Source: an optimization exercise on an open RTL-to-GDS flow (aim: small area and few clock cycles per item). Production flows keep margins and buffers that such runs may drop. Where RTL was checked, it was by simulation tests only, not by an equivalence proof against the original. The series may have gaps, and a smaller design here may also do less where the tests do not look. The RTL of runs 2 to 4 was laid out without a check of its function.

## design/flow/run.sh

```bash
#!/bin/bash
# synth_recipe.tcl (not shown) runs the flow's synth.tcl, then flattens the netlist and writes it again
# the make line also repeats each setting of config.mk as NAME=value (left out here)
make -C /OpenROAD-flow-scripts/flow DESIGN_CONFIG=/design/flow/config.mk WORK_HOME=/design/flow/orfs CLKGATE_MAP_FILE= SYNTH_SCRIPT=/design/flow/synth_recipe.tcl finish
```

## design/flow/config.mk

```make
export PLATFORM = sky130hd
export DESIGN_NAME = sorting_network
export DESIGN_NICKNAME = sorting_network
export VERILOG_FILES = /design/flow/design.v
export SDC_FILE = /design/flow/constraint.sdc
export NUM_CORES = 4
export LEC_CHECK = 0
export CAP_MARGIN = 20
export CORE_MARGIN = 2
export CORE_UTILIZATION = 35
export PLACE_DENSITY = 0.5
export SLEW_MARGIN = 20
```

## design/flow/constraint.sdc

```tcl
create_clock -name core_clock -period 5.0 [get_ports {clk_i}]
set_input_delay 1.0000 -clock core_clock [delete_from_list [all_inputs] [get_ports {clk_i}]]
set_output_delay 1.0000 -clock core_clock [all_outputs]
set_load 0.01 [all_outputs]
```

## design/flow/design.v

```verilog
module sorting_network #(
  parameter int NUMBER_WIDTH   = 16,
  parameter int NUMBERS_AMOUNT = 16
)(
  input                                                 clk_i,
  input                                                 rst_i,
  input  [NUMBERS_AMOUNT * NUMBER_WIDTH - 1 : 0]       data_i,
  input                                                 data_valid_i,
  output                                                ready_o,
  output [NUMBERS_AMOUNT * NUMBER_WIDTH - 1 : 0]       data_o,
  output                                                data_valid_o,
  input                                                 ready_i
);
localparam int LAYERS_AMOUNT = NUMBERS_AMOUNT + 1;
function logic [2 * NUMBER_WIDTH - 1 : 0] comp_and_swap
(
  input logic [2 * NUMBER_WIDTH - 1 : 0] unsorted_data
);
  if( unsorted_data[NUMBER_WIDTH - 1 : 0] > unsorted_data[2 * NUMBER_WIDTH - 1 : NUMBER_WIDTH] )
    comp_and_swap = { unsorted_data[NUMBER_WIDTH - 1 : 0],
                      unsorted_data[2 * NUMBER_WIDTH - 1 : NUMBER_WIDTH] };
  else
    comp_and_swap = unsorted_data;
endfunction
logic [LAYERS_AMOUNT - 1 : 0][NUMBERS_AMOUNT - 1 : 0][NUMBER_WIDTH - 1 : 0] network;
logic [LAYERS_AMOUNT - 1 : 0][NUMBERS_AMOUNT - 1 : 0][NUMBER_WIDTH - 1 : 0] network_comb;
logic [LAYERS_AMOUNT - 1 : 0]                                               data_valid_d;
always_comb
  begin
    network_comb[0] = data_i;
    network_comb[LAYERS_AMOUNT - 1 : 1] = network[LAYERS_AMOUNT - 1 : 1];
    for( int layer = 1; layer < LAYERS_AMOUNT; layer++ )
      if( layer % 2 )
        if( NUMBERS_AMOUNT % 2 )
          begin
            for( int pair = 0; pair < NUMBERS_AMOUNT - 1; pair += 2 )
              network_comb[layer][pair + 1 -: 2] = comp_and_swap( network[layer - 1][pair + 1 -: 2] );
            network_comb[layer][NUMBERS_AMOUNT - 1] = network[layer - 1][NUMBERS_AMOUNT - 1];
          end
        else
          for( int pair = 0; pair < NUMBERS_AMOUNT; pair += 2 )
            network_comb[layer][pair + 1 -: 2] = comp_and_swap( network[layer - 1][pair + 1 -: 2] );
      else
        if( NUMBERS_AMOUNT % 2 )
          begin
            network_comb[layer][0] = network[layer - 1][0];
            for( int pair = 1; pair < NUMBERS_AMOUNT; pair += 2 ) 
              network_comb[layer][pair + 1 -: 2] = comp_and_swap( network[layer - 1][pair + 1 -: 2] );
          end
        else
          begin
            network_comb[layer][0]                  = network[layer - 1][0];
            for( int pair = 1; pair < NUMBERS_AMOUNT - 1; pair += 2 ) 
              network_comb[layer][pair + 1 -: 2] = comp_and_swap( network[layer - 1][pair + 1 -: 2] );
            network_comb[layer][NUMBERS_AMOUNT - 1] = network[layer - 1][NUMBERS_AMOUNT - 1];
          end
  end
always_ff @( posedge clk_i, posedge rst_i )
  if( rst_i )
    network <= '0;
  else
    if( ready_o )
      network <= network_comb;
always_ff @( posedge clk_i, posedge rst_i )
  if( rst_i )
    data_valid_d <= '0;
  else
    if( ready_o )
      begin
        data_valid_d[0] <= data_valid_i;
        for( int i = 1; i < LAYERS_AMOUNT; i++ )
          data_valid_d[i] <= data_valid_d[i - 1];
      end
assign data_o       = network[LAYERS_AMOUNT - 1];
assign data_valid_o = data_valid_d[LAYERS_AMOUNT - 1];
assign ready_o      = ready_i || !data_valid_o;
endmodule
```

### Signal wires on met1, run 1

Supply wires on this layer in gray. Cells faint in the background.
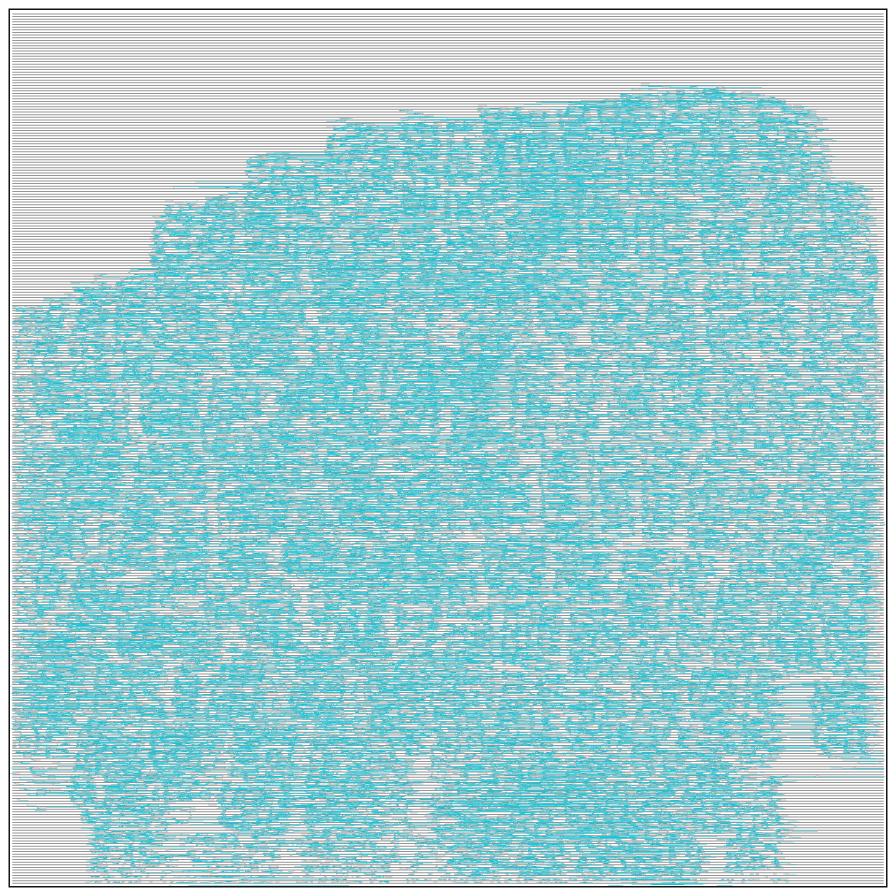
share of all routed wire: 44%
nets with wire on the layer: 32065
wire length on this layer: 440 mm
longest straight run: 165 um

### M2 wires, run 1

Scale bar: 200 um.
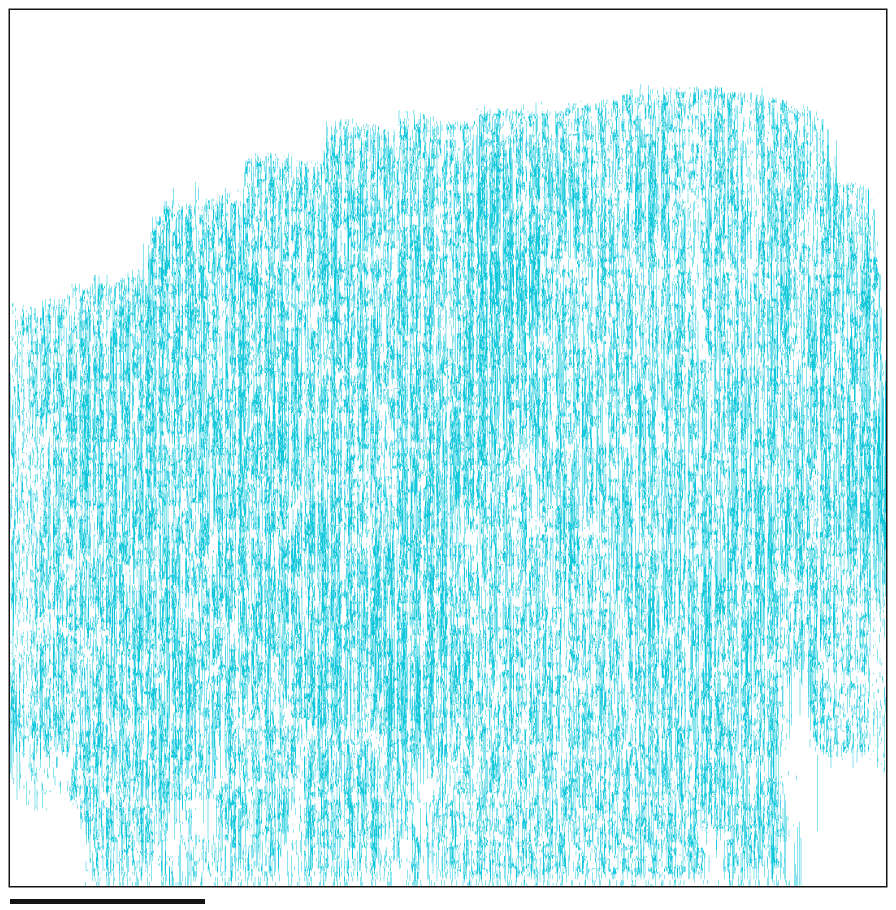
wire length on this layer: 479 mm
share of all routed wire: 48%
nets with wire on the layer: 26852
longest straight run: 193 um
main direction: vertical
M2 GR Usage: 0.397
vias: 258000
Post-Route WL: 1010000 um

### The metal 3 layer, run 1

Cells faint in the background.
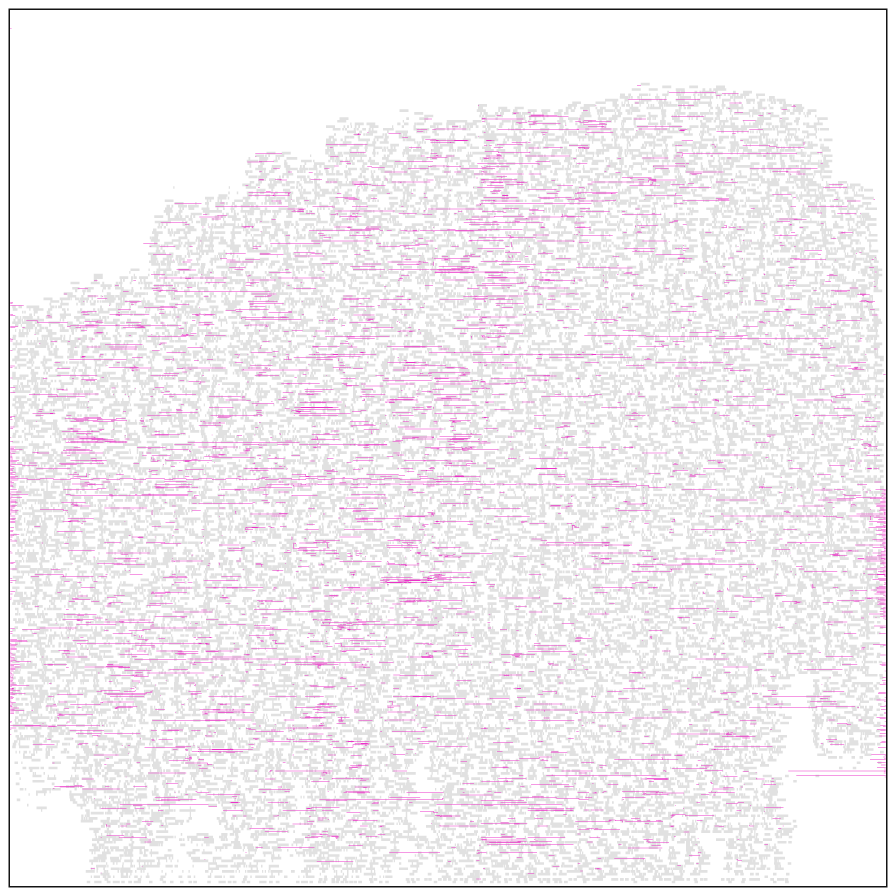
nets with wire on the layer: 2315
longest straight run: 129 um
wire length on this layer: 40.5 mm
share of all routed wire: 4.0%
main direction: horizontal

### Metal 4, run 1

Scale bar: 200 um. Supply wires on this layer in gray. Cells faint in the background.
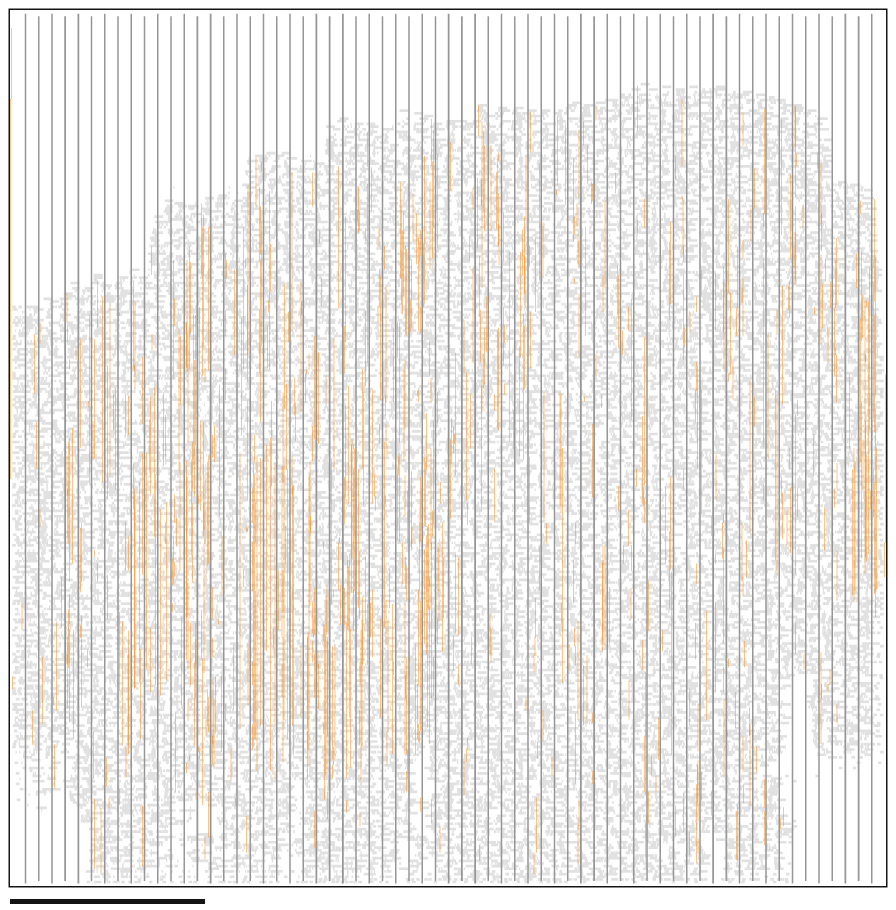
longest straight run: 389 um
wire length on this layer: 49.5 mm
share of all routed wire: 4.9%

==> run 1: cell usage in the layout, fill, tap and decap left out, types with 129 or more instances in the layout <==
| cell type | netlist | layout |
|---|---|---|
| a21oi_1 | 3424 | 3424 |
| a22oi_1 | 992 | 992 |
| and3_1 | 848 | 848 |
| buf_4 | 408 | 323 |
| clkbuf_1 | 1885 | 129 |
| clkbuf_16 | 0 | 576 |
| clkdlybuf4s50_1 | 0 | 517 |
| dfrtp_1 | 4369 | 4369 |
| ha_1 | 1920 | 1920 |
| inv_1 | 1930 | 1929 |
| nand2_1 | 3619 | 3554 |
| nand3_1 | 2904 | 2904 |
| nand4_1 | 3211 | 3211 |
| nor2_1 | 3006 | 3006 |
| o211ai_1 | 2029 | 2029 |
| o21ai_0 | 340 | 340 |
| o311ai_0 | 140 | 140 |
| o311ai_1 | 852 | 852 |
==> run 1: stage by stage <==
step	setup WS (ns)	cell area, um2
3_5_place_dp	0.871	289000
6_report	1.04	308000
5_1_grt	0.967	308000
2_1_floorplan	-56.90	280000
3_3_place_gp	0.876	289000
4_1_cts	0.945	307000
==> run 1: layer usage <==
metal	vias to the layer above	routed length, um	track usage
met3	1570	40500	0.0208
met5	-	0	0
li1	122000	-	-
met4	0	49500	0.0987
met1	128000	440000	0.319
met2	6467	479000	0.397
==> run 1: path summary, 6_finish.rpt <==
check | endpoint | from
setup / recovery | ready_o | data_valid_d[16]
hold / removal | network[4345] | rst_i
setup reg to reg | network[4277] | network[4030]
hold reg to reg | network[3083] | network[2827]
max in group asynchronous | network[1873] | rst_i
min in group core_clock | network[170] | data_i[170]
==> run 1: final cells by class <==
type / count / area (um2)
clock buffer: 818 / 16500
sequential: 4369 / 109000
multi-input combinational: 24400 / 150000
timing repair buffer: 964 / 10100
antenna: 5 / 12.5
clock inverter: 137 / 1670
inverter: 1931 / 7270
tap: 10600 / 13200
fill: 81000 / 490000
==> run 1: state kept, by name, indices dropped and copies added, names as in the netlist <==
signal / flops
network: 4352
data_valid_d: 17
==> results.json, run 1 <==
{
  "cp.depth": 3,
  "yosysMostFrequentCell": "dfrtp_1",
  "synth_seq_area_share": 0.390,
  "area_growth_pct": 9.73,
  "synthAdderAreaFrac": 0.0857,
  "path_max_fanout": 69,
  "max-cap-violations": 0,
  "synthesis.nets": 36200,
  "stdcell_count": 43200,
  "r2r_slack_ns": 1.22,
  "cp-start-kind": "register",
  "overflow": 0,
  "cts_buffer_depth": 4,
  "synthCells": 34000,
  "clk_pin_slew_ns": 0.06,
  "drc": 0,
  "start_util": 0.351,
  "clock_latency_ns": 1.12,
  "status": "complete, no violations",
  "die_w_um": 899,
  "cts_buffers": 554,
  "synth-edff-count": 0,
  "synth_largest_area_cell": "dfrtp_1",
  "synth_top_flop_cell": "dfrtp_1",
  "synth_top_cells_by_count": "dfrtp_1, nand2_1, a21oi_1, nand4_1, nor2_1",
  "synth.distinct_cells": 44,
  "gp_congestion": 0.861,
  "cp-end-kind": "output port",
  "synth_xor_area_frac": 0,
  "syn-cell-area_um2": 280000,
  "required_ns": 4.00,
  "crit_family": "buffers and inverters",
  "worst_ep_arrival_time_ns": 2.96,
  "fin_util": 0.386,
  "slowest_delay_ns": 0.69,
  "grt_pass1_vias": 237000,
  "ctsResizeCount": 0,
  "htree_levels": 6,
  "fin_tns_setup_ns": 0,
  "final-setup-viol-count": 0,
  "via_per_inst": 5.96,
  "yosysTopAreaCellShare": 0.390,
  "clock-root-buffer": "clkbuf_16",
  "rows": 328,
  "ctsHoldBuffers": 0,
  "grtUsageTotal": 0.238,
  "synth_compound_area_frac": 0.198,
  "cp_slowest_cell": "clkdlybuf4s50_1",
  "async_reset_ff_frac": 1.00,
  "antenna_found_initial": 2,
  "drive_above_1_share": 0.0516,
  "io-pin-count": 518,
  "ys_warn_count": 1,
  "synth_top_family_by_area": "simple AND/OR/NAND/NOR gates"
}
Testbench counts for the RTL of run 1, summed over its fixed seeds: cycles 4,068, items 4,000.
==> run 2: a larger rewrite; changed files in full <==
==> design/flow/design.v <==
module sorting_network #(
  parameter int NUMBER_WIDTH   = 16,
  parameter int NUMBERS_AMOUNT = 16
)(
  input                                                 clk_i,
  input                                                 rst_i,
  input  [NUMBERS_AMOUNT * NUMBER_WIDTH - 1 : 0]       data_i,
  input                                                 data_valid_i,
  output                                                ready_o,
  output [NUMBERS_AMOUNT * NUMBER_WIDTH - 1 : 0]       data_o,
  output                                                data_valid_o,
  input                                                 ready_i
);
logic [1:0] valid_d;
logic       adv;
assign adv     = ready_i | ~valid_d[1];
assign ready_o = adv;
assign data_valid_o = valid_d[1];
always_ff @( posedge clk_i, posedge rst_i )
  if( rst_i )
    valid_d <= '0;
  else if( adv )
    valid_d <= { valid_d[0:0], data_valid_i };
wire [15:0] l1_0, l1_13;
sn_cas c1_0_13 ( .a( data_i[0 +: 16] ), .b( data_i[208 +: 16] ), .lo( l1_0 ), .hi( l1_13 ) );
wire [15:0] l1_1, l1_12;
sn_cas c1_1_12 ( .a( data_i[16 +: 16] ), .b( data_i[192 +: 16] ), .lo( l1_1 ), .hi( l1_12 ) );
wire [15:0] l1_2, l1_15;
sn_cas c1_2_15 ( .a( data_i[32 +: 16] ), .b( data_i[240 +: 16] ), .lo( l1_2 ), .hi( l1_15 ) );
wire [15:0] l1_3, l1_14;
sn_cas c1_3_14 ( .a( data_i[48 +: 16] ), .b( data_i[224 +: 16] ), .lo( l1_3 ), .hi( l1_14 ) );
wire [15:0] l1_4, l1_8;
sn_cas c1_4_8 ( .a( data_i[64 +: 16] ), .b( data_i[128 +: 16] ), .lo( l1_4 ), .hi( l1_8 ) );
wire [15:0] l1_5, l1_6;
sn_cas c1_5_6 ( .a( data_i[80 +: 16] ), .b( data_i[96 +: 16] ), .lo( l1_5 ), .hi( l1_6 ) );
wire [15:0] l1_7, l1_11;
sn_cas c1_7_11 ( .a( data_i[112 +: 16] ), .b( data_i[176 +: 16] ), .lo( l1_7 ), .hi( l1_11 ) );
wire [15:0] l1_9, l1_10;
sn_cas c1_9_10 ( .a( data_i[144 +: 16] ), .b( data_i[160 +: 16] ), .lo( l1_9 ), .hi( l1_10 ) );
wire [15:0] l2_0, l2_5;
sn_cas c2_0_5 ( .a( l1_0 ), .b( l1_5 ), .lo( l2_0 ), .hi( l2_5 ) );
wire [15:0] l2_1, l2_7;
sn_cas c2_1_7 ( .a( l1_1 ), .b( l1_7 ), .lo( l2_1 ), .hi( l2_7 ) );
wire [15:0] l2_2, l2_9;
sn_cas c2_2_9 ( .a( l1_2 ), .b( l1_9 ), .lo( l2_2 ), .hi( l2_9 ) );
wire [15:0] l2_3, l2_4;
sn_cas c2_3_4 ( .a( l1_3 ), .b( l1_4 ), .lo( l2_3 ), .hi( l2_4 ) );
wire [15:0] l2_6, l2_13;
sn_cas c2_6_13 ( .a( l1_6 ), .b( l1_13 ), .lo( l2_6 ), .hi( l2_13 ) );
wire [15:0] l2_8, l2_14;
sn_cas c2_8_14 ( .a( l1_8 ), .b( l1_14 ), .lo( l2_8 ), .hi( l2_14 ) );
wire [15:0] l2_10, l2_15;
sn_cas c2_10_15 ( .a( l1_10 ), .b( l1_15 ), .lo( l2_10 ), .hi( l2_15 ) );
wire [15:0] l2_11, l2_12;
sn_cas c2_11_12 ( .a( l1_11 ), .b( l1_12 ), .lo( l2_11 ), .hi( l2_12 ) );
wire [15:0] l3_0, l3_1;
sn_cas c3_0_1 ( .a( l2_0 ), .b( l2_1 ), .lo( l3_0 ), .hi( l3_1 ) );
wire [15:0] l3_2, l3_3;
sn_cas c3_2_3 ( .a( l2_2 ), .b( l2_3 ), .lo( l3_2 ), .hi( l3_3 ) );
wire [15:0] l3_4, l3_5;
sn_cas c3_4_5 ( .a( l2_4 ), .b( l2_5 ), .lo( l3_4 ), .hi( l3_5 ) );
wire [15:0] l3_6, l3_8;
sn_cas c3_6_8 ( .a( l2_6 ), .b( l2_8 ), .lo( l3_6 ), .hi( l3_8 ) );
wire [15:0] l3_7, l3_9;
sn_cas c3_7_9 ( .a( l2_7 ), .b( l2_9 ), .lo( l3_7 ), .hi( l3_9 ) );
wire [15:0] l3_10, l3_11;
sn_cas c3_10_11 ( .a( l2_10 ), .b( l2_11 ), .lo( l3_10 ), .hi( l3_11 ) );
wire [15:0] l3_12, l3_13;
sn_cas c3_12_13 ( .a( l2_12 ), .b( l2_13 ), .lo( l3_12 ), .hi( l3_13 ) );
wire [15:0] l3_14, l3_15;
sn_cas c3_14_15 ( .a( l2_14 ), .b( l2_15 ), .lo( l3_14 ), .hi( l3_15 ) );
logic [15:0][15:0] r0_d, r0_q;
assign r0_d[0] = l3_0;
assign r0_d[1] = l3_1;
assign r0_d[2] = l3_2;
assign r0_d[3] = l3_3;
assign r0_d[4] = l3_4;
assign r0_d[5] = l3_5;
assign r0_d[6] = l3_6;
assign r0_d[7] = l3_7;
assign r0_d[8] = l3_8;
assign r0_d[9] = l3_9;
assign r0_d[10] = l3_10;
assign r0_d[11] = l3_11;
assign r0_d[12] = l3_12;
assign r0_d[13] = l3_13;
assign r0_d[14] = l3_14;
assign r0_d[15] = l3_15;
always_ff @( posedge clk_i )
  if( adv )
    r0_q <= r0_d;
wire [15:0] l4_0, l4_2;
sn_cas c4_0_2 ( .a( r0_q[0] ), .b( r0_q[2] ), .lo( l4_0 ), .hi( l4_2 ) );
wire [15:0] l4_1, l4_3;
sn_cas c4_1_3 ( .a( r0_q[1] ), .b( r0_q[3] ), .lo( l4_1 ), .hi( l4_3 ) );
wire [15:0] l4_4, l4_10;
sn_cas c4_4_10 ( .a( r0_q[4] ), .b( r0_q[10] ), .lo( l4_4 ), .hi( l4_10 ) );
wire [15:0] l4_5, l4_11;
sn_cas c4_5_11 ( .a( r0_q[5] ), .b( r0_q[11] ), .lo( l4_5 ), .hi( l4_11 ) );
wire [15:0] l4_6, l4_7;
sn_cas c4_6_7 ( .a( r0_q[6] ), .b( r0_q[7] ), .lo( l4_6 ), .hi( l4_7 ) );
wire [15:0] l4_8, l4_9;
sn_cas c4_8_9 ( .a( r0_q[8] ), .b( r0_q[9] ), .lo( l4_8 ), .hi( l4_9 ) );
wire [15:0] l4_12, l4_14;
sn_cas c4_12_14 ( .a( r0_q[12] ), .b( r0_q[14] ), .lo( l4_12 ), .hi( l4_14 ) );
wire [15:0] l4_13, l4_15;
sn_cas c4_13_15 ( .a( r0_q[13] ), .b( r0_q[15] ), .lo( l4_13 ), .hi( l4_15 ) );
wire [15:0] l5_1, l5_2;
sn_cas c5_1_2 ( .a( l4_1 ), .b( l4_2 ), .lo( l5_1 ), .hi( l5_2 ) );
wire [15:0] l5_3, l5_12;
sn_cas c5_3_12 ( .a( l4_3 ), .b( l4_12 ), .lo( l5_3 ), .hi( l5_12 ) );
wire [15:0] l5_4, l5_6;
sn_cas c5_4_6 ( .a( l4_4 ), .b( l4_6 ), .lo( l5_4 ), .hi( l5_6 ) );
wire [15:0] l5_5, l5_7;
sn_cas c5_5_7 ( .a( l4_5 ), .b( l4_7 ), .lo( l5_5 ), .hi( l5_7 ) );
wire [15:0] l5_8, l5_10;
sn_cas c5_8_10 ( .a( l4_8 ), .b( l4_10 ), .lo( l5_8 ), .hi( l5_10 ) );
wire [15:0] l5_9, l5_11;
sn_cas c5_9_11 ( .a( l4_9 ), .b( l4_11 ), .lo( l5_9 ), .hi( l5_11 ) );
wire [15:0] l5_13, l5_14;
sn_cas c5_13_14 ( .a( l4_13 ), .b( l4_14 ), .lo( l5_13 ), .hi( l5_14 ) );
wire [15:0] l6_1, l6_4;
sn_cas c6_1_4 ( .a( l5_1 ), .b( l5_4 ), .lo( l6_1 ), .hi( l6_4 ) );
wire [15:0] l6_2, l6_6;
sn_cas c6_2_6 ( .a( l5_2 ), .b( l5_6 ), .lo( l6_2 ), .hi( l6_6 ) );
wire [15:0] l6_5, l6_8;
sn_cas c6_5_8 ( .a( l5_5 ), .b( l5_8 ), .lo( l6_5 ), .hi( l6_8 ) );
wire [15:0] l6_7, l6_10;
sn_cas c6_7_10 ( .a( l5_7 ), .b( l5_10 ), .lo( l6_7 ), .hi( l6_10 ) );
wire [15:0] l6_9, l6_13;
sn_cas c6_9_13 ( .a( l5_9 ), .b( l5_13 ), .lo( l6_9 ), .hi( l6_13 ) );
wire [15:0] l6_11, l6_14;
sn_cas c6_11_14 ( .a( l5_11 ), .b( l5_14 ), .lo( l6_11 ), .hi( l6_14 ) );
wire [15:0] l7_2, l7_4;
sn_cas c7_2_4 ( .a( l6_2 ), .b( l6_4 ), .lo( l7_2 ), .hi( l7_4 ) );
wire [15:0] l7_3, l7_6;
sn_cas c7_3_6 ( .a( l5_3 ), .b( l6_6 ), .lo( l7_3 ), .hi( l7_6 ) );
wire [15:0] l7_9, l7_12;
sn_cas c7_9_12 ( .a( l6_9 ), .b( l5_12 ), .lo( l7_9 ), .hi( l7_12 ) );
wire [15:0] l7_11, l7_13;
sn_cas c7_11_13 ( .a( l6_11 ), .b( l6_13 ), .lo( l7_11 ), .hi( l7_13 ) );
logic [15:0][15:0] r1_d, r1_q;
assign r1_d[0] = l4_0;
assign r1_d[1] = l6_1;
assign r1_d[2] = l7_2;
assign r1_d[3] = l7_3;
assign r1_d[4] = l7_4;
assign r1_d[5] = l6_5;
assign r1_d[6] = l7_6;
assign r1_d[7] = l6_7;
assign r1_d[8] = l6_8;
assign r1_d[9] = l7_9;
assign r1_d[10] = l6_10;
assign r1_d[11] = l7_11;
assign r1_d[12] = l7_12;
assign r1_d[13] = l7_13;
assign r1_d[14] = l6_14;
assign r1_d[15] = l4_15;
always_ff @( posedge clk_i )
  if( adv )
    r1_q <= r1_d;
wire [15:0] l8_3, l8_5;
sn_cas c8_3_5 ( .a( r1_q[3] ), .b( r1_q[5] ), .lo( l8_3 ), .hi( l8_5 ) );
wire [15:0] l8_6, l8_8;
sn_cas c8_6_8 ( .a( r1_q[6] ), .b( r1_q[8] ), .lo( l8_6 ), .hi( l8_8 ) );
wire [15:0] l8_7, l8_9;
sn_cas c8_7_9 ( .a( r1_q[7] ), .b( r1_q[9] ), .lo( l8_7 ), .hi( l8_9 ) );
wire [15:0] l8_10, l8_12;
sn_cas c8_10_12 ( .a( r1_q[10] ), .b( r1_q[12] ), .lo( l8_10 ), .hi( l8_12 ) );
wire [15:0] l9_3, l9_4;
sn_cas c9_3_4 ( .a( l8_3 ), .b( r1_q[4] ), .lo( l9_3 ), .hi( l9_4 ) );
wire [15:0] l9_5, l9_6;
sn_cas c9_5_6 ( .a( l8_5 ), .b( l8_6 ), .lo( l9_5 ), .hi( l9_6 ) );
wire [15:0] l9_7, l9_8;
sn_cas c9_7_8 ( .a( l8_7 ), .b( l8_8 ), .lo( l9_7 ), .hi( l9_8 ) );
wire [15:0] l9_9, l9_10;
sn_cas c9_9_10 ( .a( l8_9 ), .b( l8_10 ), .lo( l9_9 ), .hi( l9_10 ) );
wire [15:0] l9_11, l9_12;
sn_cas c9_11_12 ( .a( r1_q[11] ), .b( l8_12 ), .lo( l9_11 ), .hi( l9_12 ) );
wire [15:0] l10_6, l10_7;
sn_cas c10_6_7 ( .a( l9_6 ), .b( l9_7 ), .lo( l10_6 ), .hi( l10_7 ) );
wire [15:0] l10_8, l10_9;
sn_cas c10_8_9 ( .a( l9_8 ), .b( l9_9 ), .lo( l10_8 ), .hi( l10_9 ) );
assign data_o = { r1_q[15], r1_q[14], r1_q[13], l9_12, l9_11, l9_10, l10_9, l10_8, l10_7, l10_6, l9_5, l9_4, l9_3, r1_q[2], r1_q[1], r1_q[0] };
endmodule
module sn_cas (
  input  [15:0] a,
  input  [15:0] b,
  output [15:0] lo,
  output [15:0] hi
);
  wire [15:0] g0 = a & ~b;
  wire [15:0] l0 = ~a & b;
  wire [7:0]  g1, l1;
  wire [3:0]  g2, l2;
  wire [1:0]  g3, l3;
  genvar i;
  generate
    for( i = 0; i < 8; i++ ) begin : t1
      assign g1[i] = g0[2*i+1] | ( ~l0[2*i+1] & g0[2*i] );
      assign l1[i] = l0[2*i+1] | ( ~g0[2*i+1] & l0[2*i] );
    end
    for( i = 0; i < 4; i++ ) begin : t2
      assign g2[i] = g1[2*i+1] | ( ~l1[2*i+1] & g1[2*i] );
      assign l2[i] = l1[2*i+1] | ( ~g1[2*i+1] & l1[2*i] );
    end
    for( i = 0; i < 2; i++ ) begin : t3
      assign g3[i] = g2[2*i+1] | ( ~l2[2*i+1] & g2[2*i] );
      assign l3[i] = l2[2*i+1] | ( ~g2[2*i+1] & l2[2*i] );
    end
  endgenerate
  wire swap = g3[1] | ( ~l3[1] & g3[0] );
  assign lo = swap ? b : a;
  assign hi = swap ? a : b;
endmodule
==> design/flow/config.mk <==
export PLATFORM = sky130hd
export DESIGN_NAME = sorting_network
export DESIGN_NICKNAME = sorting_network
export VERILOG_FILES = /design/flow/design.v
export SDC_FILE = /design/flow/constraint.sdc
export NUM_CORES = 4
export LEC_CHECK = 0
export ABC_AREA = 1
export CAP_MARGIN = 20
export CORE_MARGIN = 2
export CORE_UTILIZATION = 55
export PLACE_DENSITY = 0.65
export SLEW_MARGIN = 20
==> results.json, run 2 <==
{
  "io-pin-count": 518,
  "io_buffers": 517,
  "overflow": 499,
  "yosysTopAreaCellShare": 0.279,
  "cts_buffers": 53,
  "synth_top_flop_cell": "edfxtp_1",
  "ys_top_cells_by_area": "nand2_1, edfxtp_1, o21ai_0, inv_1, nand3_1",
  "dpl_worst_slack_ns": -1.60,
  "hpwl_um": 214000,
  "syn_area_per_cell_um2": 5.49,
  "grtUsageTotal": 0.802,
  "synth.distinct_cells": 56,
  "cts_buffer_depth": 3,
  "status": "did not finish",
  "worstEndpointType": "top-level output",
  "synth-edff-count": 512,
  "start_util": 0.555,
  "synthCells": 11000,
  "gp_congestion": 1.19,
  "syn-cell-area_um2": 60400,
  "clock-root-buffer": "clkbuf_16",
  "synth_seq_area_share": 0.255,
  "cts.sinks": 514,
  "async_reset_ff_frac": 0.00389,
  "synth_largest_area_cell": "nand2_1",
  "die_h_um": 335,
  "grt_max_degree": 169,
  "postGrtWorstEndpoint": "data_o[122]",
  "lastStage": "global routing",
  "synthesis.nets": 11300,
  "ys_ff_latch": 514,
  "rows": 121,
  "htree_levels": 2,
  "synth_top_cells_by_count": "nand2_1, inv_1, o21ai_0, nand3_1, nor2_1",
  "dp_cells": 15200,
  "die_w_um": 335,
  "ys_warn_count": 1,
  "error_line": "[ERROR GRT-0232] Routing congestion too high. Check the congestion heatmap in the GUI.",
  "yosysMostFrequentCell": "nand2_1"
}
run 2: worst max-delay path by stage:
stage,startpoint,to,cells after the start,slack [ns]
CTS,r1_q[119],data_o[153],36,-1.12
detailed placement,data_i[47],r0_q[47],32,-1.60
global placement,data_i[33],r0_q[58],30,-1.43
floorplan,r1_q[158],data_o[133],32,-0.09
run 2: repair_timing:
item                                    CTS
endpoints found under the hold margin     0
buffers inserted                        107
gates resized for setup                 701
pin swaps                               100
endpoints found under the setup margin  608
hold buffers                              0
gates cloned                             25
run 2: kinds of logic after synthesis:
group / share of synthesized area
flops: 0.255
compound gates: 0.180
simple gates: 0.429
fa+ha+maj: 0.000332
buf+inv: 0.135
run 2: metal layers:
layer	GRT overflow	GRT usage
met5	6	0.590
met4	160	0.758
met3	64	0.694
met2	214	0.929
met1	55	0.800
run 2: metrics by stage:
| step | setup TNS, ns | utilization | instance area [um2] |
|---|---|---|---|
| floorplan | -1.77 | - | 60500 |
| global placement | -385.62 | 0.798 | 86900 |
| CTS | -336.32 | 0.833 | 90700 |
| detailed placement | -498.66 | 0.798 | 86900 |
==> run 3: a larger rewrite; changed files in full <==
==> design/flow/design.v <==
module sorting_network #(
  parameter int NUMBER_WIDTH   = 16,
  parameter int NUMBERS_AMOUNT = 16
)(
  input                                                 clk_i,
  input                                                 rst_i,
  input  [NUMBERS_AMOUNT * NUMBER_WIDTH - 1 : 0]       data_i,
  input                                                 data_valid_i,
  output                                                ready_o,
  output [NUMBERS_AMOUNT * NUMBER_WIDTH - 1 : 0]       data_o,
  output                                                data_valid_o,
  input                                                 ready_i
);
logic [2:0] valid_d;
logic       adv;
assign adv          = ready_i | ~valid_d[2];
assign ready_o      = adv;
assign data_valid_o = valid_d[2];
always_ff @( posedge clk_i, posedge rst_i )
  if( rst_i )
    valid_d <= '0;
  else if( adv )
    valid_d <= { valid_d[1:0], data_valid_i };
wire s1_0_13, s1_0_13n;
sn_gt u_gt1_0_13 ( .x( data_i[0 +: 16] ), .y( data_i[208 +: 16] ), .gt( s1_0_13 ), .gtn( s1_0_13n ) );
wire [15:0] l1_0;
sn_seli u_sel1_0 ( .s( s1_0_13 ), .sn( s1_0_13n ), .a( data_i[0 +: 16] ), .b( data_i[208 +: 16] ), .y( l1_0 ) );
wire [15:0] l1_13;
sn_seli u_sel1_13 ( .s( s1_0_13 ), .sn( s1_0_13n ), .a( data_i[208 +: 16] ), .b( data_i[0 +: 16] ), .y( l1_13 ) );
wire s1_1_12, s1_1_12n;
sn_gt u_gt1_1_12 ( .x( data_i[16 +: 16] ), .y( data_i[192 +: 16] ), .gt( s1_1_12 ), .gtn( s1_1_12n ) );
wire [15:0] l1_1;
sn_seli u_sel1_1 ( .s( s1_1_12 ), .sn( s1_1_12n ), .a( data_i[16 +: 16] ), .b( data_i[192 +: 16] ), .y( l1_1 ) );
wire [15:0] l1_12;
sn_seli u_sel1_12 ( .s( s1_1_12 ), .sn( s1_1_12n ), .a( data_i[192 +: 16] ), .b( data_i[16 +: 16] ), .y( l1_12 ) );
wire s1_2_15, s1_2_15n;
sn_gt u_gt1_2_15 ( .x( data_i[32 +: 16] ), .y( data_i[240 +: 16] ), .gt( s1_2_15 ), .gtn( s1_2_15n ) );
wire [15:0] l1_2;
sn_seli u_sel1_2 ( .s( s1_2_15 ), .sn( s1_2_15n ), .a( data_i[32 +: 16] ), .b( data_i[240 +: 16] ), .y( l1_2 ) );
wire [15:0] l1_15;
sn_seli u_sel1_15 ( .s( s1_2_15 ), .sn( s1_2_15n ), .a( data_i[240 +: 16] ), .b( data_i[32 +: 16] ), .y( l1_15 ) );
wire s1_3_14, s1_3_14n;
sn_gt u_gt1_3_14 ( .x( data_i[48 +: 16] ), .y( data_i[224 +: 16] ), .gt( s1_3_14 ), .gtn( s1_3_14n ) );
wire [15:0] l1_3;
sn_seli u_sel1_3 ( .s( s1_3_14 ), .sn( s1_3_14n ), .a( data_i[48 +: 16] ), .b( data_i[224 +: 16] ), .y( l1_3 ) );
wire [15:0] l1_14;
sn_seli u_sel1_14 ( .s( s1_3_14 ), .sn( s1_3_14n ), .a( data_i[224 +: 16] ), .b( data_i[48 +: 16] ), .y( l1_14 ) );
wire s1_4_8, s1_4_8n;
sn_gt u_gt1_4_8 ( .x( data_i[64 +: 16] ), .y( data_i[128 +: 16] ), .gt( s1_4_8 ), .gtn( s1_4_8n ) );
wire [15:0] l1_4;
sn_seli u_sel1_4 ( .s( s1_4_8 ), .sn( s1_4_8n ), .a( data_i[64 +: 16] ), .b( data_i[128 +: 16] ), .y( l1_4 ) );
wire [15:0] l1_8;
sn_seli u_sel1_8 ( .s( s1_4_8 ), .sn( s1_4_8n ), .a( data_i[128 +: 16] ), .b( data_i[64 +: 16] ), .y( l1_8 ) );
wire s1_5_6, s1_5_6n;
sn_gt u_gt1_5_6 ( .x( data_i[80 +: 16] ), .y( data_i[96 +: 16] ), .gt( s1_5_6 ), .gtn( s1_5_6n ) );
wire [15:0] l1_5;
sn_seli u_sel1_5 ( .s( s1_5_6 ), .sn( s1_5_6n ), .a( data_i[80 +: 16] ), .b( data_i[96 +: 16] ), .y( l1_5 ) );
wire [15:0] l1_6;
sn_seli u_sel1_6 ( .s( s1_5_6 ), .sn( s1_5_6n ), .a( data_i[96 +: 16] ), .b( data_i[80 +: 16] ), .y( l1_6 ) );
wire s1_7_11, s1_7_11n;
sn_gt u_gt1_7_11 ( .x( data_i[112 +: 16] ), .y( data_i[176 +: 16] ), .gt( s1_7_11 ), .gtn( s1_7_11n ) );
wire [15:0] l1_7;
sn_seli u_sel1_7 ( .s( s1_7_11 ), .sn( s1_7_11n ), .a( data_i[112 +: 16] ), .b( data_i[176 +: 16] ), .y( l1_7 ) );
wire [15:0] l1_11;
sn_seli u_sel1_11 ( .s( s1_7_11 ), .sn( s1_7_11n ), .a( data_i[176 +: 16] ), .b( data_i[112 +: 16] ), .y( l1_11 ) );
wire s1_9_10, s1_9_10n;
sn_gt u_gt1_9_10 ( .x( data_i[144 +: 16] ), .y( data_i[160 +: 16] ), .gt( s1_9_10 ), .gtn( s1_9_10n ) );
wire [15:0] l1_9;
sn_seli u_sel1_9 ( .s( s1_9_10 ), .sn( s1_9_10n ), .a( data_i[144 +: 16] ), .b( data_i[160 +: 16] ), .y( l1_9 ) );
wire [15:0] l1_10;
sn_seli u_sel1_10 ( .s( s1_9_10 ), .sn( s1_9_10n ), .a( data_i[160 +: 16] ), .b( data_i[144 +: 16] ), .y( l1_10 ) );
wire s2_0_5, s2_0_5n;
sn_gt u_gt2_0_5 ( .x( l1_5 ), .y( l1_0 ), .gt( s2_0_5 ), .gtn( s2_0_5n ) );
wire [15:0] l2_0;
sn_seli u_sel2_0 ( .s( s2_0_5 ), .sn( s2_0_5n ), .a( l1_0 ), .b( l1_5 ), .y( l2_0 ) );
wire [15:0] l2_5;
sn_seli u_sel2_5 ( .s( s2_0_5 ), .sn( s2_0_5n ), .a( l1_5 ), .b( l1_0 ), .y( l2_5 ) );
wire s2_1_7, s2_1_7n;
sn_gt u_gt2_1_7 ( .x( l1_7 ), .y( l1_1 ), .gt( s2_1_7 ), .gtn( s2_1_7n ) );
wire [15:0] l2_1;
sn_seli u_sel2_1 ( .s( s2_1_7 ), .sn( s2_1_7n ), .a( l1_1 ), .b( l1_7 ), .y( l2_1 ) );
wire [15:0] l2_7;
sn_seli u_sel2_7 ( .s( s2_1_7 ), .sn( s2_1_7n ), .a( l1_7 ), .b( l1_1 ), .y( l2_7 ) );
wire s2_2_9, s2_2_9n;
sn_gt u_gt2_2_9 ( .x( l1_9 ), .y( l1_2 ), .gt( s2_2_9 ), .gtn( s2_2_9n ) );
wire [15:0] l2_2;
sn_seli u_sel2_2 ( .s( s2_2_9 ), .sn( s2_2_9n ), .a( l1_2 ), .b( l1_9 ), .y( l2_2 ) );
wire [15:0] l2_9;
sn_seli u_sel2_9 ( .s( s2_2_9 ), .sn( s2_2_9n ), .a( l1_9 ), .b( l1_2 ), .y( l2_9 ) );
wire s2_3_4, s2_3_4n;
sn_gt u_gt2_3_4 ( .x( l1_4 ), .y( l1_3 ), .gt( s2_3_4 ), .gtn( s2_3_4n ) );
wire [15:0] l2_3;
sn_seli u_sel2_3 ( .s( s2_3_4 ), .sn( s2_3_4n ), .a( l1_3 ), .b( l1_4 ), .y( l2_3 ) );
wire [15:0] l2_4;
sn_seli u_sel2_4 ( .s( s2_3_4 ), .sn( s2_3_4n ), .a( l1_4 ), .b( l1_3 ), .y( l2_4 ) );
wire s2_6_13, s2_6_13n;
sn_gt u_gt2_6_13 ( .x( l1_13 ), .y( l1_6 ), .gt( s2_6_13 ), .gtn( s2_6_13n ) );
wire [15:0] l2_6;
sn_seli u_sel2_6 ( .s( s2_6_13 ), .sn( s2_6_13n ), .a( l1_6 ), .b( l1_13 ), .y( l2_6 ) );
wire [15:0] l2_13;
sn_seli u_sel2_13 ( .s( s2_6_13 ), .sn( s2_6_13n ), .a( l1_13 ), .b( l1_6 ), .y( l2_13 ) );
wire s2_8_14, s2_8_14n;
sn_gt u_gt2_8_14 ( .x( l1_14 ), .y( l1_8 ), .gt( s2_8_14 ), .gtn( s2_8_14n ) );
wire [15:0] l2_8;
sn_seli u_sel2_8 ( .s( s2_8_14 ), .sn( s2_8_14n ), .a( l1_8 ), .b( l1_14 ), .y( l2_8 ) );
wire [15:0] l2_14;
sn_seli u_sel2_14 ( .s( s2_8_14 ), .sn( s2_8_14n ), .a( l1_14 ), .b( l1_8 ), .y( l2_14 ) );
wire s2_10_15, s2_10_15n;
sn_gt u_gt2_10_15 ( .x( l1_15 ), .y( l1_10 ), .gt( s2_10_15 ), .gtn( s2_10_15n ) );
wire [15:0] l2_10;
sn_seli u_sel2_10 ( .s( s2_10_15 ), .sn( s2_10_15n ), .a( l1_10 ), .b( l1_15 ), .y( l2_10 ) );
wire [15:0] l2_15;
sn_seli u_sel2_15 ( .s( s2_10_15 ), .sn( s2_10_15n ), .a( l1_15 ), .b( l1_10 ), .y( l2_15 ) );
wire s2_11_12, s2_11_12n;
sn_gt u_gt2_11_12 ( .x( l1_12 ), .y( l1_11 ), .gt( s2_11_12 ), .gtn( s2_11_12n ) );
wire [15:0] l2_11;
sn_seli u_sel2_11 ( .s( s2_11_12 ), .sn( s2_11_12n ), .a( l1_11 ), .b( l1_12 ), .y( l2_11 ) );
wire [15:0] l2_12;
sn_seli u_sel2_12 ( .s( s2_11_12 ), .sn( s2_11_12n ), .a( l1_12 ), .b( l1_11 ), .y( l2_12 ) );
logic [15:0][15:0] r0_q;
always_ff @( posedge clk_i )
  if( adv )
    r0_q <= { l2_15, l2_14, l2_13, l2_12, l2_11, l2_10, l2_9, l2_8, l2_7, l2_6, l2_5, l2_4, l2_3, l2_2, l2_1, l2_0 };
wire s3_0_1, s3_0_1n;
sn_gt u_gt3_0_1 ( .x( r0_q[0] ), .y( r0_q[1] ), .gt( s3_0_1 ), .gtn( s3_0_1n ) );
wire [15:0] l3_0;
sn_seli u_sel3_0 ( .s( s3_0_1 ), .sn( s3_0_1n ), .a( r0_q[0] ), .b( r0_q[1] ), .y( l3_0 ) );
wire [15:0] l3_1;
sn_seli u_sel3_1 ( .s( s3_0_1 ), .sn( s3_0_1n ), .a( r0_q[1] ), .b( r0_q[0] ), .y( l3_1 ) );
wire s3_2_3, s3_2_3n;
sn_gt u_gt3_2_3 ( .x( r0_q[2] ), .y( r0_q[3] ), .gt( s3_2_3 ), .gtn( s3_2_3n ) );
wire [15:0] l3_2;
sn_seli u_sel3_2 ( .s( s3_2_3 ), .sn( s3_2_3n ), .a( r0_q[2] ), .b( r0_q[3] ), .y( l3_2 ) );
wire [15:0] l3_3;
sn_seli u_sel3_3 ( .s( s3_2_3 ), .sn( s3_2_3n ), .a( r0_q[3] ), .b( r0_q[2] ), .y( l3_3 ) );
wire s3_4_5, s3_4_5n;
sn_gt u_gt3_4_5 ( .x( r0_q[4] ), .y( r0_q[5] ), .gt( s3_4_5 ), .gtn( s3_4_5n ) );
wire [15:0] l3_4;
sn_seli u_sel3_4 ( .s( s3_4_5 ), .sn( s3_4_5n ), .a( r0_q[4] ), .b( r0_q[5] ), .y( l3_4 ) );
wire [15:0] l3_5;
sn_seli u_sel3_5 ( .s( s3_4_5 ), .sn( s3_4_5n ), .a( r0_q[5] ), .b( r0_q[4] ), .y( l3_5 ) );
wire s3_6_8, s3_6_8n;
sn_gt u_gt3_6_8 ( .x( r0_q[6] ), .y( r0_q[8] ), .gt( s3_6_8 ), .gtn( s3_6_8n ) );
wire [15:0] l3_6;
sn_seli u_sel3_6 ( .s( s3_6_8 ), .sn( s3_6_8n ), .a( r0_q[6] ), .b( r0_q[8] ), .y( l3_6 ) );
wire [15:0] l3_8;
sn_seli u_sel3_8 ( .s( s3_6_8 ), .sn( s3_6_8n ), .a( r0_q[8] ), .b( r0_q[6] ), .y( l3_8 ) );
wire s3_7_9, s3_7_9n;
sn_gt u_gt3_7_9 ( .x( r0_q[7] ), .y( r0_q[9] ), .gt( s3_7_9 ), .gtn( s3_7_9n ) );
wire [15:0] l3_7;
sn_seli u_sel3_7 ( .s( s3_7_9 ), .sn( s3_7_9n ), .a( r0_q[7] ), .b( r0_q[9] ), .y( l3_7 ) );
wire [15:0] l3_9;
sn_seli u_sel3_9 ( .s( s3_7_9 ), .sn( s3_7_9n ), .a( r0_q[9] ), .b( r0_q[7] ), .y( l3_9 ) );
wire s3_10_11, s3_10_11n;
sn_gt u_gt3_10_11 ( .x( r0_q[10] ), .y( r0_q[11] ), .gt( s3_10_11 ), .gtn( s3_10_11n ) );
wire [15:0] l3_10;
sn_seli u_sel3_10 ( .s( s3_10_11 ), .sn( s3_10_11n ), .a( r0_q[10] ), .b( r0_q[11] ), .y( l3_10 ) );
wire [15:0] l3_11;
sn_seli u_sel3_11 ( .s( s3_10_11 ), .sn( s3_10_11n ), .a( r0_q[11] ), .b( r0_q[10] ), .y( l3_11 ) );
wire s3_12_13, s3_12_13n;
sn_gt u_gt3_12_13 ( .x( r0_q[12] ), .y( r0_q[13] ), .gt( s3_12_13 ), .gtn( s3_12_13n ) );
wire [15:0] l3_12;
sn_seli u_sel3_12 ( .s( s3_12_13 ), .sn( s3_12_13n ), .a( r0_q[12] ), .b( r0_q[13] ), .y( l3_12 ) );
wire [15:0] l3_13;
sn_seli u_sel3_13 ( .s( s3_12_13 ), .sn( s3_12_13n ), .a( r0_q[13] ), .b( r0_q[12] ), .y( l3_13 ) );
wire s3_14_15, s3_14_15n;
sn_gt u_gt3_14_15 ( .x( r0_q[14] ), .y( r0_q[15] ), .gt( s3_14_15 ), .gtn( s3_14_15n ) );
wire [15:0] l3_14;
sn_seli u_sel3_14 ( .s( s3_14_15 ), .sn( s3_14_15n ), .a( r0_q[14] ), .b( r0_q[15] ), .y( l3_14 ) );
wire [15:0] l3_15;
sn_seli u_sel3_15 ( .s( s3_14_15 ), .sn( s3_14_15n ), .a( r0_q[15] ), .b( r0_q[14] ), .y( l3_15 ) );
wire s4_0_2, s4_0_2n;
sn_gt u_gt4_0_2 ( .x( l3_2 ), .y( l3_0 ), .gt( s4_0_2 ), .gtn( s4_0_2n ) );
wire [15:0] l4_0;
sn_seli u_sel4_0 ( .s( s4_0_2 ), .sn( s4_0_2n ), .a( l3_0 ), .b( l3_2 ), .y( l4_0 ) );
wire [15:0] l4_2;
sn_seli u_sel4_2 ( .s( s4_0_2 ), .sn( s4_0_2n ), .a( l3_2 ), .b( l3_0 ), .y( l4_2 ) );
wire s4_1_3, s4_1_3n;
sn_gt u_gt4_1_3 ( .x( l3_3 ), .y( l3_1 ), .gt( s4_1_3 ), .gtn( s4_1_3n ) );
wire [15:0] l4_1;
sn_seli u_sel4_1 ( .s( s4_1_3 ), .sn( s4_1_3n ), .a( l3_1 ), .b( l3_3 ), .y( l4_1 ) );
wire [15:0] l4_3;
sn_seli u_sel4_3 ( .s( s4_1_3 ), .sn( s4_1_3n ), .a( l3_3 ), .b( l3_1 ), .y( l4_3 ) );
wire s4_4_10, s4_4_10n;
sn_gt u_gt4_4_10 ( .x( l3_10 ), .y( l3_4 ), .gt( s4_4_10 ), .gtn( s4_4_10n ) );
wire [15:0] l4_4;
sn_seli u_sel4_4 ( .s( s4_4_10 ), .sn( s4_4_10n ), .a( l3_4 ), .b( l3_10 ), .y( l4_4 ) );
wire [15:0] l4_10;
sn_seli u_sel4_10 ( .s( s4_4_10 ), .sn( s4_4_10n ), .a( l3_10 ), .b( l3_4 ), .y( l4_10 ) );
wire s4_5_11, s4_5_11n;
sn_gt u_gt4_5_11 ( .x( l3_11 ), .y( l3_5 ), .gt( s4_5_11 ), .gtn( s4_5_11n ) );
wire [15:0] l4_5;
sn_seli u_sel4_5 ( .s( s4_5_11 ), .sn( s4_5_11n ), .a( l3_5 ), .b( l3_11 ), .y( l4_5 ) );
wire [15:0] l4_11;
sn_seli u_sel4_11 ( .s( s4_5_11 ), .sn( s4_5_11n ), .a( l3_11 ), .b( l3_5 ), .y( l4_11 ) );
wire s4_6_7, s4_6_7n;
sn_gt u_gt4_6_7 ( .x( l3_7 ), .y( l3_6 ), .gt( s4_6_7 ), .gtn( s4_6_7n ) );
wire [15:0] l4_6;
sn_seli u_sel4_6 ( .s( s4_6_7 ), .sn( s4_6_7n ), .a( l3_6 ), .b( l3_7 ), .y( l4_6 ) );
wire [15:0] l4_7;
sn_seli u_sel4_7 ( .s( s4_6_7 ), .sn( s4_6_7n ), .a( l3_7 ), .b( l3_6 ), .y( l4_7 ) );
wire s4_8_9, s4_8_9n;
sn_gt u_gt4_8_9 ( .x( l3_9 ), .y( l3_8 ), .gt( s4_8_9 ), .gtn( s4_8_9n ) );
wire [15:0] l4_8;
sn_seli u_sel4_8 ( .s( s4_8_9 ), .sn( s4_8_9n ), .a( l3_8 ), .b( l3_9 ), .y( l4_8 ) );
wire [15:0] l4_9;
sn_seli u_sel4_9 ( .s( s4_8_9 ), .sn( s4_8_9n ), .a( l3_9 ), .b( l3_8 ), .y( l4_9 ) );
wire s4_12_14, s4_12_14n;
sn_gt u_gt4_12_14 ( .x( l3_14 ), .y( l3_12 ), .gt( s4_12_14 ), .gtn( s4_12_14n ) );
wire [15:0] l4_12;
sn_seli u_sel4_12 ( .s( s4_12_14 ), .sn( s4_12_14n ), .a( l3_12 ), .b( l3_14 ), .y( l4_12 ) );
wire [15:0] l4_14;
sn_seli u_sel4_14 ( .s( s4_12_14 ), .sn( s4_12_14n ), .a( l3_14 ), .b( l3_12 ), .y( l4_14 ) );
wire s4_13_15, s4_13_15n;
sn_gt u_gt4_13_15 ( .x( l3_15 ), .y( l3_13 ), .gt( s4_13_15 ), .gtn( s4_13_15n ) );
wire [15:0] l4_13;
sn_seli u_sel4_13 ( .s( s4_13_15 ), .sn( s4_13_15n ), .a( l3_13 ), .b( l3_15 ), .y( l4_13 ) );
wire [15:0] l4_15;
sn_seli u_sel4_15 ( .s( s4_13_15 ), .sn( s4_13_15n ), .a( l3_15 ), .b( l3_13 ), .y( l4_15 ) );
wire s5_1_2, s5_1_2n;
sn_gt u_gt5_1_2 ( .x( l4_1 ), .y( l4_2 ), .gt( s5_1_2 ), .gtn( s5_1_2n ) );
wire [15:0] l5_1;
sn_seli u_sel5_1 ( .s( s5_1_2 ), .sn( s5_1_2n ), .a( l4_1 ), .b( l4_2 ), .y( l5_1 ) );
wire [15:0] l5_2;
sn_seli u_sel5_2 ( .s( s5_1_2 ), .sn( s5_1_2n ), .a( l4_2 ), .b( l4_1 ), .y( l5_2 ) );
wire s5_3_12, s5_3_12n;
sn_gt u_gt5_3_12 ( .x( l4_3 ), .y( l4_12 ), .gt( s5_3_12 ), .gtn( s5_3_12n ) );
wire [15:0] l5_3;
sn_seli u_sel5_3 ( .s( s5_3_12 ), .sn( s5_3_12n ), .a( l4_3 ), .b( l4_12 ), .y( l5_3 ) );
wire [15:0] l5_12;
sn_seli u_sel5_12 ( .s( s5_3_12 ), .sn( s5_3_12n ), .a( l4_12 ), .b( l4_3 ), .y( l5_12 ) );
wire s5_4_6, s5_4_6n;
sn_gt u_gt5_4_6 ( .x( l4_4 ), .y( l4_6 ), .gt( s5_4_6 ), .gtn( s5_4_6n ) );
wire [15:0] l5_4;
sn_seli u_sel5_4 ( .s( s5_4_6 ), .sn( s5_4_6n ), .a( l4_4 ), .b( l4_6 ), .y( l5_4 ) );
wire [15:0] l5_6;
sn_seli u_sel5_6 ( .s( s5_4_6 ), .sn( s5_4_6n ), .a( l4_6 ), .b( l4_4 ), .y( l5_6 ) );
wire s5_5_7, s5_5_7n;
sn_gt u_gt5_5_7 ( .x( l4_5 ), .y( l4_7 ), .gt( s5_5_7 ), .gtn( s5_5_7n ) );
wire [15:0] l5_5;
sn_seli u_sel5_5 ( .s( s5_5_7 ), .sn( s5_5_7n ), .a( l4_5 ), .b( l4_7 ), .y( l5_5 ) );
wire [15:0] l5_7;
sn_seli u_sel5_7 ( .s( s5_5_7 ), .sn( s5_5_7n ), .a( l4_7 ), .b( l4_5 ), .y( l5_7 ) );
wire s5_8_10, s5_8_10n;
sn_gt u_gt5_8_10 ( .x( l4_8 ), .y( l4_10 ), .gt( s5_8_10 ), .gtn( s5_8_10n ) );
wire [15:0] l5_8;
sn_seli u_sel5_8 ( .s( s5_8_10 ), .sn( s5_8_10n ), .a( l4_8 ), .b( l4_10 ), .y( l5_8 ) );
wire [15:0] l5_10;
sn_seli u_sel5_10 ( .s( s5_8_10 ), .sn( s5_8_10n ), .a( l4_10 ), .b( l4_8 ), .y( l5_10 ) );
wire s5_9_11, s5_9_11n;
sn_gt u_gt5_9_11 ( .x( l4_9 ), .y( l4_11 ), .gt( s5_9_11 ), .gtn( s5_9_11n ) );
wire [15:0] l5_9;
sn_seli u_sel5_9 ( .s( s5_9_11 ), .sn( s5_9_11n ), .a( l4_9 ), .b( l4_11 ), .y( l5_9 ) );
wire [15:0] l5_11;
sn_seli u_sel5_11 ( .s( s5_9_11 ), .sn( s5_9_11n ), .a( l4_11 ), .b( l4_9 ), .y( l5_11 ) );
wire s5_13_14, s5_13_14n;
sn_gt u_gt5_13_14 ( .x( l4_13 ), .y( l4_14 ), .gt( s5_13_14 ), .gtn( s5_13_14n ) );
wire [15:0] l5_13;
sn_seli u_sel5_13 ( .s( s5_13_14 ), .sn( s5_13_14n ), .a( l4_13 ), .b( l4_14 ), .y( l5_13 ) );
wire [15:0] l5_14;
sn_seli u_sel5_14 ( .s( s5_13_14 ), .sn( s5_13_14n ), .a( l4_14 ), .b( l4_13 ), .y( l5_14 ) );
logic [15:0][15:0] r1_q;
always_ff @( posedge clk_i )
  if( adv )
    r1_q <= { l4_15, l5_14, l5_13, l5_12, l5_11, l5_10, l5_9, l5_8, l5_7, l5_6, l5_5, l5_4, l5_3, l5_2, l5_1, l4_0 };
wire s6_1_4, s6_1_4n;
sn_gt u_gt6_1_4 ( .x( r1_q[4] ), .y( r1_q[1] ), .gt( s6_1_4 ), .gtn( s6_1_4n ) );
wire [15:0] l6_1;
sn_seli u_sel6_1 ( .s( s6_1_4 ), .sn( s6_1_4n ), .a( r1_q[1] ), .b( r1_q[4] ), .y( l6_1 ) );
wire [15:0] l6_4;
sn_seli u_sel6_4 ( .s( s6_1_4 ), .sn( s6_1_4n ), .a( r1_q[4] ), .b( r1_q[1] ), .y( l6_4 ) );
wire s6_2_6, s6_2_6n;
sn_gt u_gt6_2_6 ( .x( r1_q[6] ), .y( r1_q[2] ), .gt( s6_2_6 ), .gtn( s6_2_6n ) );
wire [15:0] l6_2;
sn_seli u_sel6_2 ( .s( s6_2_6 ), .sn( s6_2_6n ), .a( r1_q[2] ), .b( r1_q[6] ), .y( l6_2 ) );
wire [15:0] l6_6;
sn_sel u_sel6_6 ( .s( s6_2_6 ), .sn( s6_2_6n ), .a( r1_q[6] ), .b( r1_q[2] ), .y( l6_6 ) );
wire s6_5_8, s6_5_8n;
sn_gt u_gt6_5_8 ( .x( r1_q[8] ), .y( r1_q[5] ), .gt( s6_5_8 ), .gtn( s6_5_8n ) );
wire [15:0] l6_5;
sn_seli u_sel6_5 ( .s( s6_5_8 ), .sn( s6_5_8n ), .a( r1_q[5] ), .b( r1_q[8] ), .y( l6_5 ) );
wire [15:0] l6_8;
sn_seli u_sel6_8 ( .s( s6_5_8 ), .sn( s6_5_8n ), .a( r1_q[8] ), .b( r1_q[5] ), .y( l6_8 ) );
wire s6_7_10, s6_7_10n;
sn_gt u_gt6_7_10 ( .x( r1_q[10] ), .y( r1_q[7] ), .gt( s6_7_10 ), .gtn( s6_7_10n ) );
wire [15:0] l6_7;
sn_seli u_sel6_7 ( .s( s6_7_10 ), .sn( s6_7_10n ), .a( r1_q[7] ), .b( r1_q[10] ), .y( l6_7 ) );
wire [15:0] l6_10;
sn_seli u_sel6_10 ( .s( s6_7_10 ), .sn( s6_7_10n ), .a( r1_q[10] ), .b( r1_q[7] ), .y( l6_10 ) );
wire s6_9_13, s6_9_13n;
sn_gt u_gt6_9_13 ( .x( r1_q[13] ), .y( r1_q[9] ), .gt( s6_9_13 ), .gtn( s6_9_13n ) );
wire [15:0] l6_9;
sn_sel u_sel6_9 ( .s( s6_9_13 ), .sn( s6_9_13n ), .a( r1_q[9] ), .b( r1_q[13] ), .y( l6_9 ) );
wire [15:0] l6_13;
sn_seli u_sel6_13 ( .s( s6_9_13 ), .sn( s6_9_13n ), .a( r1_q[13] ), .b( r1_q[9] ), .y( l6_13 ) );
wire s6_11_14, s6_11_14n;
sn_gt u_gt6_11_14 ( .x( r1_q[14] ), .y( r1_q[11] ), .gt( s6_11_14 ), .gtn( s6_11_14n ) );
wire [15:0] l6_11;
sn_seli u_sel6_11 ( .s( s6_11_14 ), .sn( s6_11_14n ), .a( r1_q[11] ), .b( r1_q[14] ), .y( l6_11 ) );
wire [15:0] l6_14;
sn_seli u_sel6_14 ( .s( s6_11_14 ), .sn( s6_11_14n ), .a( r1_q[14] ), .b( r1_q[11] ), .y( l6_14 ) );
wire s7_2_4, s7_2_4n;
sn_gt u_gt7_2_4 ( .x( l6_2 ), .y( l6_4 ), .gt( s7_2_4 ), .gtn( s7_2_4n ) );
wire [15:0] l7_2;
sn_sel u_sel7_2 ( .s( s7_2_4 ), .sn( s7_2_4n ), .a( l6_2 ), .b( l6_4 ), .y( l7_2 ) );
wire [15:0] l7_4;
sn_seli u_sel7_4 ( .s( s7_2_4 ), .sn( s7_2_4n ), .a( l6_4 ), .b( l6_2 ), .y( l7_4 ) );
wire s7_3_6, s7_3_6n;
sn_gt u_gt7_3_6 ( .x( l6_6 ), .y( r1_q[3] ), .gt( s7_3_6 ), .gtn( s7_3_6n ) );
wire [15:0] l7_3;
sn_seli u_sel7_3 ( .s( s7_3_6 ), .sn( s7_3_6n ), .a( r1_q[3] ), .b( l6_6 ), .y( l7_3 ) );
wire [15:0] l7_6;
sn_seli u_sel7_6 ( .s( s7_3_6 ), .sn( s7_3_6n ), .a( l6_6 ), .b( r1_q[3] ), .y( l7_6 ) );
wire s7_9_12, s7_9_12n;
sn_gt u_gt7_9_12 ( .x( r1_q[12] ), .y( l6_9 ), .gt( s7_9_12 ), .gtn( s7_9_12n ) );
wire [15:0] l7_9;
sn_seli u_sel7_9 ( .s( s7_9_12 ), .sn( s7_9_12n ), .a( l6_9 ), .b( r1_q[12] ), .y( l7_9 ) );
wire [15:0] l7_12;
sn_seli u_sel7_12 ( .s( s7_9_12 ), .sn( s7_9_12n ), .a( r1_q[12] ), .b( l6_9 ), .y( l7_12 ) );
wire s7_11_13, s7_11_13n;
sn_gt u_gt7_11_13 ( .x( l6_11 ), .y( l6_13 ), .gt( s7_11_13 ), .gtn( s7_11_13n ) );
wire [15:0] l7_11;
sn_seli u_sel7_11 ( .s( s7_11_13 ), .sn( s7_11_13n ), .a( l6_11 ), .b( l6_13 ), .y( l7_11 ) );
wire [15:0] l7_13;
sn_sel u_sel7_13 ( .s( s7_11_13 ), .sn( s7_11_13n ), .a( l6_13 ), .b( l6_11 ), .y( l7_13 ) );
wire s8_3_5, s8_3_5n;
sn_gt u_gt8_3_5 ( .x( l7_3 ), .y( l6_5 ), .gt( s8_3_5 ), .gtn( s8_3_5n ) );
wire [15:0] l8_3;
sn_seli u_sel8_3 ( .s( s8_3_5 ), .sn( s8_3_5n ), .a( l7_3 ), .b( l6_5 ), .y( l8_3 ) );
wire [15:0] l8_5;
sn_seli u_sel8_5 ( .s( s8_3_5 ), .sn( s8_3_5n ), .a( l6_5 ), .b( l7_3 ), .y( l8_5 ) );
wire s8_6_8, s8_6_8n;
sn_gt u_gt8_6_8 ( .x( l7_6 ), .y( l6_8 ), .gt( s8_6_8 ), .gtn( s8_6_8n ) );
wire [15:0] l8_6;
sn_seli u_sel8_6 ( .s( s8_6_8 ), .sn( s8_6_8n ), .a( l7_6 ), .b( l6_8 ), .y( l8_6 ) );
wire [15:0] l8_8;
sn_seli u_sel8_8 ( .s( s8_6_8 ), .sn( s8_6_8n ), .a( l6_8 ), .b( l7_6 ), .y( l8_8 ) );
wire s8_7_9, s8_7_9n;
sn_gt u_gt8_7_9 ( .x( l6_7 ), .y( l7_9 ), .gt( s8_7_9 ), .gtn( s8_7_9n ) );
wire [15:0] l8_7;
sn_seli u_sel8_7 ( .s( s8_7_9 ), .sn( s8_7_9n ), .a( l6_7 ), .b( l7_9 ), .y( l8_7 ) );
wire [15:0] l8_9;
sn_seli u_sel8_9 ( .s( s8_7_9 ), .sn( s8_7_9n ), .a( l7_9 ), .b( l6_7 ), .y( l8_9 ) );
wire s8_10_12, s8_10_12n;
sn_gt u_gt8_10_12 ( .x( l6_10 ), .y( l7_12 ), .gt( s8_10_12 ), .gtn( s8_10_12n ) );
wire [15:0] l8_10;
sn_seli u_sel8_10 ( .s( s8_10_12 ), .sn( s8_10_12n ), .a( l6_10 ), .b( l7_12 ), .y( l8_10 ) );
wire [15:0] l8_12;
sn_seli u_sel8_12 ( .s( s8_10_12 ), .sn( s8_10_12n ), .a( l7_12 ), .b( l6_10 ), .y( l8_12 ) );
logic [15:0][15:0] r2_q;
always_ff @( posedge clk_i )
  if( adv )
    r2_q <= { r1_q[15], l6_14, l7_13, l8_12, l7_11, l8_10, l8_9, l8_8, l8_7, l8_6, l8_5, l7_4, l8_3, l7_2, l6_1, r1_q[0] };
wire s9_3_4, s9_3_4n;
sn_gt u_gt9_3_4 ( .x( r2_q[4] ), .y( r2_q[3] ), .gt( s9_3_4 ), .gtn( s9_3_4n ) );
wire [15:0] l9_3;
sn_seli u_sel9_3 ( .s( s9_3_4 ), .sn( s9_3_4n ), .a( r2_q[3] ), .b( r2_q[4] ), .y( l9_3 ) );
wire [15:0] l9_4;
sn_seli u_sel9_4 ( .s( s9_3_4 ), .sn( s9_3_4n ), .a( r2_q[4] ), .b( r2_q[3] ), .y( l9_4 ) );
wire s9_5_6, s9_5_6n;
sn_gt u_gt9_5_6 ( .x( r2_q[6] ), .y( r2_q[5] ), .gt( s9_5_6 ), .gtn( s9_5_6n ) );
wire [15:0] l9_5;
sn_seli u_sel9_5 ( .s( s9_5_6 ), .sn( s9_5_6n ), .a( r2_q[5] ), .b( r2_q[6] ), .y( l9_5 ) );
wire [15:0] l9_6;
sn_seli u_sel9_6 ( .s( s9_5_6 ), .sn( s9_5_6n ), .a( r2_q[6] ), .b( r2_q[5] ), .y( l9_6 ) );
wire s9_7_8, s9_7_8n;
sn_gt u_gt9_7_8 ( .x( r2_q[8] ), .y( r2_q[7] ), .gt( s9_7_8 ), .gtn( s9_7_8n ) );
wire [15:0] l9_7;
sn_seli u_sel9_7 ( .s( s9_7_8 ), .sn( s9_7_8n ), .a( r2_q[7] ), .b( r2_q[8] ), .y( l9_7 ) );
wire [15:0] l9_8;
sn_seli u_sel9_8 ( .s( s9_7_8 ), .sn( s9_7_8n ), .a( r2_q[8] ), .b( r2_q[7] ), .y( l9_8 ) );
wire s9_9_10, s9_9_10n;
sn_gt u_gt9_9_10 ( .x( r2_q[10] ), .y( r2_q[9] ), .gt( s9_9_10 ), .gtn( s9_9_10n ) );
wire [15:0] l9_9;
sn_seli u_sel9_9 ( .s( s9_9_10 ), .sn( s9_9_10n ), .a( r2_q[9] ), .b( r2_q[10] ), .y( l9_9 ) );
wire [15:0] l9_10;
sn_seli u_sel9_10 ( .s( s9_9_10 ), .sn( s9_9_10n ), .a( r2_q[10] ), .b( r2_q[9] ), .y( l9_10 ) );
wire s9_11_12, s9_11_12n;
sn_gt u_gt9_11_12 ( .x( r2_q[12] ), .y( r2_q[11] ), .gt( s9_11_12 ), .gtn( s9_11_12n ) );
wire [15:0] l9_11;
sn_seli u_sel9_11 ( .s( s9_11_12 ), .sn( s9_11_12n ), .a( r2_q[11] ), .b( r2_q[12] ), .y( l9_11 ) );
wire [15:0] l9_12;
sn_seli u_sel9_12 ( .s( s9_11_12 ), .sn( s9_11_12n ), .a( r2_q[12] ), .b( r2_q[11] ), .y( l9_12 ) );
wire s10_6_7, s10_6_7n;
sn_gt u_gt10_6_7 ( .x( l9_6 ), .y( l9_7 ), .gt( s10_6_7 ), .gtn( s10_6_7n ) );
wire [15:0] l10_6;
sn_sel u_sel10_6 ( .s( s10_6_7 ), .sn( s10_6_7n ), .a( l9_6 ), .b( l9_7 ), .y( l10_6 ) );
wire [15:0] l10_7;
sn_sel u_sel10_7 ( .s( s10_6_7 ), .sn( s10_6_7n ), .a( l9_7 ), .b( l9_6 ), .y( l10_7 ) );
wire s10_8_9, s10_8_9n;
sn_gt u_gt10_8_9 ( .x( l9_8 ), .y( l9_9 ), .gt( s10_8_9 ), .gtn( s10_8_9n ) );
wire [15:0] l10_8;
sn_sel u_sel10_8 ( .s( s10_8_9 ), .sn( s10_8_9n ), .a( l9_8 ), .b( l9_9 ), .y( l10_8 ) );
wire [15:0] l10_9;
sn_sel u_sel10_9 ( .s( s10_8_9 ), .sn( s10_8_9n ), .a( l9_9 ), .b( l9_8 ), .y( l10_9 ) );
assign data_o = { r2_q[15], r2_q[14], r2_q[13], l9_12, l9_11, l9_10, l10_9, l10_8, l10_7, l10_6, l9_5, l9_4, l9_3, r2_q[2], r2_q[1], r2_q[0] };
endmodule
module sn_gt (
  input  [15:0] x,
  input  [15:0] y,
  output        gt,
  output        gtn
);
  wire [7:0] gn1, gen1;    
  wire [3:0] g2, ge2;      
  wire [1:0] gn3, gen3;    
  genvar i;
  generate
    for( i = 0; i < 8; i++ ) begin : t1
      sn_cmp2 u ( .x1( x[2*i+1] ), .x0( x[2*i] ), .y1( y[2*i+1] ), .y0( y[2*i] ), .gn( gn1[i] ), .gen( gen1[i] ) );
    end
    for( i = 0; i < 4; i++ ) begin : t2
      sn_mrgn u ( .gnh( gn1[2*i+1] ), .genh( gen1[2*i+1] ), .gnl( gn1[2*i] ), .genl( gen1[2*i] ),
                  .g( g2[i] ), .ge( ge2[i] ) );
    end
    for( i = 0; i < 2; i++ ) begin : t3
      sn_mrgp u ( .gh( g2[2*i+1] ), .geh( ge2[2*i+1] ), .gl( g2[2*i] ), .gel( ge2[2*i] ),
                  .gn( gn3[i] ), .gen( gen3[i] ) );
    end
  endgenerate
  sn_rootn u_root ( .gnh( gn3[1] ), .genh( gen3[1] ), .gnl( gn3[0] ), .g( gt ) );
  sn_inv   u_inv  ( .a( gt ), .y( gtn ) );
endmodule
module sn_cmp2 ( input x1, input x0, input y1, input y0, output gn, output gen );
  wire g1  = x1 & ~y1;
  wire ge1 = x1 | ~y1;
  wire g0  = x0 & ~y0;
  wire ge0 = x0 | ~y0;
  assign gn  = ~( g1 | ( ge1 & g0 ) );
  assign gen = ~( g1 | ( ge1 & ge0 ) );
endmodule
module sn_mrgn ( input gnh, input genh, input gnl, input genl, output g, output ge );
  assign g  = ~( gnh & ( genh | gnl ) );
  assign ge = ~( gnh & ( genh | genl ) );
endmodule
module sn_mrgp ( input gh, input geh, input gl, input gel, output gn, output gen );
  assign gn  = ~( gh | ( geh & gl ) );
  assign gen = ~( gh | ( geh & gel ) );
endmodule
module sn_rootn ( input gnh, input genh, input gnl, output g );
  assign g = ~( gnh & ( genh | gnl ) );
endmodule
module sn_inv ( input a, output y );
  assign y = ~a;
endmodule
module sn_seli (
  input         s,
  input         sn,
  input  [15:0] a,
  input  [15:0] b,
  output [15:0] y
);
  genvar i;
  generate
    for( i = 0; i < 16; i++ ) begin : m
      sn_o22ai u ( .a1( s ), .a2( a[i] ), .b1( sn ), .b2( b[i] ), .y( y[i] ) );
    end
  endgenerate
endmodule
module sn_sel (
  input         s,
  input         sn,
  input  [15:0] a,
  input  [15:0] b,
  output [15:0] y
);
  genvar i;
  generate
    for( i = 0; i < 16; i++ ) begin : m
      sn_o22a u ( .a1( s ), .a2( a[i] ), .b1( sn ), .b2( b[i] ), .y( y[i] ) );
    end
  endgenerate
endmodule
module sn_o22ai ( input a1, input a2, input b1, input b2, output y );
  assign y = ~( ( a1 | a2 ) & ( b1 | b2 ) );
endmodule
module sn_o22a ( input a1, input a2, input b1, input b2, output y );
  assign y = ( a1 | a2 ) & ( b1 | b2 );
endmodule
==> design/flow/config.mk <==
export PLATFORM = sky130hd
export DESIGN_NAME = sorting_network
export DESIGN_NICKNAME = sorting_network
export VERILOG_FILES = /design/flow/design.v
export SDC_FILE = /design/flow/constraint.sdc
export NUM_CORES = 4
export LEC_CHECK = 0
export CAP_MARGIN = 20
export CORE_MARGIN = 2
export CORE_UTILIZATION = 40
export PLACE_DENSITY = 0.55
export SLEW_MARGIN = 20
export SYNTH_HIERARCHICAL = 1
### The metal 3 layer, run 3

Cells faint in the background.
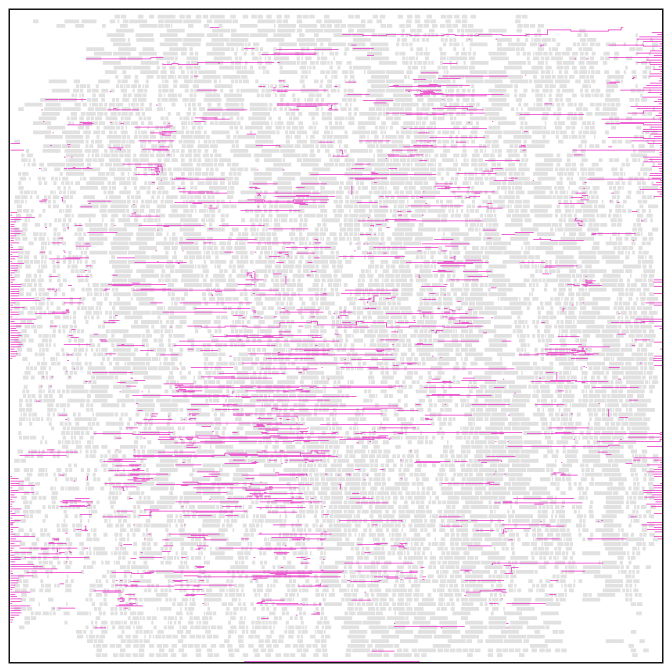
vias: 58100
Post-Route WL: 249000 um
GR Util met3: 0.0397

==> results.json, run 3 <==
{
  "top_regs": "r0_q (256), r1_q (256), r2_q (256)",
  "overflow": 0,
  "die_h_um": 383,
  "io_buffers": 517,
  "die_w_um": 383,
  "cp_slowest_cell": "edfxtp_1",
  "cts.sinks": 771,
  "worst_slack_ns": -0.217,
  "cp-start-kind": "register",
  "clk_pin_slew_ns": 0.06,
  "max-cap-violations": 0,
  "syn-cell-area_um2": 57600,
  "violations": "negative setup slack",
  "final-setup-viol-count": 237,
  "worst_ep_arrival_time_ns": 4.22,
  "htree_levels": 3,
  "synthesis.nets": 6052,
  "layout_commonest_cell": "o22ai_1",
  "cp-end-kind": "output port",
  "ctsHoldBuffers": 0,
  "path_max_fanout": 8,
  "slowest_delay_ns": 0.46,
  "area_growth_pct": 52.9,
  "crit_family": "compound AO/OA/AOI/OAI gates",
  "required_ns": 4.00,
  "syn_area_per_cell_um2": 9.94,
  "status": "complete, but fails checks",
  "min_path_type": "reg2reg",
  "drive_above_1_share": 0.465,
  "antenna_found_initial": 16,
  "ys_warn_count": 7,
  "hpwl_um": 191000,
  "via_per_inst": 6.06,
  "clock-root-buffer": "clkbuf_16",
  "start_util": 0.402,
  "fin_util": 0.614,
  "grt_pass1_vias": 52000,
  "grt_max_degree": 183,
  "io-pin-count": 518
}
### Clock routing, run 3

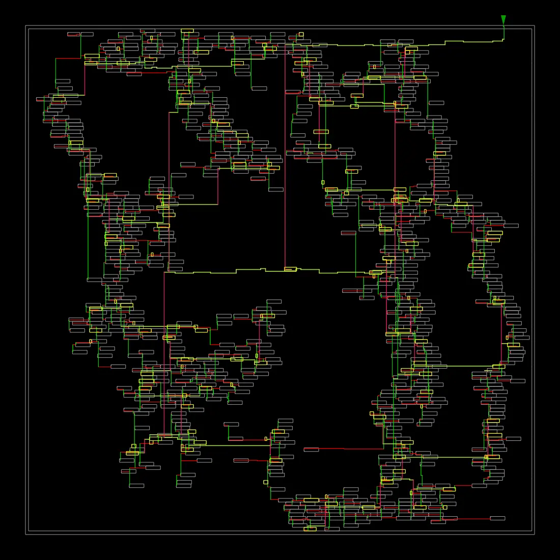
clock buffer count from CTS: 86
final-layout clock buffer total: 100
clock latency on the worst-skew pair: 0.71 ns

run 3: cell type report:
cell class | instances | area (um2)
Antenna cell | 6 | 15.0
Clock buffer | 100 | 2310
Clock inverter | 57 | 579
Fill cell | 11600 | 55300
Inverter | 541 | 2090
Multi-Input combinational cell | 4384 | 39900
Sequential cell | 771 | 23100
Tap cell | 1903 | 2380
Timing Repair Buffer | 1837 | 17600
Timing Repair inverter | 2 | 15.0
run 3: per-stage QoR:
stage                     TNS [ns]  area, um2  setup slack, ns  hold WS [ns]
after floorplan           -2694.51      57800            -2.25         0.400
after global placement      -35.20      72700           -0.378         0.403
after detailed placement    -43.94      72700           -0.455         0.405
after CTS                   -14.66      77200           -0.164         0.419
after global routing        -73.21      88000           -0.353         0.425
final                       -26.15      88000           -0.217         0.417
run 3: final timing paths:
path                            from          end  slack [ns]  cells after the start
setup / recovery            r2_q[84]  data_o[120]       -0.22                     18
hold / removal             r1_q[240]    r2_q[240]        0.42                      0
setup reg to reg           r0_q[158]     r1_q[97]       -0.20                     27
hold reg to reg            r1_q[240]    r2_q[240]        0.42                      0
max in group asynchronous      rst_i   valid_d[2]        4.41                      2
min in group asynchronous      rst_i   valid_d[0]        0.46                      2
run 3: worst reg2reg max path: stages (launching register included):
cell and delay, ns:
edfxtp_1 0.42, nor2b_4 0.15, maj3_2 0.35, o21ai_4 0.21, a21oi_2 0.09, o21ai_4 0.23
inv_2 0.10, buf_8 0.15, buf_8 0.14, o22ai_4 0.14, buf_6 0.13, nor2b_1 0.04
maj3_2 0.34, o21ai_4 0.18, a21oi_2 0.09, o21ai_4 0.27, buf_6 0.16, buf_8 0.12
o22ai_4 0.08, buf_6 0.13, nor2b_4 0.12, maj3_2 0.33, o21ai_2 0.16, a21oi_2 0.09
o21ai_4 0.31, clkinv_4 0.20, clkbuf_16 0.22, o22ai_2 0.11
run 3: routing by layer:
layer  vias to the layer above  share of wire  track usage
met3                       507          0.055       0.0397
met5                         -        0.00055            0
met1                     28700           0.40        0.380
met4                        20          0.055        0.136
li1                      26900              -            -
met2                      1964           0.49        0.523
run 3: timing repair:
| item | CTS | global route |
|---|---|---|
| pin swaps | 30 | 193 |
| setup endpoints to repair | 276 | 419 |
| resized for setup | 504 | 1437 |
| buffers inserted | 66 | 237 |
| cloned | 8 | 78 |
==> run 4, diff against run 3 <==
--- a/design/flow/design.v
+++ b/design/flow/design.v
@@ -401,44 +401,51 @@
   output        gt,
   output        gtn
 );
-  wire [7:0] gn1, gen1;    
-  wire [3:0] g2, ge2;      
-  wire [1:0] gn3, gen3;    
+  wire [15:0] gn0, gen0;    
+  wire [7:0]  g1, ge1;      
+  wire [3:0]  gn2, gen2;    
+  wire [1:0]  g3, ge3;      
   genvar i;
   generate
+    for( i = 0; i < 16; i++ ) begin : t0
+      sn_nand2b u_g  ( .a( x[i] ), .b( y[i] ), .y( gn0[i] ) );
+      if( i > 0 ) begin : ge
+        sn_nor2b u_ge ( .a( x[i] ), .b( y[i] ), .y( gen0[i] ) );
+      end
+    end
     for( i = 0; i < 8; i++ ) begin : t1
-      sn_cmp2 u ( .x1( x[2*i+1] ), .x0( x[2*i] ), .y1( y[2*i+1] ), .y0( y[2*i] ), .gn( gn1[i] ), .gen( gen1[i] ) );
+      sn_o21ai u_g ( .a1( gen0[2*i+1] ), .a2( gn0[2*i] ), .b1( gn0[2*i+1] ), .y( g1[i] ) );
+      if( i > 0 ) begin : ge
+        sn_o21ai u_ge ( .a1( gen0[2*i+1] ), .a2( gen0[2*i] ), .b1( gn0[2*i+1] ), .y( ge1[i] ) );
+      end
     end
     for( i = 0; i < 4; i++ ) begin : t2
-      sn_mrgn u ( .gnh( gn1[2*i+1] ), .genh( gen1[2*i+1] ), .gnl( gn1[2*i] ), .genl( gen1[2*i] ),
-                  .g( g2[i] ), .ge( ge2[i] ) );
+      sn_a21oi u_g ( .a1( ge1[2*i+1] ), .a2( g1[2*i] ), .b1( g1[2*i+1] ), .y( gn2[i] ) );
+      if( i > 0 ) begin : ge
+        sn_a21oi u_ge ( .a1( ge1[2*i+1] ), .a2( ge1[2*i] ), .b1( g1[2*i+1] ), .y( gen2[i] ) );
+      end
     end
     for( i = 0; i < 2; i++ ) begin : t3
-      sn_mrgp u ( .gh( g2[2*i+1] ), .geh( ge2[2*i+1] ), .gl( g2[2*i] ), .gel( ge2[2*i] ),
-                  .gn( gn3[i] ), .gen( gen3[i] ) );
+      sn_o21ai u_g ( .a1( gen2[2*i+1] ), .a2( gn2[2*i] ), .b1( gn2[2*i+1] ), .y( g3[i] ) );
+      if( i > 0 ) begin : ge
+        sn_o21ai u_ge ( .a1( gen2[2*i+1] ), .a2( gen2[2*i] ), .b1( gn2[2*i+1] ), .y( ge3[i] ) );
+      end
     end
   endgenerate
-  sn_rootn u_root ( .gnh( gn3[1] ), .genh( gen3[1] ), .gnl( gn3[0] ), .g( gt ) );
-  sn_inv   u_inv  ( .a( gt ), .y( gtn ) );
+  sn_a21oi u_root ( .a1( ge3[1] ), .a2( g3[0] ), .b1( g3[1] ), .y( gtn ) );
+  sn_inv   u_inv  ( .a( gtn ), .y( gt ) );
 endmodule
-module sn_cmp2 ( input x1, input x0, input y1, input y0, output gn, output gen );
-  wire g1  = x1 & ~y1;
-  wire ge1 = x1 | ~y1;
-  wire g0  = x0 & ~y0;
-  wire ge0 = x0 | ~y0;
-  assign gn  = ~( g1 | ( ge1 & g0 ) );
-  assign gen = ~( g1 | ( ge1 & ge0 ) );
+module sn_nand2b ( input a, input b, output y );
+  assign y = ~( a & ~b );
 endmodule
-module sn_mrgn ( input gnh, input genh, input gnl, input genl, output g, output ge );
-  assign g  = ~( gnh & ( genh | gnl ) );
-  assign ge = ~( gnh & ( genh | genl ) );
+module sn_nor2b ( input a, input b, output y );
+  assign y = ~( a | ~b );
 endmodule
-module sn_mrgp ( input gh, input geh, input gl, input gel, output gn, output gen );
-  assign gn  = ~( gh | ( geh & gl ) );
-  assign gen = ~( gh | ( geh & gel ) );
+module sn_o21ai ( input a1, input a2, input b1, output y );
+  assign y = ~( ( a1 | a2 ) & b1 );
 endmodule
-module sn_rootn ( input gnh, input genh, input gnl, output g );
-  assign g = ~( gnh & ( genh | gnl ) );
+module sn_a21oi ( input a1, input a2, input b1, output y );
+  assign y = ~( ( a1 & a2 ) | b1 );
 endmodule
 module sn_inv ( input a, output y );
   assign y = ~a;
==> design/flow/flow/run.sh (new file) <==
#!/bin/bash
set -euo pipefail
R=orfs/results/$FLOW_PLATFORM/sorting_network/base
bash standard.sh synth > flow_synth.log 2>&1
cp $R/1_2_yosys.v $R/1_2_yosys.orig.v
python3 flow/downsize.py $FLOW_HOME/platforms/$FLOW_PLATFORM/lib/sky130_fd_sc_hd__tt_025C_1v80.lib $R/1_2_yosys.v > flow_downsize.log 2>&1
bash standard.sh "BUFFER_PORTS_ARGS=-buffer_cell sky130_fd_sc_hd__buf_1" finish > flow_finish.log 2>&1
==> design/flow/flow/downsize.py (new file) <==
#!/usr/bin/env python3
# Rewrite a gate-level netlist so that every combinational sky130hd cell uses
# its _1 drive strength (when the library has one); flip-flops keep their cell.
# usage: downsize.py LIB NETLIST
import re, sys
lib, net = sys.argv[1], sys.argv[2]
cells = set(re.findall(r'cell\s*\(\s*"?(sky130_fd_sc_hd__\w+?)"?\s*\)', open(lib).read()))
keep = re.compile(r'sky130_fd_sc_hd__(s?e?df|dl|conb|tap|fill|decap|clk|lpflow|probe|dly)')
txt = open(net).read()
count = {}
def sub(m):
    name, base, drive = m.group(0), m.group(1), m.group(2)
    if keep.match(name) or drive == '1':
        return name
    new = base + '_1'
    if new not in cells:
        return name
    count[name] = count.get(name, 0) + 1
    return new
txt = re.sub(r'\b(sky130_fd_sc_hd__[a-z0-9]+(?:_[a-z0-9]+)*?)_(\d+)\b(?=\s+\S+\s*\()', sub, txt)
open(net, 'w').write(txt)
for k, v in sorted(count.items()):
    print('downsized %5d %s' % (v, k))
==> design/flow/standard.sh (new file) <==
#!/bin/bash
# synth_recipe.tcl (not shown) runs the flow's synth.tcl, then flattens the netlist and writes it again
# the make line also repeats each setting of config.mk as NAME=value (left out here)
make -C /OpenROAD-flow-scripts/flow DESIGN_CONFIG=/design/flow/config.mk WORK_HOME=/design/flow/orfs CLKGATE_MAP_FILE= SYNTH_SCRIPT=/design/flow/synth_recipe.tcl "${@:-finish}"
removed: design/flow/run.sh
### Signal wires on met1, run 4

Supply wires on this layer in gray. Cells faint in the background.
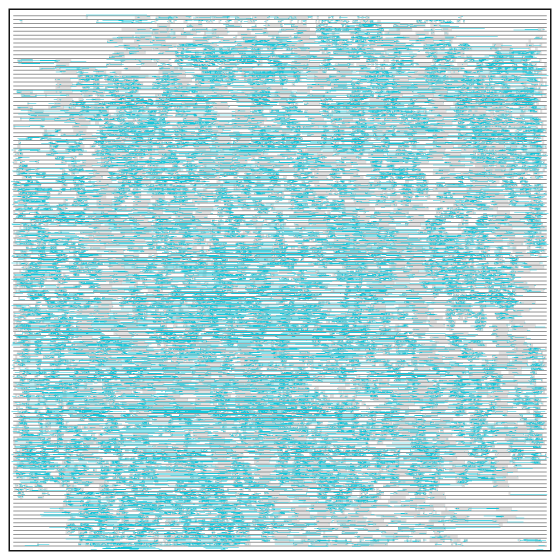
Post-Route WL: 234000 um
vias: 58300
met1 usage: 0.413

==> results.json, run 4 <==
{
  "grt_max_degree": 138,
  "worst_ep_arrival_time_ns": 4.08,
  "syn_area_per_cell_um2": 8.85,
  "cp-end-kind": "output port",
  "worst_slack_ns": -0.0832,
  "top_regs": "r0_q (256), r1_q (256), r2_q (256)",
  "start_util": 0.403,
  "cts_buffer_depth": 3,
  "rows": 136,
  "post_cts_buffers": 9,
  "ctsResizeCount": 58,
  "synthCells": 6272,
  "required_ns": 4.00,
  "cts_buffers": 87,
  "area_growth_pct": 28.8,
  "violations": "negative setup slack",
  "gp_congestion": 1.03,
  "antenna_found_initial": 9,
  "final-setup-viol-count": 15,
  "ctsHoldBuffers": 0,
  "status": "complete, but fails checks",
  "multi_input_area_um2": 35600,
  "htree_levels": 3,
  "hpwl_um": 186000,
  "io-pin-count": 518,
  "cts.sinks": 771,
  "period_share": 1.02,
  "syn-cell-area_um2": 55500,
  "fillers": 12800,
  "via_per_inst": 6.28,
  "grt_pass1_vias": 50100,
  "overflow": 0,
  "io_buffers": 517,
  "final_cell_mix": "o22ai_1, o21ai_1, nand2b_1, nor2b_1, edfxtp_1",
  "path_max_fanout": 32,
  "drc": 0,
  "drive_above_1_share": 0.180,
  "die_w_um": 377,
  "grtUsageTotal": 0.309,
  "max-cap-violations": 0,
  "layout_commonest_cell": "o22ai_1",
  "cp-start-kind": "register",
  "holdWs_ns": 0.0967,
  "ys_warn_count": 7,
  "clk_pin_slew_ns": 0.06,
  "min_path_type": "in2async"
}
### The metal 3 layer, run 4

Cells faint in the background.
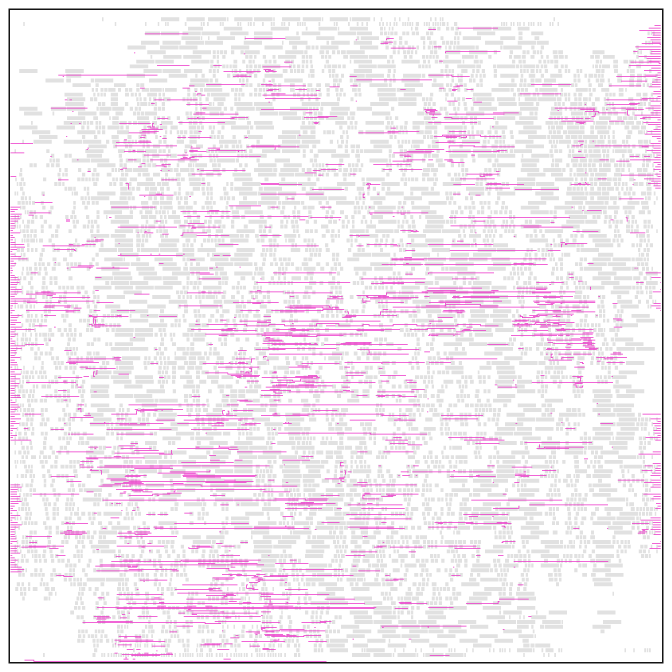
GR Util met3: 0.0351

## run 4: path summary, 6_finish.rpt
kind	slack (ns)	cells past startpoint	endpoint	from
setup / recovery	-0.08	17	data_o[102]	r2_q[135]
hold / removal	0.1	2	valid_d[2]	rst_i
setup reg to reg	0.06	25	r1_q[136]	r0_q[133]
hold reg to reg	0.39	0	r2_q[11]	r1_q[11]
max in group asynchronous	4.78	2	valid_d[0]	rst_i
min in group core_clock	0.39	0	r2_q[11]	r1_q[11]
## run 4: per-stage QoR
stage | worst slack [ns] | util | cell area [um2] | setup TNS [ns] | instances
4_1_cts | -0.00151 | 0.486 | 67000 | -0.00151 | 9125
6_report | -0.0832 | 0.520 | 71500 | -0.483 | 9276
3_3_place_gp | 0.00301 | 0.462 | 63700 | 0 | 8957
3_5_place_dp | -0.0802 | 0.462 | 63700 | -0.137 | 8957
5_1_grt | -0.255 | 0.520 | 71500 | -16.25 | 9275
2_1_floorplan | -2.25 | - | 55800 | -2591.37 | 6272
## run 4: critical path, stage by stage (launching register included)
cell        delay, ns
edfxtp_1         0.48
nor2b_2          0.18
o21ai_1          0.10
a21oi_1          0.19
o21ai_1          0.15
a21oi_2          0.18
buf_6            0.15
clkinvlp_4       0.11
buf_12           0.16
o22ai_4          0.18
nor2b_4          0.19
o21ai_1          0.08
a21oi_1          0.20
o21ai_1          0.12
a21oi_2          0.22
buf_8            0.23
o22a_1           0.25
clkbuf_2         0.17
## run 4: area by class of cell
cell class / instances / share of cell area
sequential: 771 / 0.323
clock inverter: 56 / 0.00950
timing repair inverter: 3 / 0.000315
tap: 1794 / 0.0314
timing repair buffer: 1140 / 0.103
multi-input combinational: 5344 / 0.497
antenna: 5 / 0.000175
inverter: 61 / 0.00339
clock buffer: 102 / 0.0312
## run 4: metal layers
metal | share of wire | wire length (um) | track usage
met2 | 0.46 | 108000 | 0.500
met3 | 0.067 | 15600 | 0.0351
met4 | 0.051 | 12000 | 0.143
met1 | 0.42 | 98400 | 0.413
met5 | 0.000056 | 13 | 0
==> run 5, diff against run 4 <==
--- a/design/flow/design.v
+++ b/design/flow/design.v
@@ -432,8 +432,11 @@
       end
     end
   endgenerate
-  sn_a21oi u_root ( .a1( ge3[1] ), .a2( g3[0] ), .b1( g3[1] ), .y( gtn ) );
-  sn_inv   u_inv  ( .a( gtn ), .y( gt ) );
+  wire r, t;
+  sn_a21oi u_root ( .a1( ge3[1] ), .a2( g3[0] ), .b1( g3[1] ), .y( r ) );
+  sn_inv   u_sdrv  ( .a( r ), .y( gt ) );
+  sn_inv_b u_ndrv1 ( .a( r ), .y( t ) );
+  sn_inv_c u_ndrv2 ( .a( t ), .y( gtn ) );
 endmodule
 module sn_nand2b ( input a, input b, output y );
   assign y = ~( a & ~b );
@@ -450,6 +453,12 @@
 module sn_inv ( input a, output y );
   assign y = ~a;
 endmodule
+module sn_inv_b ( input a, output y );
+  assign y = ~a;
+endmodule
+module sn_inv_c ( input a, output y );
+  assign y = ~a;
+endmodule
 module sn_seli (
   input         s,
   input         sn,
==> design/flow/flow/downsize.py (replaced) <==
#!/usr/bin/env python3
# Rewrite a gate-level netlist so that every combinational sky130hd cell uses
# its _1 drive strength (when the library has one), except cells whose output
# net matches a rule in UP (those get the given drive strength).  Flip-flops
# keep their cell.
# usage: downsize.py LIB NETLIST
import re, sys
lib, net = sys.argv[1], sys.argv[2]
cells = set(re.findall(r'cell\s*\(\s*"?(sky130_fd_sc_hd__\w+?)"?\s*\)', open(lib).read()))
keep = re.compile(r'sky130_fd_sc_hd__(s?e?df|dl|conb|tap|fill|decap|clk|lpflow|probe|dly)')
# compare-and-swap select nets: s<layer>_<a>_<b> and s<layer>_<a>_<b>n
UP = [(re.compile(r'^s\d+_\d+_\d+n?$'), '4')]
txt = open(net).read()
count = {}
inst = re.compile(r'(sky130_fd_sc_hd__[a-z0-9]+(?:_[a-z0-9]+)*?)_(\d+)(\s+\S+\s*\()(.*?\)\s*;)', re.S)
def sub(m):
    base, drive, mid, body = m.group(1), m.group(2), m.group(3), m.group(4)
    name = base + '_' + drive
    if keep.match(name):
        return m.group(0)
    want = '1'
    out = re.search(r'\.(?:X|Y)\(\s*\\?([^\s)]+)\s*\)', body)
    if out:
        for rx, d in UP:
            if rx.match(out.group(1)):
                want = d
    new = base + '_' + want
    if new == name or new not in cells:
        return m.group(0)
    count[(name, new)] = count.get((name, new), 0) + 1
    return new + mid + body
txt = inst.sub(sub, txt)
open(net, 'w').write(txt)
for (a, b), v in sorted(count.items()):
    print('%5d %s -> %s' % (v, a, b))
--- a/design/flow/config.mk
+++ b/design/flow/config.mk
@@ -7,7 +7,7 @@
 export LEC_CHECK = 0
 export CAP_MARGIN = 20
 export CORE_MARGIN = 2
-export CORE_UTILIZATION = 40
-export PLACE_DENSITY = 0.55
+export CORE_UTILIZATION = 45
+export PLACE_DENSITY = 0.6
 export SLEW_MARGIN = 20
 export SYNTH_HIERARCHICAL = 1
### Metal 4, run 5

Scale bar: 100 um. Supply wires on this layer in gray. Cells faint in the background.
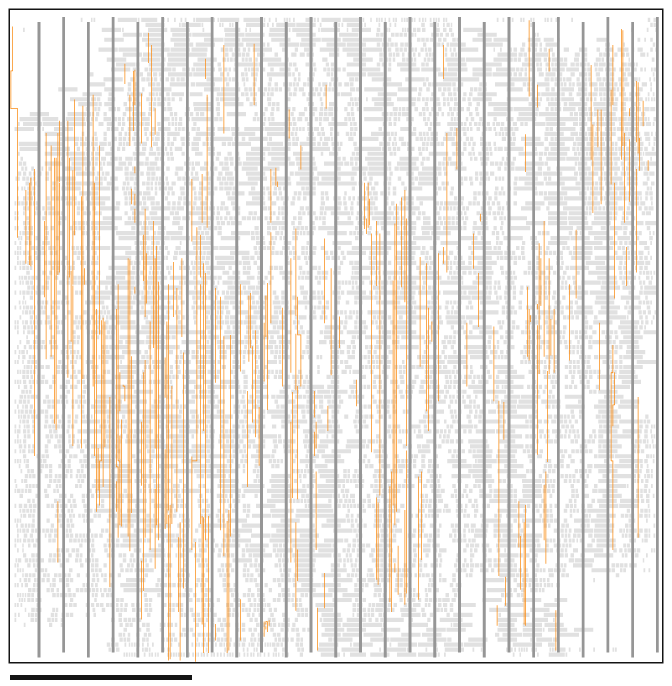
longest straight run: 169 um
wire length on this layer: 13100 um
nets with wire on the layer: 203
vias: 59400
Post-Route WL: 229000 um

==> results.json, run 5 <==
{
  "grt_max_degree": 156,
  "path_max_fanout": 16,
  "grt_pass1_vias": 49700,
  "placed_cell_area_um2": 63400,
  "cp-start-kind": "register",
  "worst_slack_ns": -0.0960,
  "cts.sinks": 771,
  "fin_tns_setup_ns": -1.96,
  "gp_congestion": 1.01,
  "die_h_um": 358,
  "status": "complete, but fails checks",
  "io-pin-count": 518,
  "cts_buffers": 85,
  "final-setup-viol-count": 42,
  "ctsHoldBuffers": 0,
  "synthesis.nets": 6652,
  "min_path_type": "in2async",
  "syn_area_per_cell_um2": 8.81,
  "required_ns": 4.00,
  "overflow": 0,
  "violations": "negative setup slack",
  "period_share": 1.02,
  "cp_cell_sequence": "nor2b_2 -> o21ai_1 -> a21oi_2 -> o21ai_2 -> a21oi_4 -> inv_8 -> o22ai_2 -> nor2b_1 -> o21ai_1 -> a21oi_2 -> o21ai_1 -> a21oi_2 -> buf_4 -> buf_4 -> inv_4 -> o22a_1 -> buf_1",
  "holdWs_ns": 0.161,
  "die_w_um": 358
}
### Signal wires on met1, run 5

Supply wires on this layer in gray. Cells faint in the background.
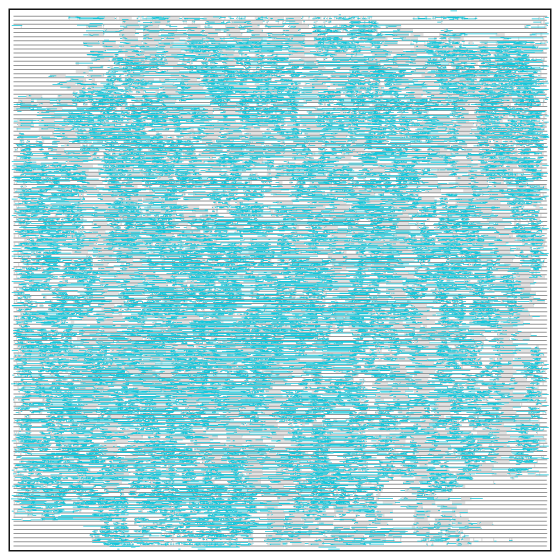
nets with wire on the layer: 7352
longest straight run: 91.1 um
wire length on this layer: 92.9 mm
main direction: horizontal

run 5: cell type report:
type | count | share of cell area
diodes | 6 | 0.000212
clock buffers | 101 | 0.0317
clock inverters | 54 | 0.00665
inverters | 181 | 0.0181
multi-input cells | 5344 | 0.497
flip-flops and latches | 771 | 0.326
well taps | 1637 | 0.0289
repair buffers | 1045 | 0.0879
repair inverters | 28 | 0.00311
run 5: how the worst min path moves through the flow:
stage                     startpoint  slack, ns  cells after the start    endpoint
after global placement     r1_q[242]       0.40                      0   r2_q[242]
after floorplan              r1_q[0]       0.40                      0     r2_q[0]
final                          rst_i       0.16                      2  valid_d[2]
after global routing           rst_i       0.16                      2  valid_d[2]
after CTS                      rst_i       0.12                      2  valid_d[2]
after detailed placement   r1_q[244]       0.40                      0   r2_q[244]
run 5: per-stage QoR:
stage,worst slack (ns),utilization
floorplan,-2.25,-
global placement,-0.00395,0.511
global route,-0.240,0.572
detailed placement,-0.122,0.511
finish,-0.0960,0.572
CTS,-0.00966,0.536
run 5: what timing repair did:
item | in CTS | in global routing
pin swaps | 0 | 37
resized for setup | 59 | 697
buffers inserted | 2 | 104
setup endpoints to repair | 199 | 416
cloned | 3 | 25
run 5: per-layer routing:
metal,GRT usage,wire length (um),vias to the layer above
met5,0,0,-
met4,0.168,13100,0
met3,0.0383,18600,488
met2,0.531,105000,3138
met1,0.443,92900,28100
li1,-,-,27600
==> run 6, diff against run 5 <==
--- a/design/flow/config.mk
+++ b/design/flow/config.mk
@@ -7,7 +7,8 @@
 export LEC_CHECK = 0
 export CAP_MARGIN = 20
 export CORE_MARGIN = 2
-export CORE_UTILIZATION = 45
-export PLACE_DENSITY = 0.6
+export CORE_UTILIZATION = 55
+export GPL_TIMING_DRIVEN = 0
+export PLACE_DENSITY = 0.65
 export SLEW_MARGIN = 20
 export SYNTH_HIERARCHICAL = 1
### Signal wires on met1, run 6

Supply wires on this layer in gray. Cells faint in the background.
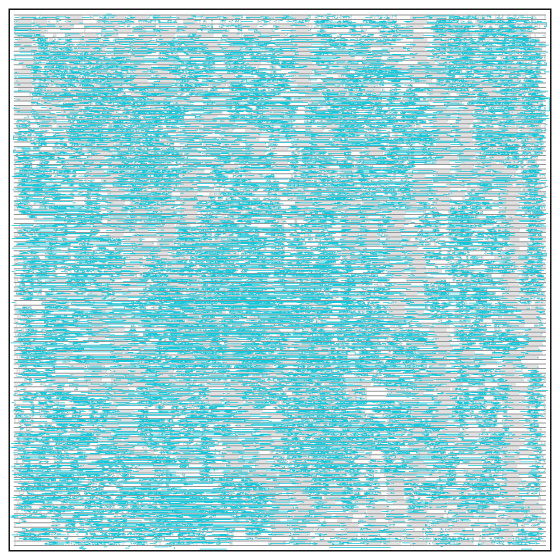
Post-Route WL: 221000 um
vias: 59400
met1 usage: 0.492

==> results.json, run 6 <==
{
  "io-pin-count": 518,
  "cp-end-kind": "register",
  "clk_pin_slew_ns": 0.06,
  "grtUsageTotal": 0.377,
  "syn-cell-area_um2": 56300,
  "overflow": 0,
  "post_cts_buffers": 8,
  "status": "complete, but fails checks",
  "max-cap-violations": 0,
  "antenna_found_initial": 20,
  "path_max_fanout": 32,
  "met2_usage": 0.596,
  "grt_max_degree": 62,
  "stdcell_count": 8653,
  "final-setup-viol-count": 95,
  "rows": 117,
  "violations": "negative setup slack",
  "cts_buffer_depth": 3,
  "ctsHoldBuffers": 0,
  "synthesis.nets": 6652,
  "top_regs": "r0_q (256), r1_q (256), r2_q (256)",
  "grt_use_met3": 0.0560,
  "worst_slack_ns": -0.257
}
### Metal 4, run 6

Scale bar: 100 um. Supply wires on this layer in gray. Cells faint in the background.
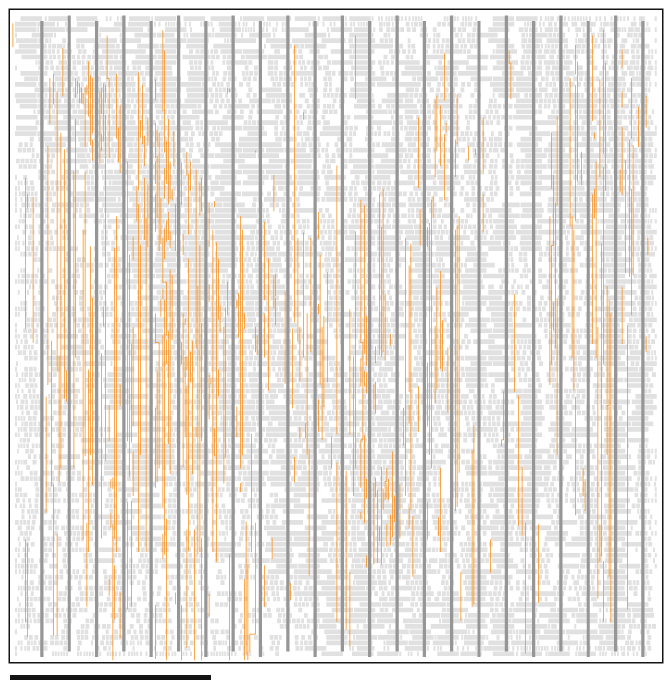
main direction: vertical
share of all routed wire: 7.0%
wire length on this layer: 15500 um
longest straight run: 173 um
nets with wire on the layer: 313

==> run 6: cell count changes in the layout (fill, tap and decap cells not counted), moves of 8 or more <==
cell | before | now
buf_1 | 497 | 610
buf_12 | 24 | 2
buf_16 | 0 | 12
buf_4 | 504 | 161
bufinv_16 | 9 | 31
clkbuf_2 | 20 | 3
clkinv_2 | 19 | 7
diode_2 | 6 | 18
inv_4 | 81 | 73
nor2b_2 | 23 | 32
o21ai_1 | 1060 | 1052
o22ai_1 | 1422 | 1191
o22ai_2 | 284 | 402
o22ai_4 | 86 | 199
==> run 6: cell type report <==
type                            count  area share
Buffer                             96     0.00506
Antenna cell                       18    0.000632
Clock inverter                     53      0.0118
Timing Repair Buffer              692      0.0495
Tap cell                         1368      0.0240
Inverter                          181      0.0226
Multi-Input combinational cell   5344       0.528
Timing Repair inverter             32     0.00362
Clock buffer                       98      0.0299
Sequential cell                   771       0.325
==> run 6: per-layer routing <==
metal / routed length, um / share of wire
met1: 83300 / 0.38
met2: 100000 / 0.45
met3: 21700 / 0.098
met4: 15500 / 0.070
met5: 100 / 0.00045
==> run 6: critical path, delay by kind of cell, from the launching register on <==
kind / cells / cell delay, ns
flops: 1 / 0.53
compound gates: 15 / 3.04
simple gates: 3 / 0.60
buf+inv: 4 / 0.84
==> run 6: path summary, 6_finish.rpt <==
check,slack [ns],from,depth (start not counted),to
worst max-delay path,-0.26,r0_q[231],22,r1_q[53]
min in group core_clock,0.40,r1_q[15],0,r2_q[15]
max in group asynchronous,4.71,rst_i,2,valid_d[2]
worst max register to register,-0.26,r0_q[231],22,r1_q[53]
worst min register to register,0.40,r1_q[15],0,r2_q[15]
worst min-delay path,0.16,rst_i,2,valid_d[0]
==> run 6: stage by stage <==
step	utilization	setup slack, ns
2_1_floorplan	-	-2.25
3_5_place_dp	0.594	-0.570
3_3_place_gp	0.590	-4.53
6_report	0.701	-0.257
4_1_cts	0.638	-0.121
5_1_grt	0.701	-0.282
==> run 7, diff against run 6 <==
--- a/design/flow/design.v
+++ b/design/flow/design.v
@@ -401,23 +401,24 @@
   output        gt,
   output        gtn
 );
-  wire [15:0] gn0, gen0;    
-  wire [7:0]  g1, ge1;      
-  wire [3:0]  gn2, gen2;    
-  wire [1:0]  g3, ge3;      
+  wire r, t;
+  sn_gtree u_t     ( .x( x ), .y( y ), .r( r ) );
+  sn_inv   u_sdrv  ( .a( r ), .y( gt ) );
+  sn_inv_b u_ndrv1 ( .a( r ), .y( t ) );
+  sn_inv_c u_ndrv2 ( .a( t ), .y( gtn ) );
+endmodule
+module sn_gtree (
+  input  [15:0] x,
+  input  [15:0] y,
+  output        r
+);
+  wire [7:0] g1, ge1;      
+  wire [3:0] gn2, gen2;    
+  wire [1:0] g3, ge3;      
   genvar i;
   generate
-    for( i = 0; i < 16; i++ ) begin : t0
-      sn_nand2b u_g  ( .a( x[i] ), .b( y[i] ), .y( gn0[i] ) );
-      if( i > 0 ) begin : ge
-        sn_nor2b u_ge ( .a( x[i] ), .b( y[i] ), .y( gen0[i] ) );
-      end
-    end
     for( i = 0; i < 8; i++ ) begin : t1
-      sn_o21ai u_g ( .a1( gen0[2*i+1] ), .a2( gn0[2*i] ), .b1( gn0[2*i+1] ), .y( g1[i] ) );
-      if( i > 0 ) begin : ge
-        sn_o21ai u_ge ( .a1( gen0[2*i+1] ), .a2( gen0[2*i] ), .b1( gn0[2*i+1] ), .y( ge1[i] ) );
-      end
+      sn_cmp2 u ( .x1( x[2*i+1] ), .x0( x[2*i] ), .y1( y[2*i+1] ), .y0( y[2*i] ), .g( g1[i] ), .ge( ge1[i] ) );
     end
     for( i = 0; i < 4; i++ ) begin : t2
       sn_a21oi u_g ( .a1( ge1[2*i+1] ), .a2( g1[2*i] ), .b1( g1[2*i+1] ), .y( gn2[i] ) );
@@ -432,17 +433,27 @@
       end
     end
   endgenerate
-  wire r, t;
   sn_a21oi u_root ( .a1( ge3[1] ), .a2( g3[0] ), .b1( g3[1] ), .y( r ) );
-  sn_inv   u_sdrv  ( .a( r ), .y( gt ) );
-  sn_inv_b u_ndrv1 ( .a( r ), .y( t ) );
-  sn_inv_c u_ndrv2 ( .a( t ), .y( gtn ) );
 endmodule
-module sn_nand2b ( input a, input b, output y );
-  assign y = ~( a & ~b );
+module sn_cmp2 ( input x1, input x0, input y1, input y0, output g, output ge );
+  wire xn0, lt1, le1;
+  sn_inv    u_i  ( .a( x0 ), .y( xn0 ) );
+  sn_lt     u_lt ( .a( x1 ), .b( y1 ), .y( lt1 ) );
+  sn_le     u_le ( .a( x1 ), .b( y1 ), .y( le1 ) );
+  sn_o31ai  u_g  ( .a1( xn0 ), .a2( y0 ), .a3( lt1 ), .b1( le1 ), .y( g ) );
+  sn_a31oi  u_ge ( .a1( xn0 ), .a2( y0 ), .a3( le1 ), .b1( lt1 ), .y( ge ) );
+endmodule
+module sn_lt ( input a, input b, output y );
+  assign y = ~a & b;
+endmodule
+module sn_le ( input a, input b, output y );
+  assign y = ~a | b;
+endmodule
+module sn_o31ai ( input a1, input a2, input a3, input b1, output y );
+  assign y = ~( ( a1 | a2 | a3 ) & b1 );
 endmodule
-module sn_nor2b ( input a, input b, output y );
-  assign y = ~( a | ~b );
+module sn_a31oi ( input a1, input a2, input a3, input b1, output y );
+  assign y = ~( ( a1 & a2 & a3 ) | b1 );
 endmodule
 module sn_o21ai ( input a1, input a2, input b1, output y );
   assign y = ~( ( a1 | a2 ) & b1 );
--- a/design/flow/flow/downsize.py
+++ b/design/flow/flow/downsize.py
@@ -1,15 +1,28 @@
 #!/usr/bin/env python3
 # Rewrite a gate-level netlist so that every combinational sky130hd cell uses
-# its _1 drive strength (when the library has one), except cells whose output
+# its smallest drive strength (the strongest of those of least area), except cells whose output
 # net matches a rule in UP (those get the given drive strength).  Flip-flops
 # keep their cell.
 # usage: downsize.py LIB NETLIST
 import re, sys
 lib, net = sys.argv[1], sys.argv[2]
-cells = set(re.findall(r'cell\s*\(\s*"?(sky130_fd_sc_hd__\w+?)"?\s*\)', open(lib).read()))
+libtxt = open(lib).read()
+area = {}
+for m in re.finditer(r'cell\s*\(\s*"?(sky130_fd_sc_hd__\w+?)"?\s*\)\s*\{', libtxt):
+    a = re.search(r'area\s*:\s*([\d.]+)', libtxt[m.end():m.end() + 20000])
+    area[m.group(1)] = float(a.group(1)) if a else 0.0
+cells = set(area)
+def smallest(base):
+    # strongest drive among the sizes of least area (inv_2 has inv_1's area)
+    sizes = [(area[c], -int(c.rsplit('_', 1)[1]), c) for c in cells
+             if c.rsplit('_', 1)[0] == base and c.rsplit('_', 1)[1].isdigit()]
+    return min(sizes)[2].rsplit('_', 1)[1] if sizes else None
 keep = re.compile(r'sky130_fd_sc_hd__(s?e?df|dl|conb|tap|fill|decap|clk|lpflow|probe|dly)')
 # compare-and-swap select nets: s<layer>_<a>_<b> and s<layer>_<a>_<b>n
-UP = [(re.compile(r'^s\d+_\d+_\d+n?$'), '4')]
+UP = [(re.compile(r'^s\d+_\d+_\d+n?$'), '8'),          # select drivers, 32 loads
+      (re.compile(r'^u_gt\d+_\d+_\d+\.r$'), '2'),       # comparator root feeding them
+      (re.compile(r'^c\d+_\d+_\d+n$'), '2'),              # root of a comparator at a register
+      (re.compile(r'^e[01]_\d+_\d+_\d+$'), '8')]          # select+hold enables, 32 loads
 txt = open(net).read()
 count = {}
 inst = re.compile(r'(sky130_fd_sc_hd__[a-z0-9]+(?:_[a-z0-9]+)*?)_(\d+)(\s+\S+\s*\()(.*?\)\s*;)', re.S)
@@ -18,7 +31,7 @@
     name = base + '_' + drive
     if keep.match(name):
         return m.group(0)
-    want = '1'
+    want = smallest(base) or drive
     out = re.search(r'\.(?:X|Y)\(\s*\\?([^\s)]+)\s*\)', body)
     if out:
         for rx, d in UP:
--- a/design/flow/config.mk
+++ b/design/flow/config.mk
@@ -7,8 +7,8 @@
 export LEC_CHECK = 0
 export CAP_MARGIN = 20
 export CORE_MARGIN = 2
-export CORE_UTILIZATION = 55
-export GPL_TIMING_DRIVEN = 0
-export PLACE_DENSITY = 0.65
+export CORE_UTILIZATION = 40
+export PLACE_DENSITY = 0.55
+export SETUP_SLACK_MARGIN = 0.1
 export SLEW_MARGIN = 20
 export SYNTH_HIERARCHICAL = 1
### M2 wires, run 7

Scale bar: 100 um.
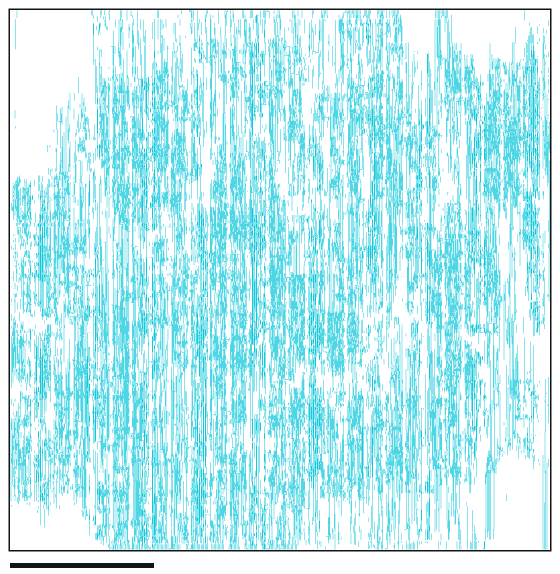
wire length on this layer: 112 mm
longest straight run: 120 um
nets with wire on the layer: 6947
main direction: vertical
share of all routed wire: 46%

==> results.json, run 7 <==
{
  "status": "complete, but fails checks",
  "violations": "negative setup slack",
  "fin_tns_setup_ns": -6.46,
  "wirelength_um": 243000,
  "die_w_um": 375,
  "start_util": 0.402,
  "vias": 59800,
  "reg2reg_to": "r1_q[179]",
  "clk_pin_slew_ns": 0.06,
  "ctsHoldBuffers": 0,
  "clock_latency_ns": 0.70,
  "grt_max_degree": 156,
  "hpwl_um": 182000,
  "antenna_found_initial": 10,
  "area_growth_pct": 39.2,
  "io-pin-count": 518,
  "gp_congestion": 0.996,
  "min_path_type": "in2async",
  "clock-root-buffer": "clkbuf_16",
  "grtUsageTotal": 0.306,
  "synthesis.nets": 6232,
  "overflow": 0,
  "grt_pass1_vias": 49300,
  "r2r_slack_ns": -0.08,
  "top_regs": "r0_q (256), r1_q (256), r2_q (256)",
  "rr_worst_depth": 26,
  "worst_slack_ns": -0.193,
  "regArea_um2": 23100,
  "max-cap-violations": 0,
  "stdcell_count": 9076,
  "io_buffers": 517,
  "multi_input_area_um2": 36400,
  "final_area_um2": 76600,
  "fillers": 11900,
  "layout_commonest_cell": "o22ai_1",
  "drc": 0,
  "final_cell_mix": "o22ai_1, edfxtp_1, buf_4, inv_2, buf_1",
  "final-setup-viol-count": 89,
  "cp-end-kind": "output port",
  "required_ns": 4.00,
  "htree_levels": 3,
  "placed_cell_area_um2": 61500,
  "period_share": 1.04
}
Testbench counts for the RTL of run 7, summed over its fixed seeds: cycles 4,012, items 4,000.
### Clock routing, run 7

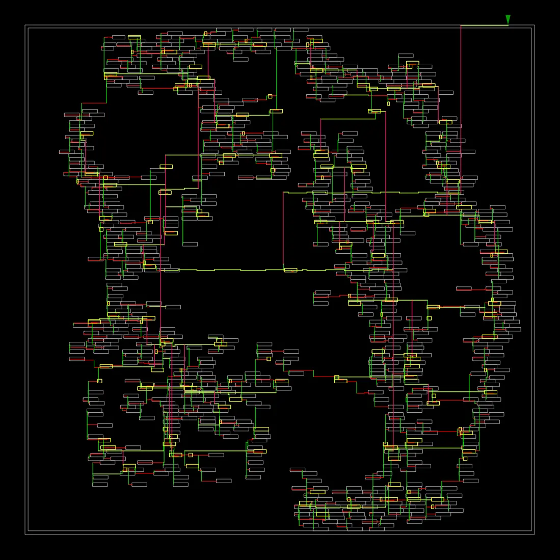
clock buffer count from CTS: 85
num sequential: 771

==> run 7: final cells by class <==
| class | instances | share of cell area |
|---|---|---|
| diodes | 6 | 0.000196 |
| clock inverters | 60 | 0.00822 |
| repair buffers | 1182 | 0.0957 |
| flip-flops and latches | 771 | 0.302 |
| well taps | 1794 | 0.0293 |
| multi-input cells | 4444 | 0.475 |
| inverters | 661 | 0.0512 |
| clock buffers | 97 | 0.0295 |
| repair inverters | 61 | 0.00840 |
==> run 7: what timing repair did <==
action | 4_1_cts | 5_1_grt
gates resized for setup | 151 | 1485
endpoints found under the setup margin | 268 | 416
cloned | 10 | 53
endpoints found under the hold margin | 0 | 0
pin swaps | 25 | 185
buffers inserted | 39 | 286
==> run 7: how the worst max path moves through the flow <==
stage / start / end / slack (ns) / cells after the start
2_1_floorplan: ready_i / ready_o / -2.24 / 1
3_3_place_gp: r0_q[63] / r1_q[43] / -0.27 / 24
3_5_place_dp: r0_q[63] / r1_q[43] / -0.20 / 24
4_1_cts: r0_q[79] / r1_q[161] / 0.08 / 27
5_1_grt: r2_q[129] / data_o[98] / -0.32 / 20
6_report: r2_q[117] / data_o[122] / -0.19 / 20
==> run 7: layer usage <==
metal  track usage  routed length (um)
met1         0.404               98000
met2         0.492              112000
met3        0.0404               18300
met4         0.156               15100
met5             0                  68
==> run 7: critical path: stages (launching register included) <==
cell and delay, ns:
edfxtp_1 0.45, nand2b_1 0.22, a31oi_2 0.27, a21oi_2 0.11, o21ai_2 0.21, a21oi_2 0.09, buf_6 0.15, buf_12 0.14
clkinv_16 0.10, o22ai_2 0.09, buf_4 0.14, nand2b_1 0.16, a31oi_1 0.24, a21oi_1 0.10, o21ai_1 0.23, a21oi_2 0.11
buf_4 0.16, inv_8 0.10, inv_8 0.05, o22a_1 0.21, clkbuf_2 0.15

==> layout pictures side by side <==
Metal 4.
Scale bar: 100 um. Supply wires on this layer in gray. Cells faint in the background.
shot_01.png
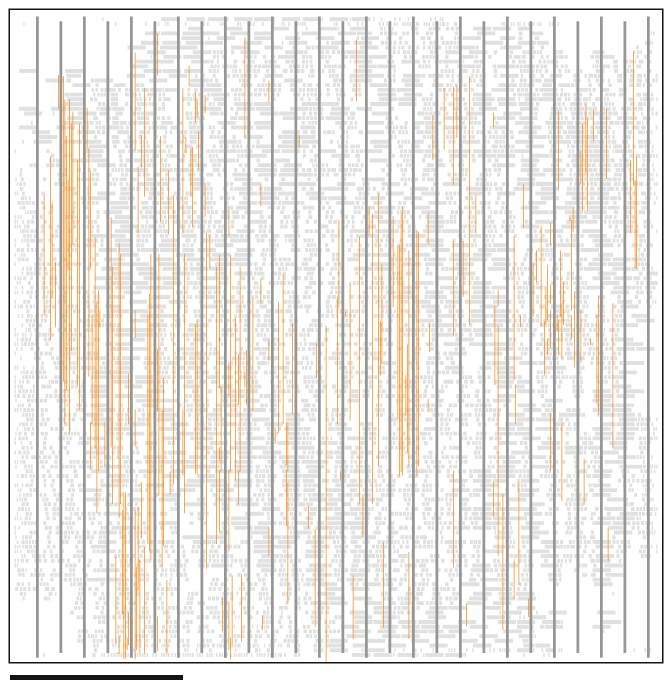
shot_02.png
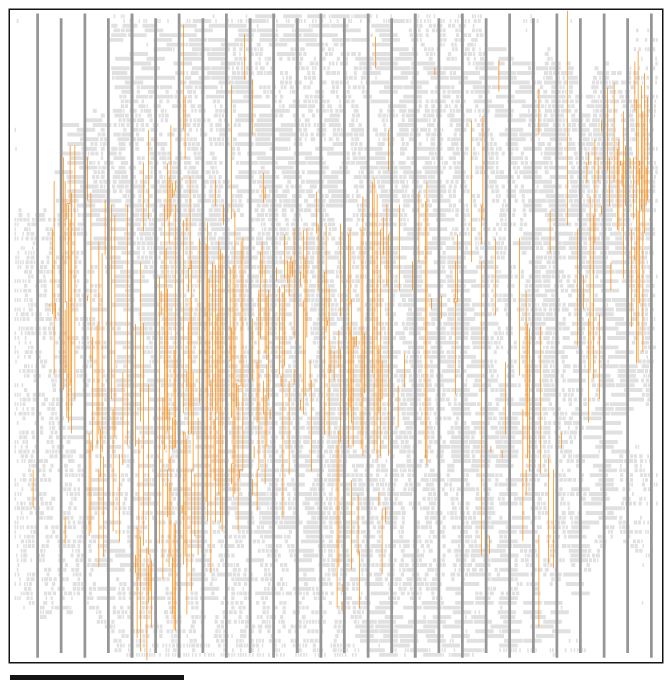
- run 4 = shot_01.png
- run 7 = shot_02.png

Key to shot_02.png:
wire length on this layer: 15100 um
share of all routed wire: 6.2%


==> gallery <==
Clock routing.
picture 1
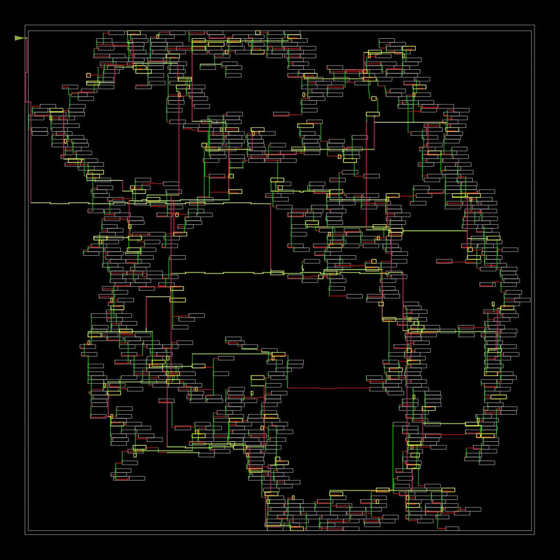
picture 2
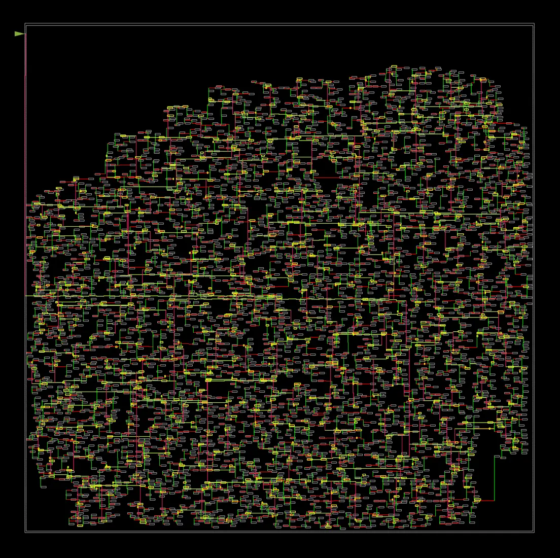
| picture | from |
|---|---|
| picture 1 | run 5 |
| picture 2 | run 1 |

-- separate check: timing with driven ports --
No port has a modelled driver above. Below, the same layouts with a new extraction and two added sets of constraints.
Step 1 (the two cells are an assumption about what drives the block):
set clk [get_ports {clk_i}]
set_driving_cell -lib_cell sky130_fd_sc_hd__clkbuf_16 $clk
set_driving_cell -lib_cell sky130_fd_sc_hd__buf_2 [delete_from_list [all_inputs] $clk]
Step 2 adds t to the input delays and takes it off the output delays; t is the mean of the earliest and latest rising clock arrival at the registers after step 1. Input paths then give back, and output paths get back, about the clock's delay inside the block.
Slacks: ideal / step 1 / step 2; pairs: ideal / step 1.
run	t (ns)	setup slack, ns	worst setup path at the end	cell pins on the clock port's net
run 1	1.243	1.044 / 0.891 / 0.792	input to register	1
run 3	0.782	-0.217 / -0.304 / -0.540	input to register	1
run 4	0.797	-0.083 / -0.162 / -0.130	input to register	1
run 5	0.765	-0.096 / -0.176 / -0.102	input to register	1
run 6	0.748	-0.257 / -0.257 / -0.257	register to register	1
run 7	0.774	-0.193 / -0.277 / -0.079	register to register	1
For run 3, which loses most, drivers alone change the setup slack by -0.087 ns; drivers and shift together by -0.323 ns.
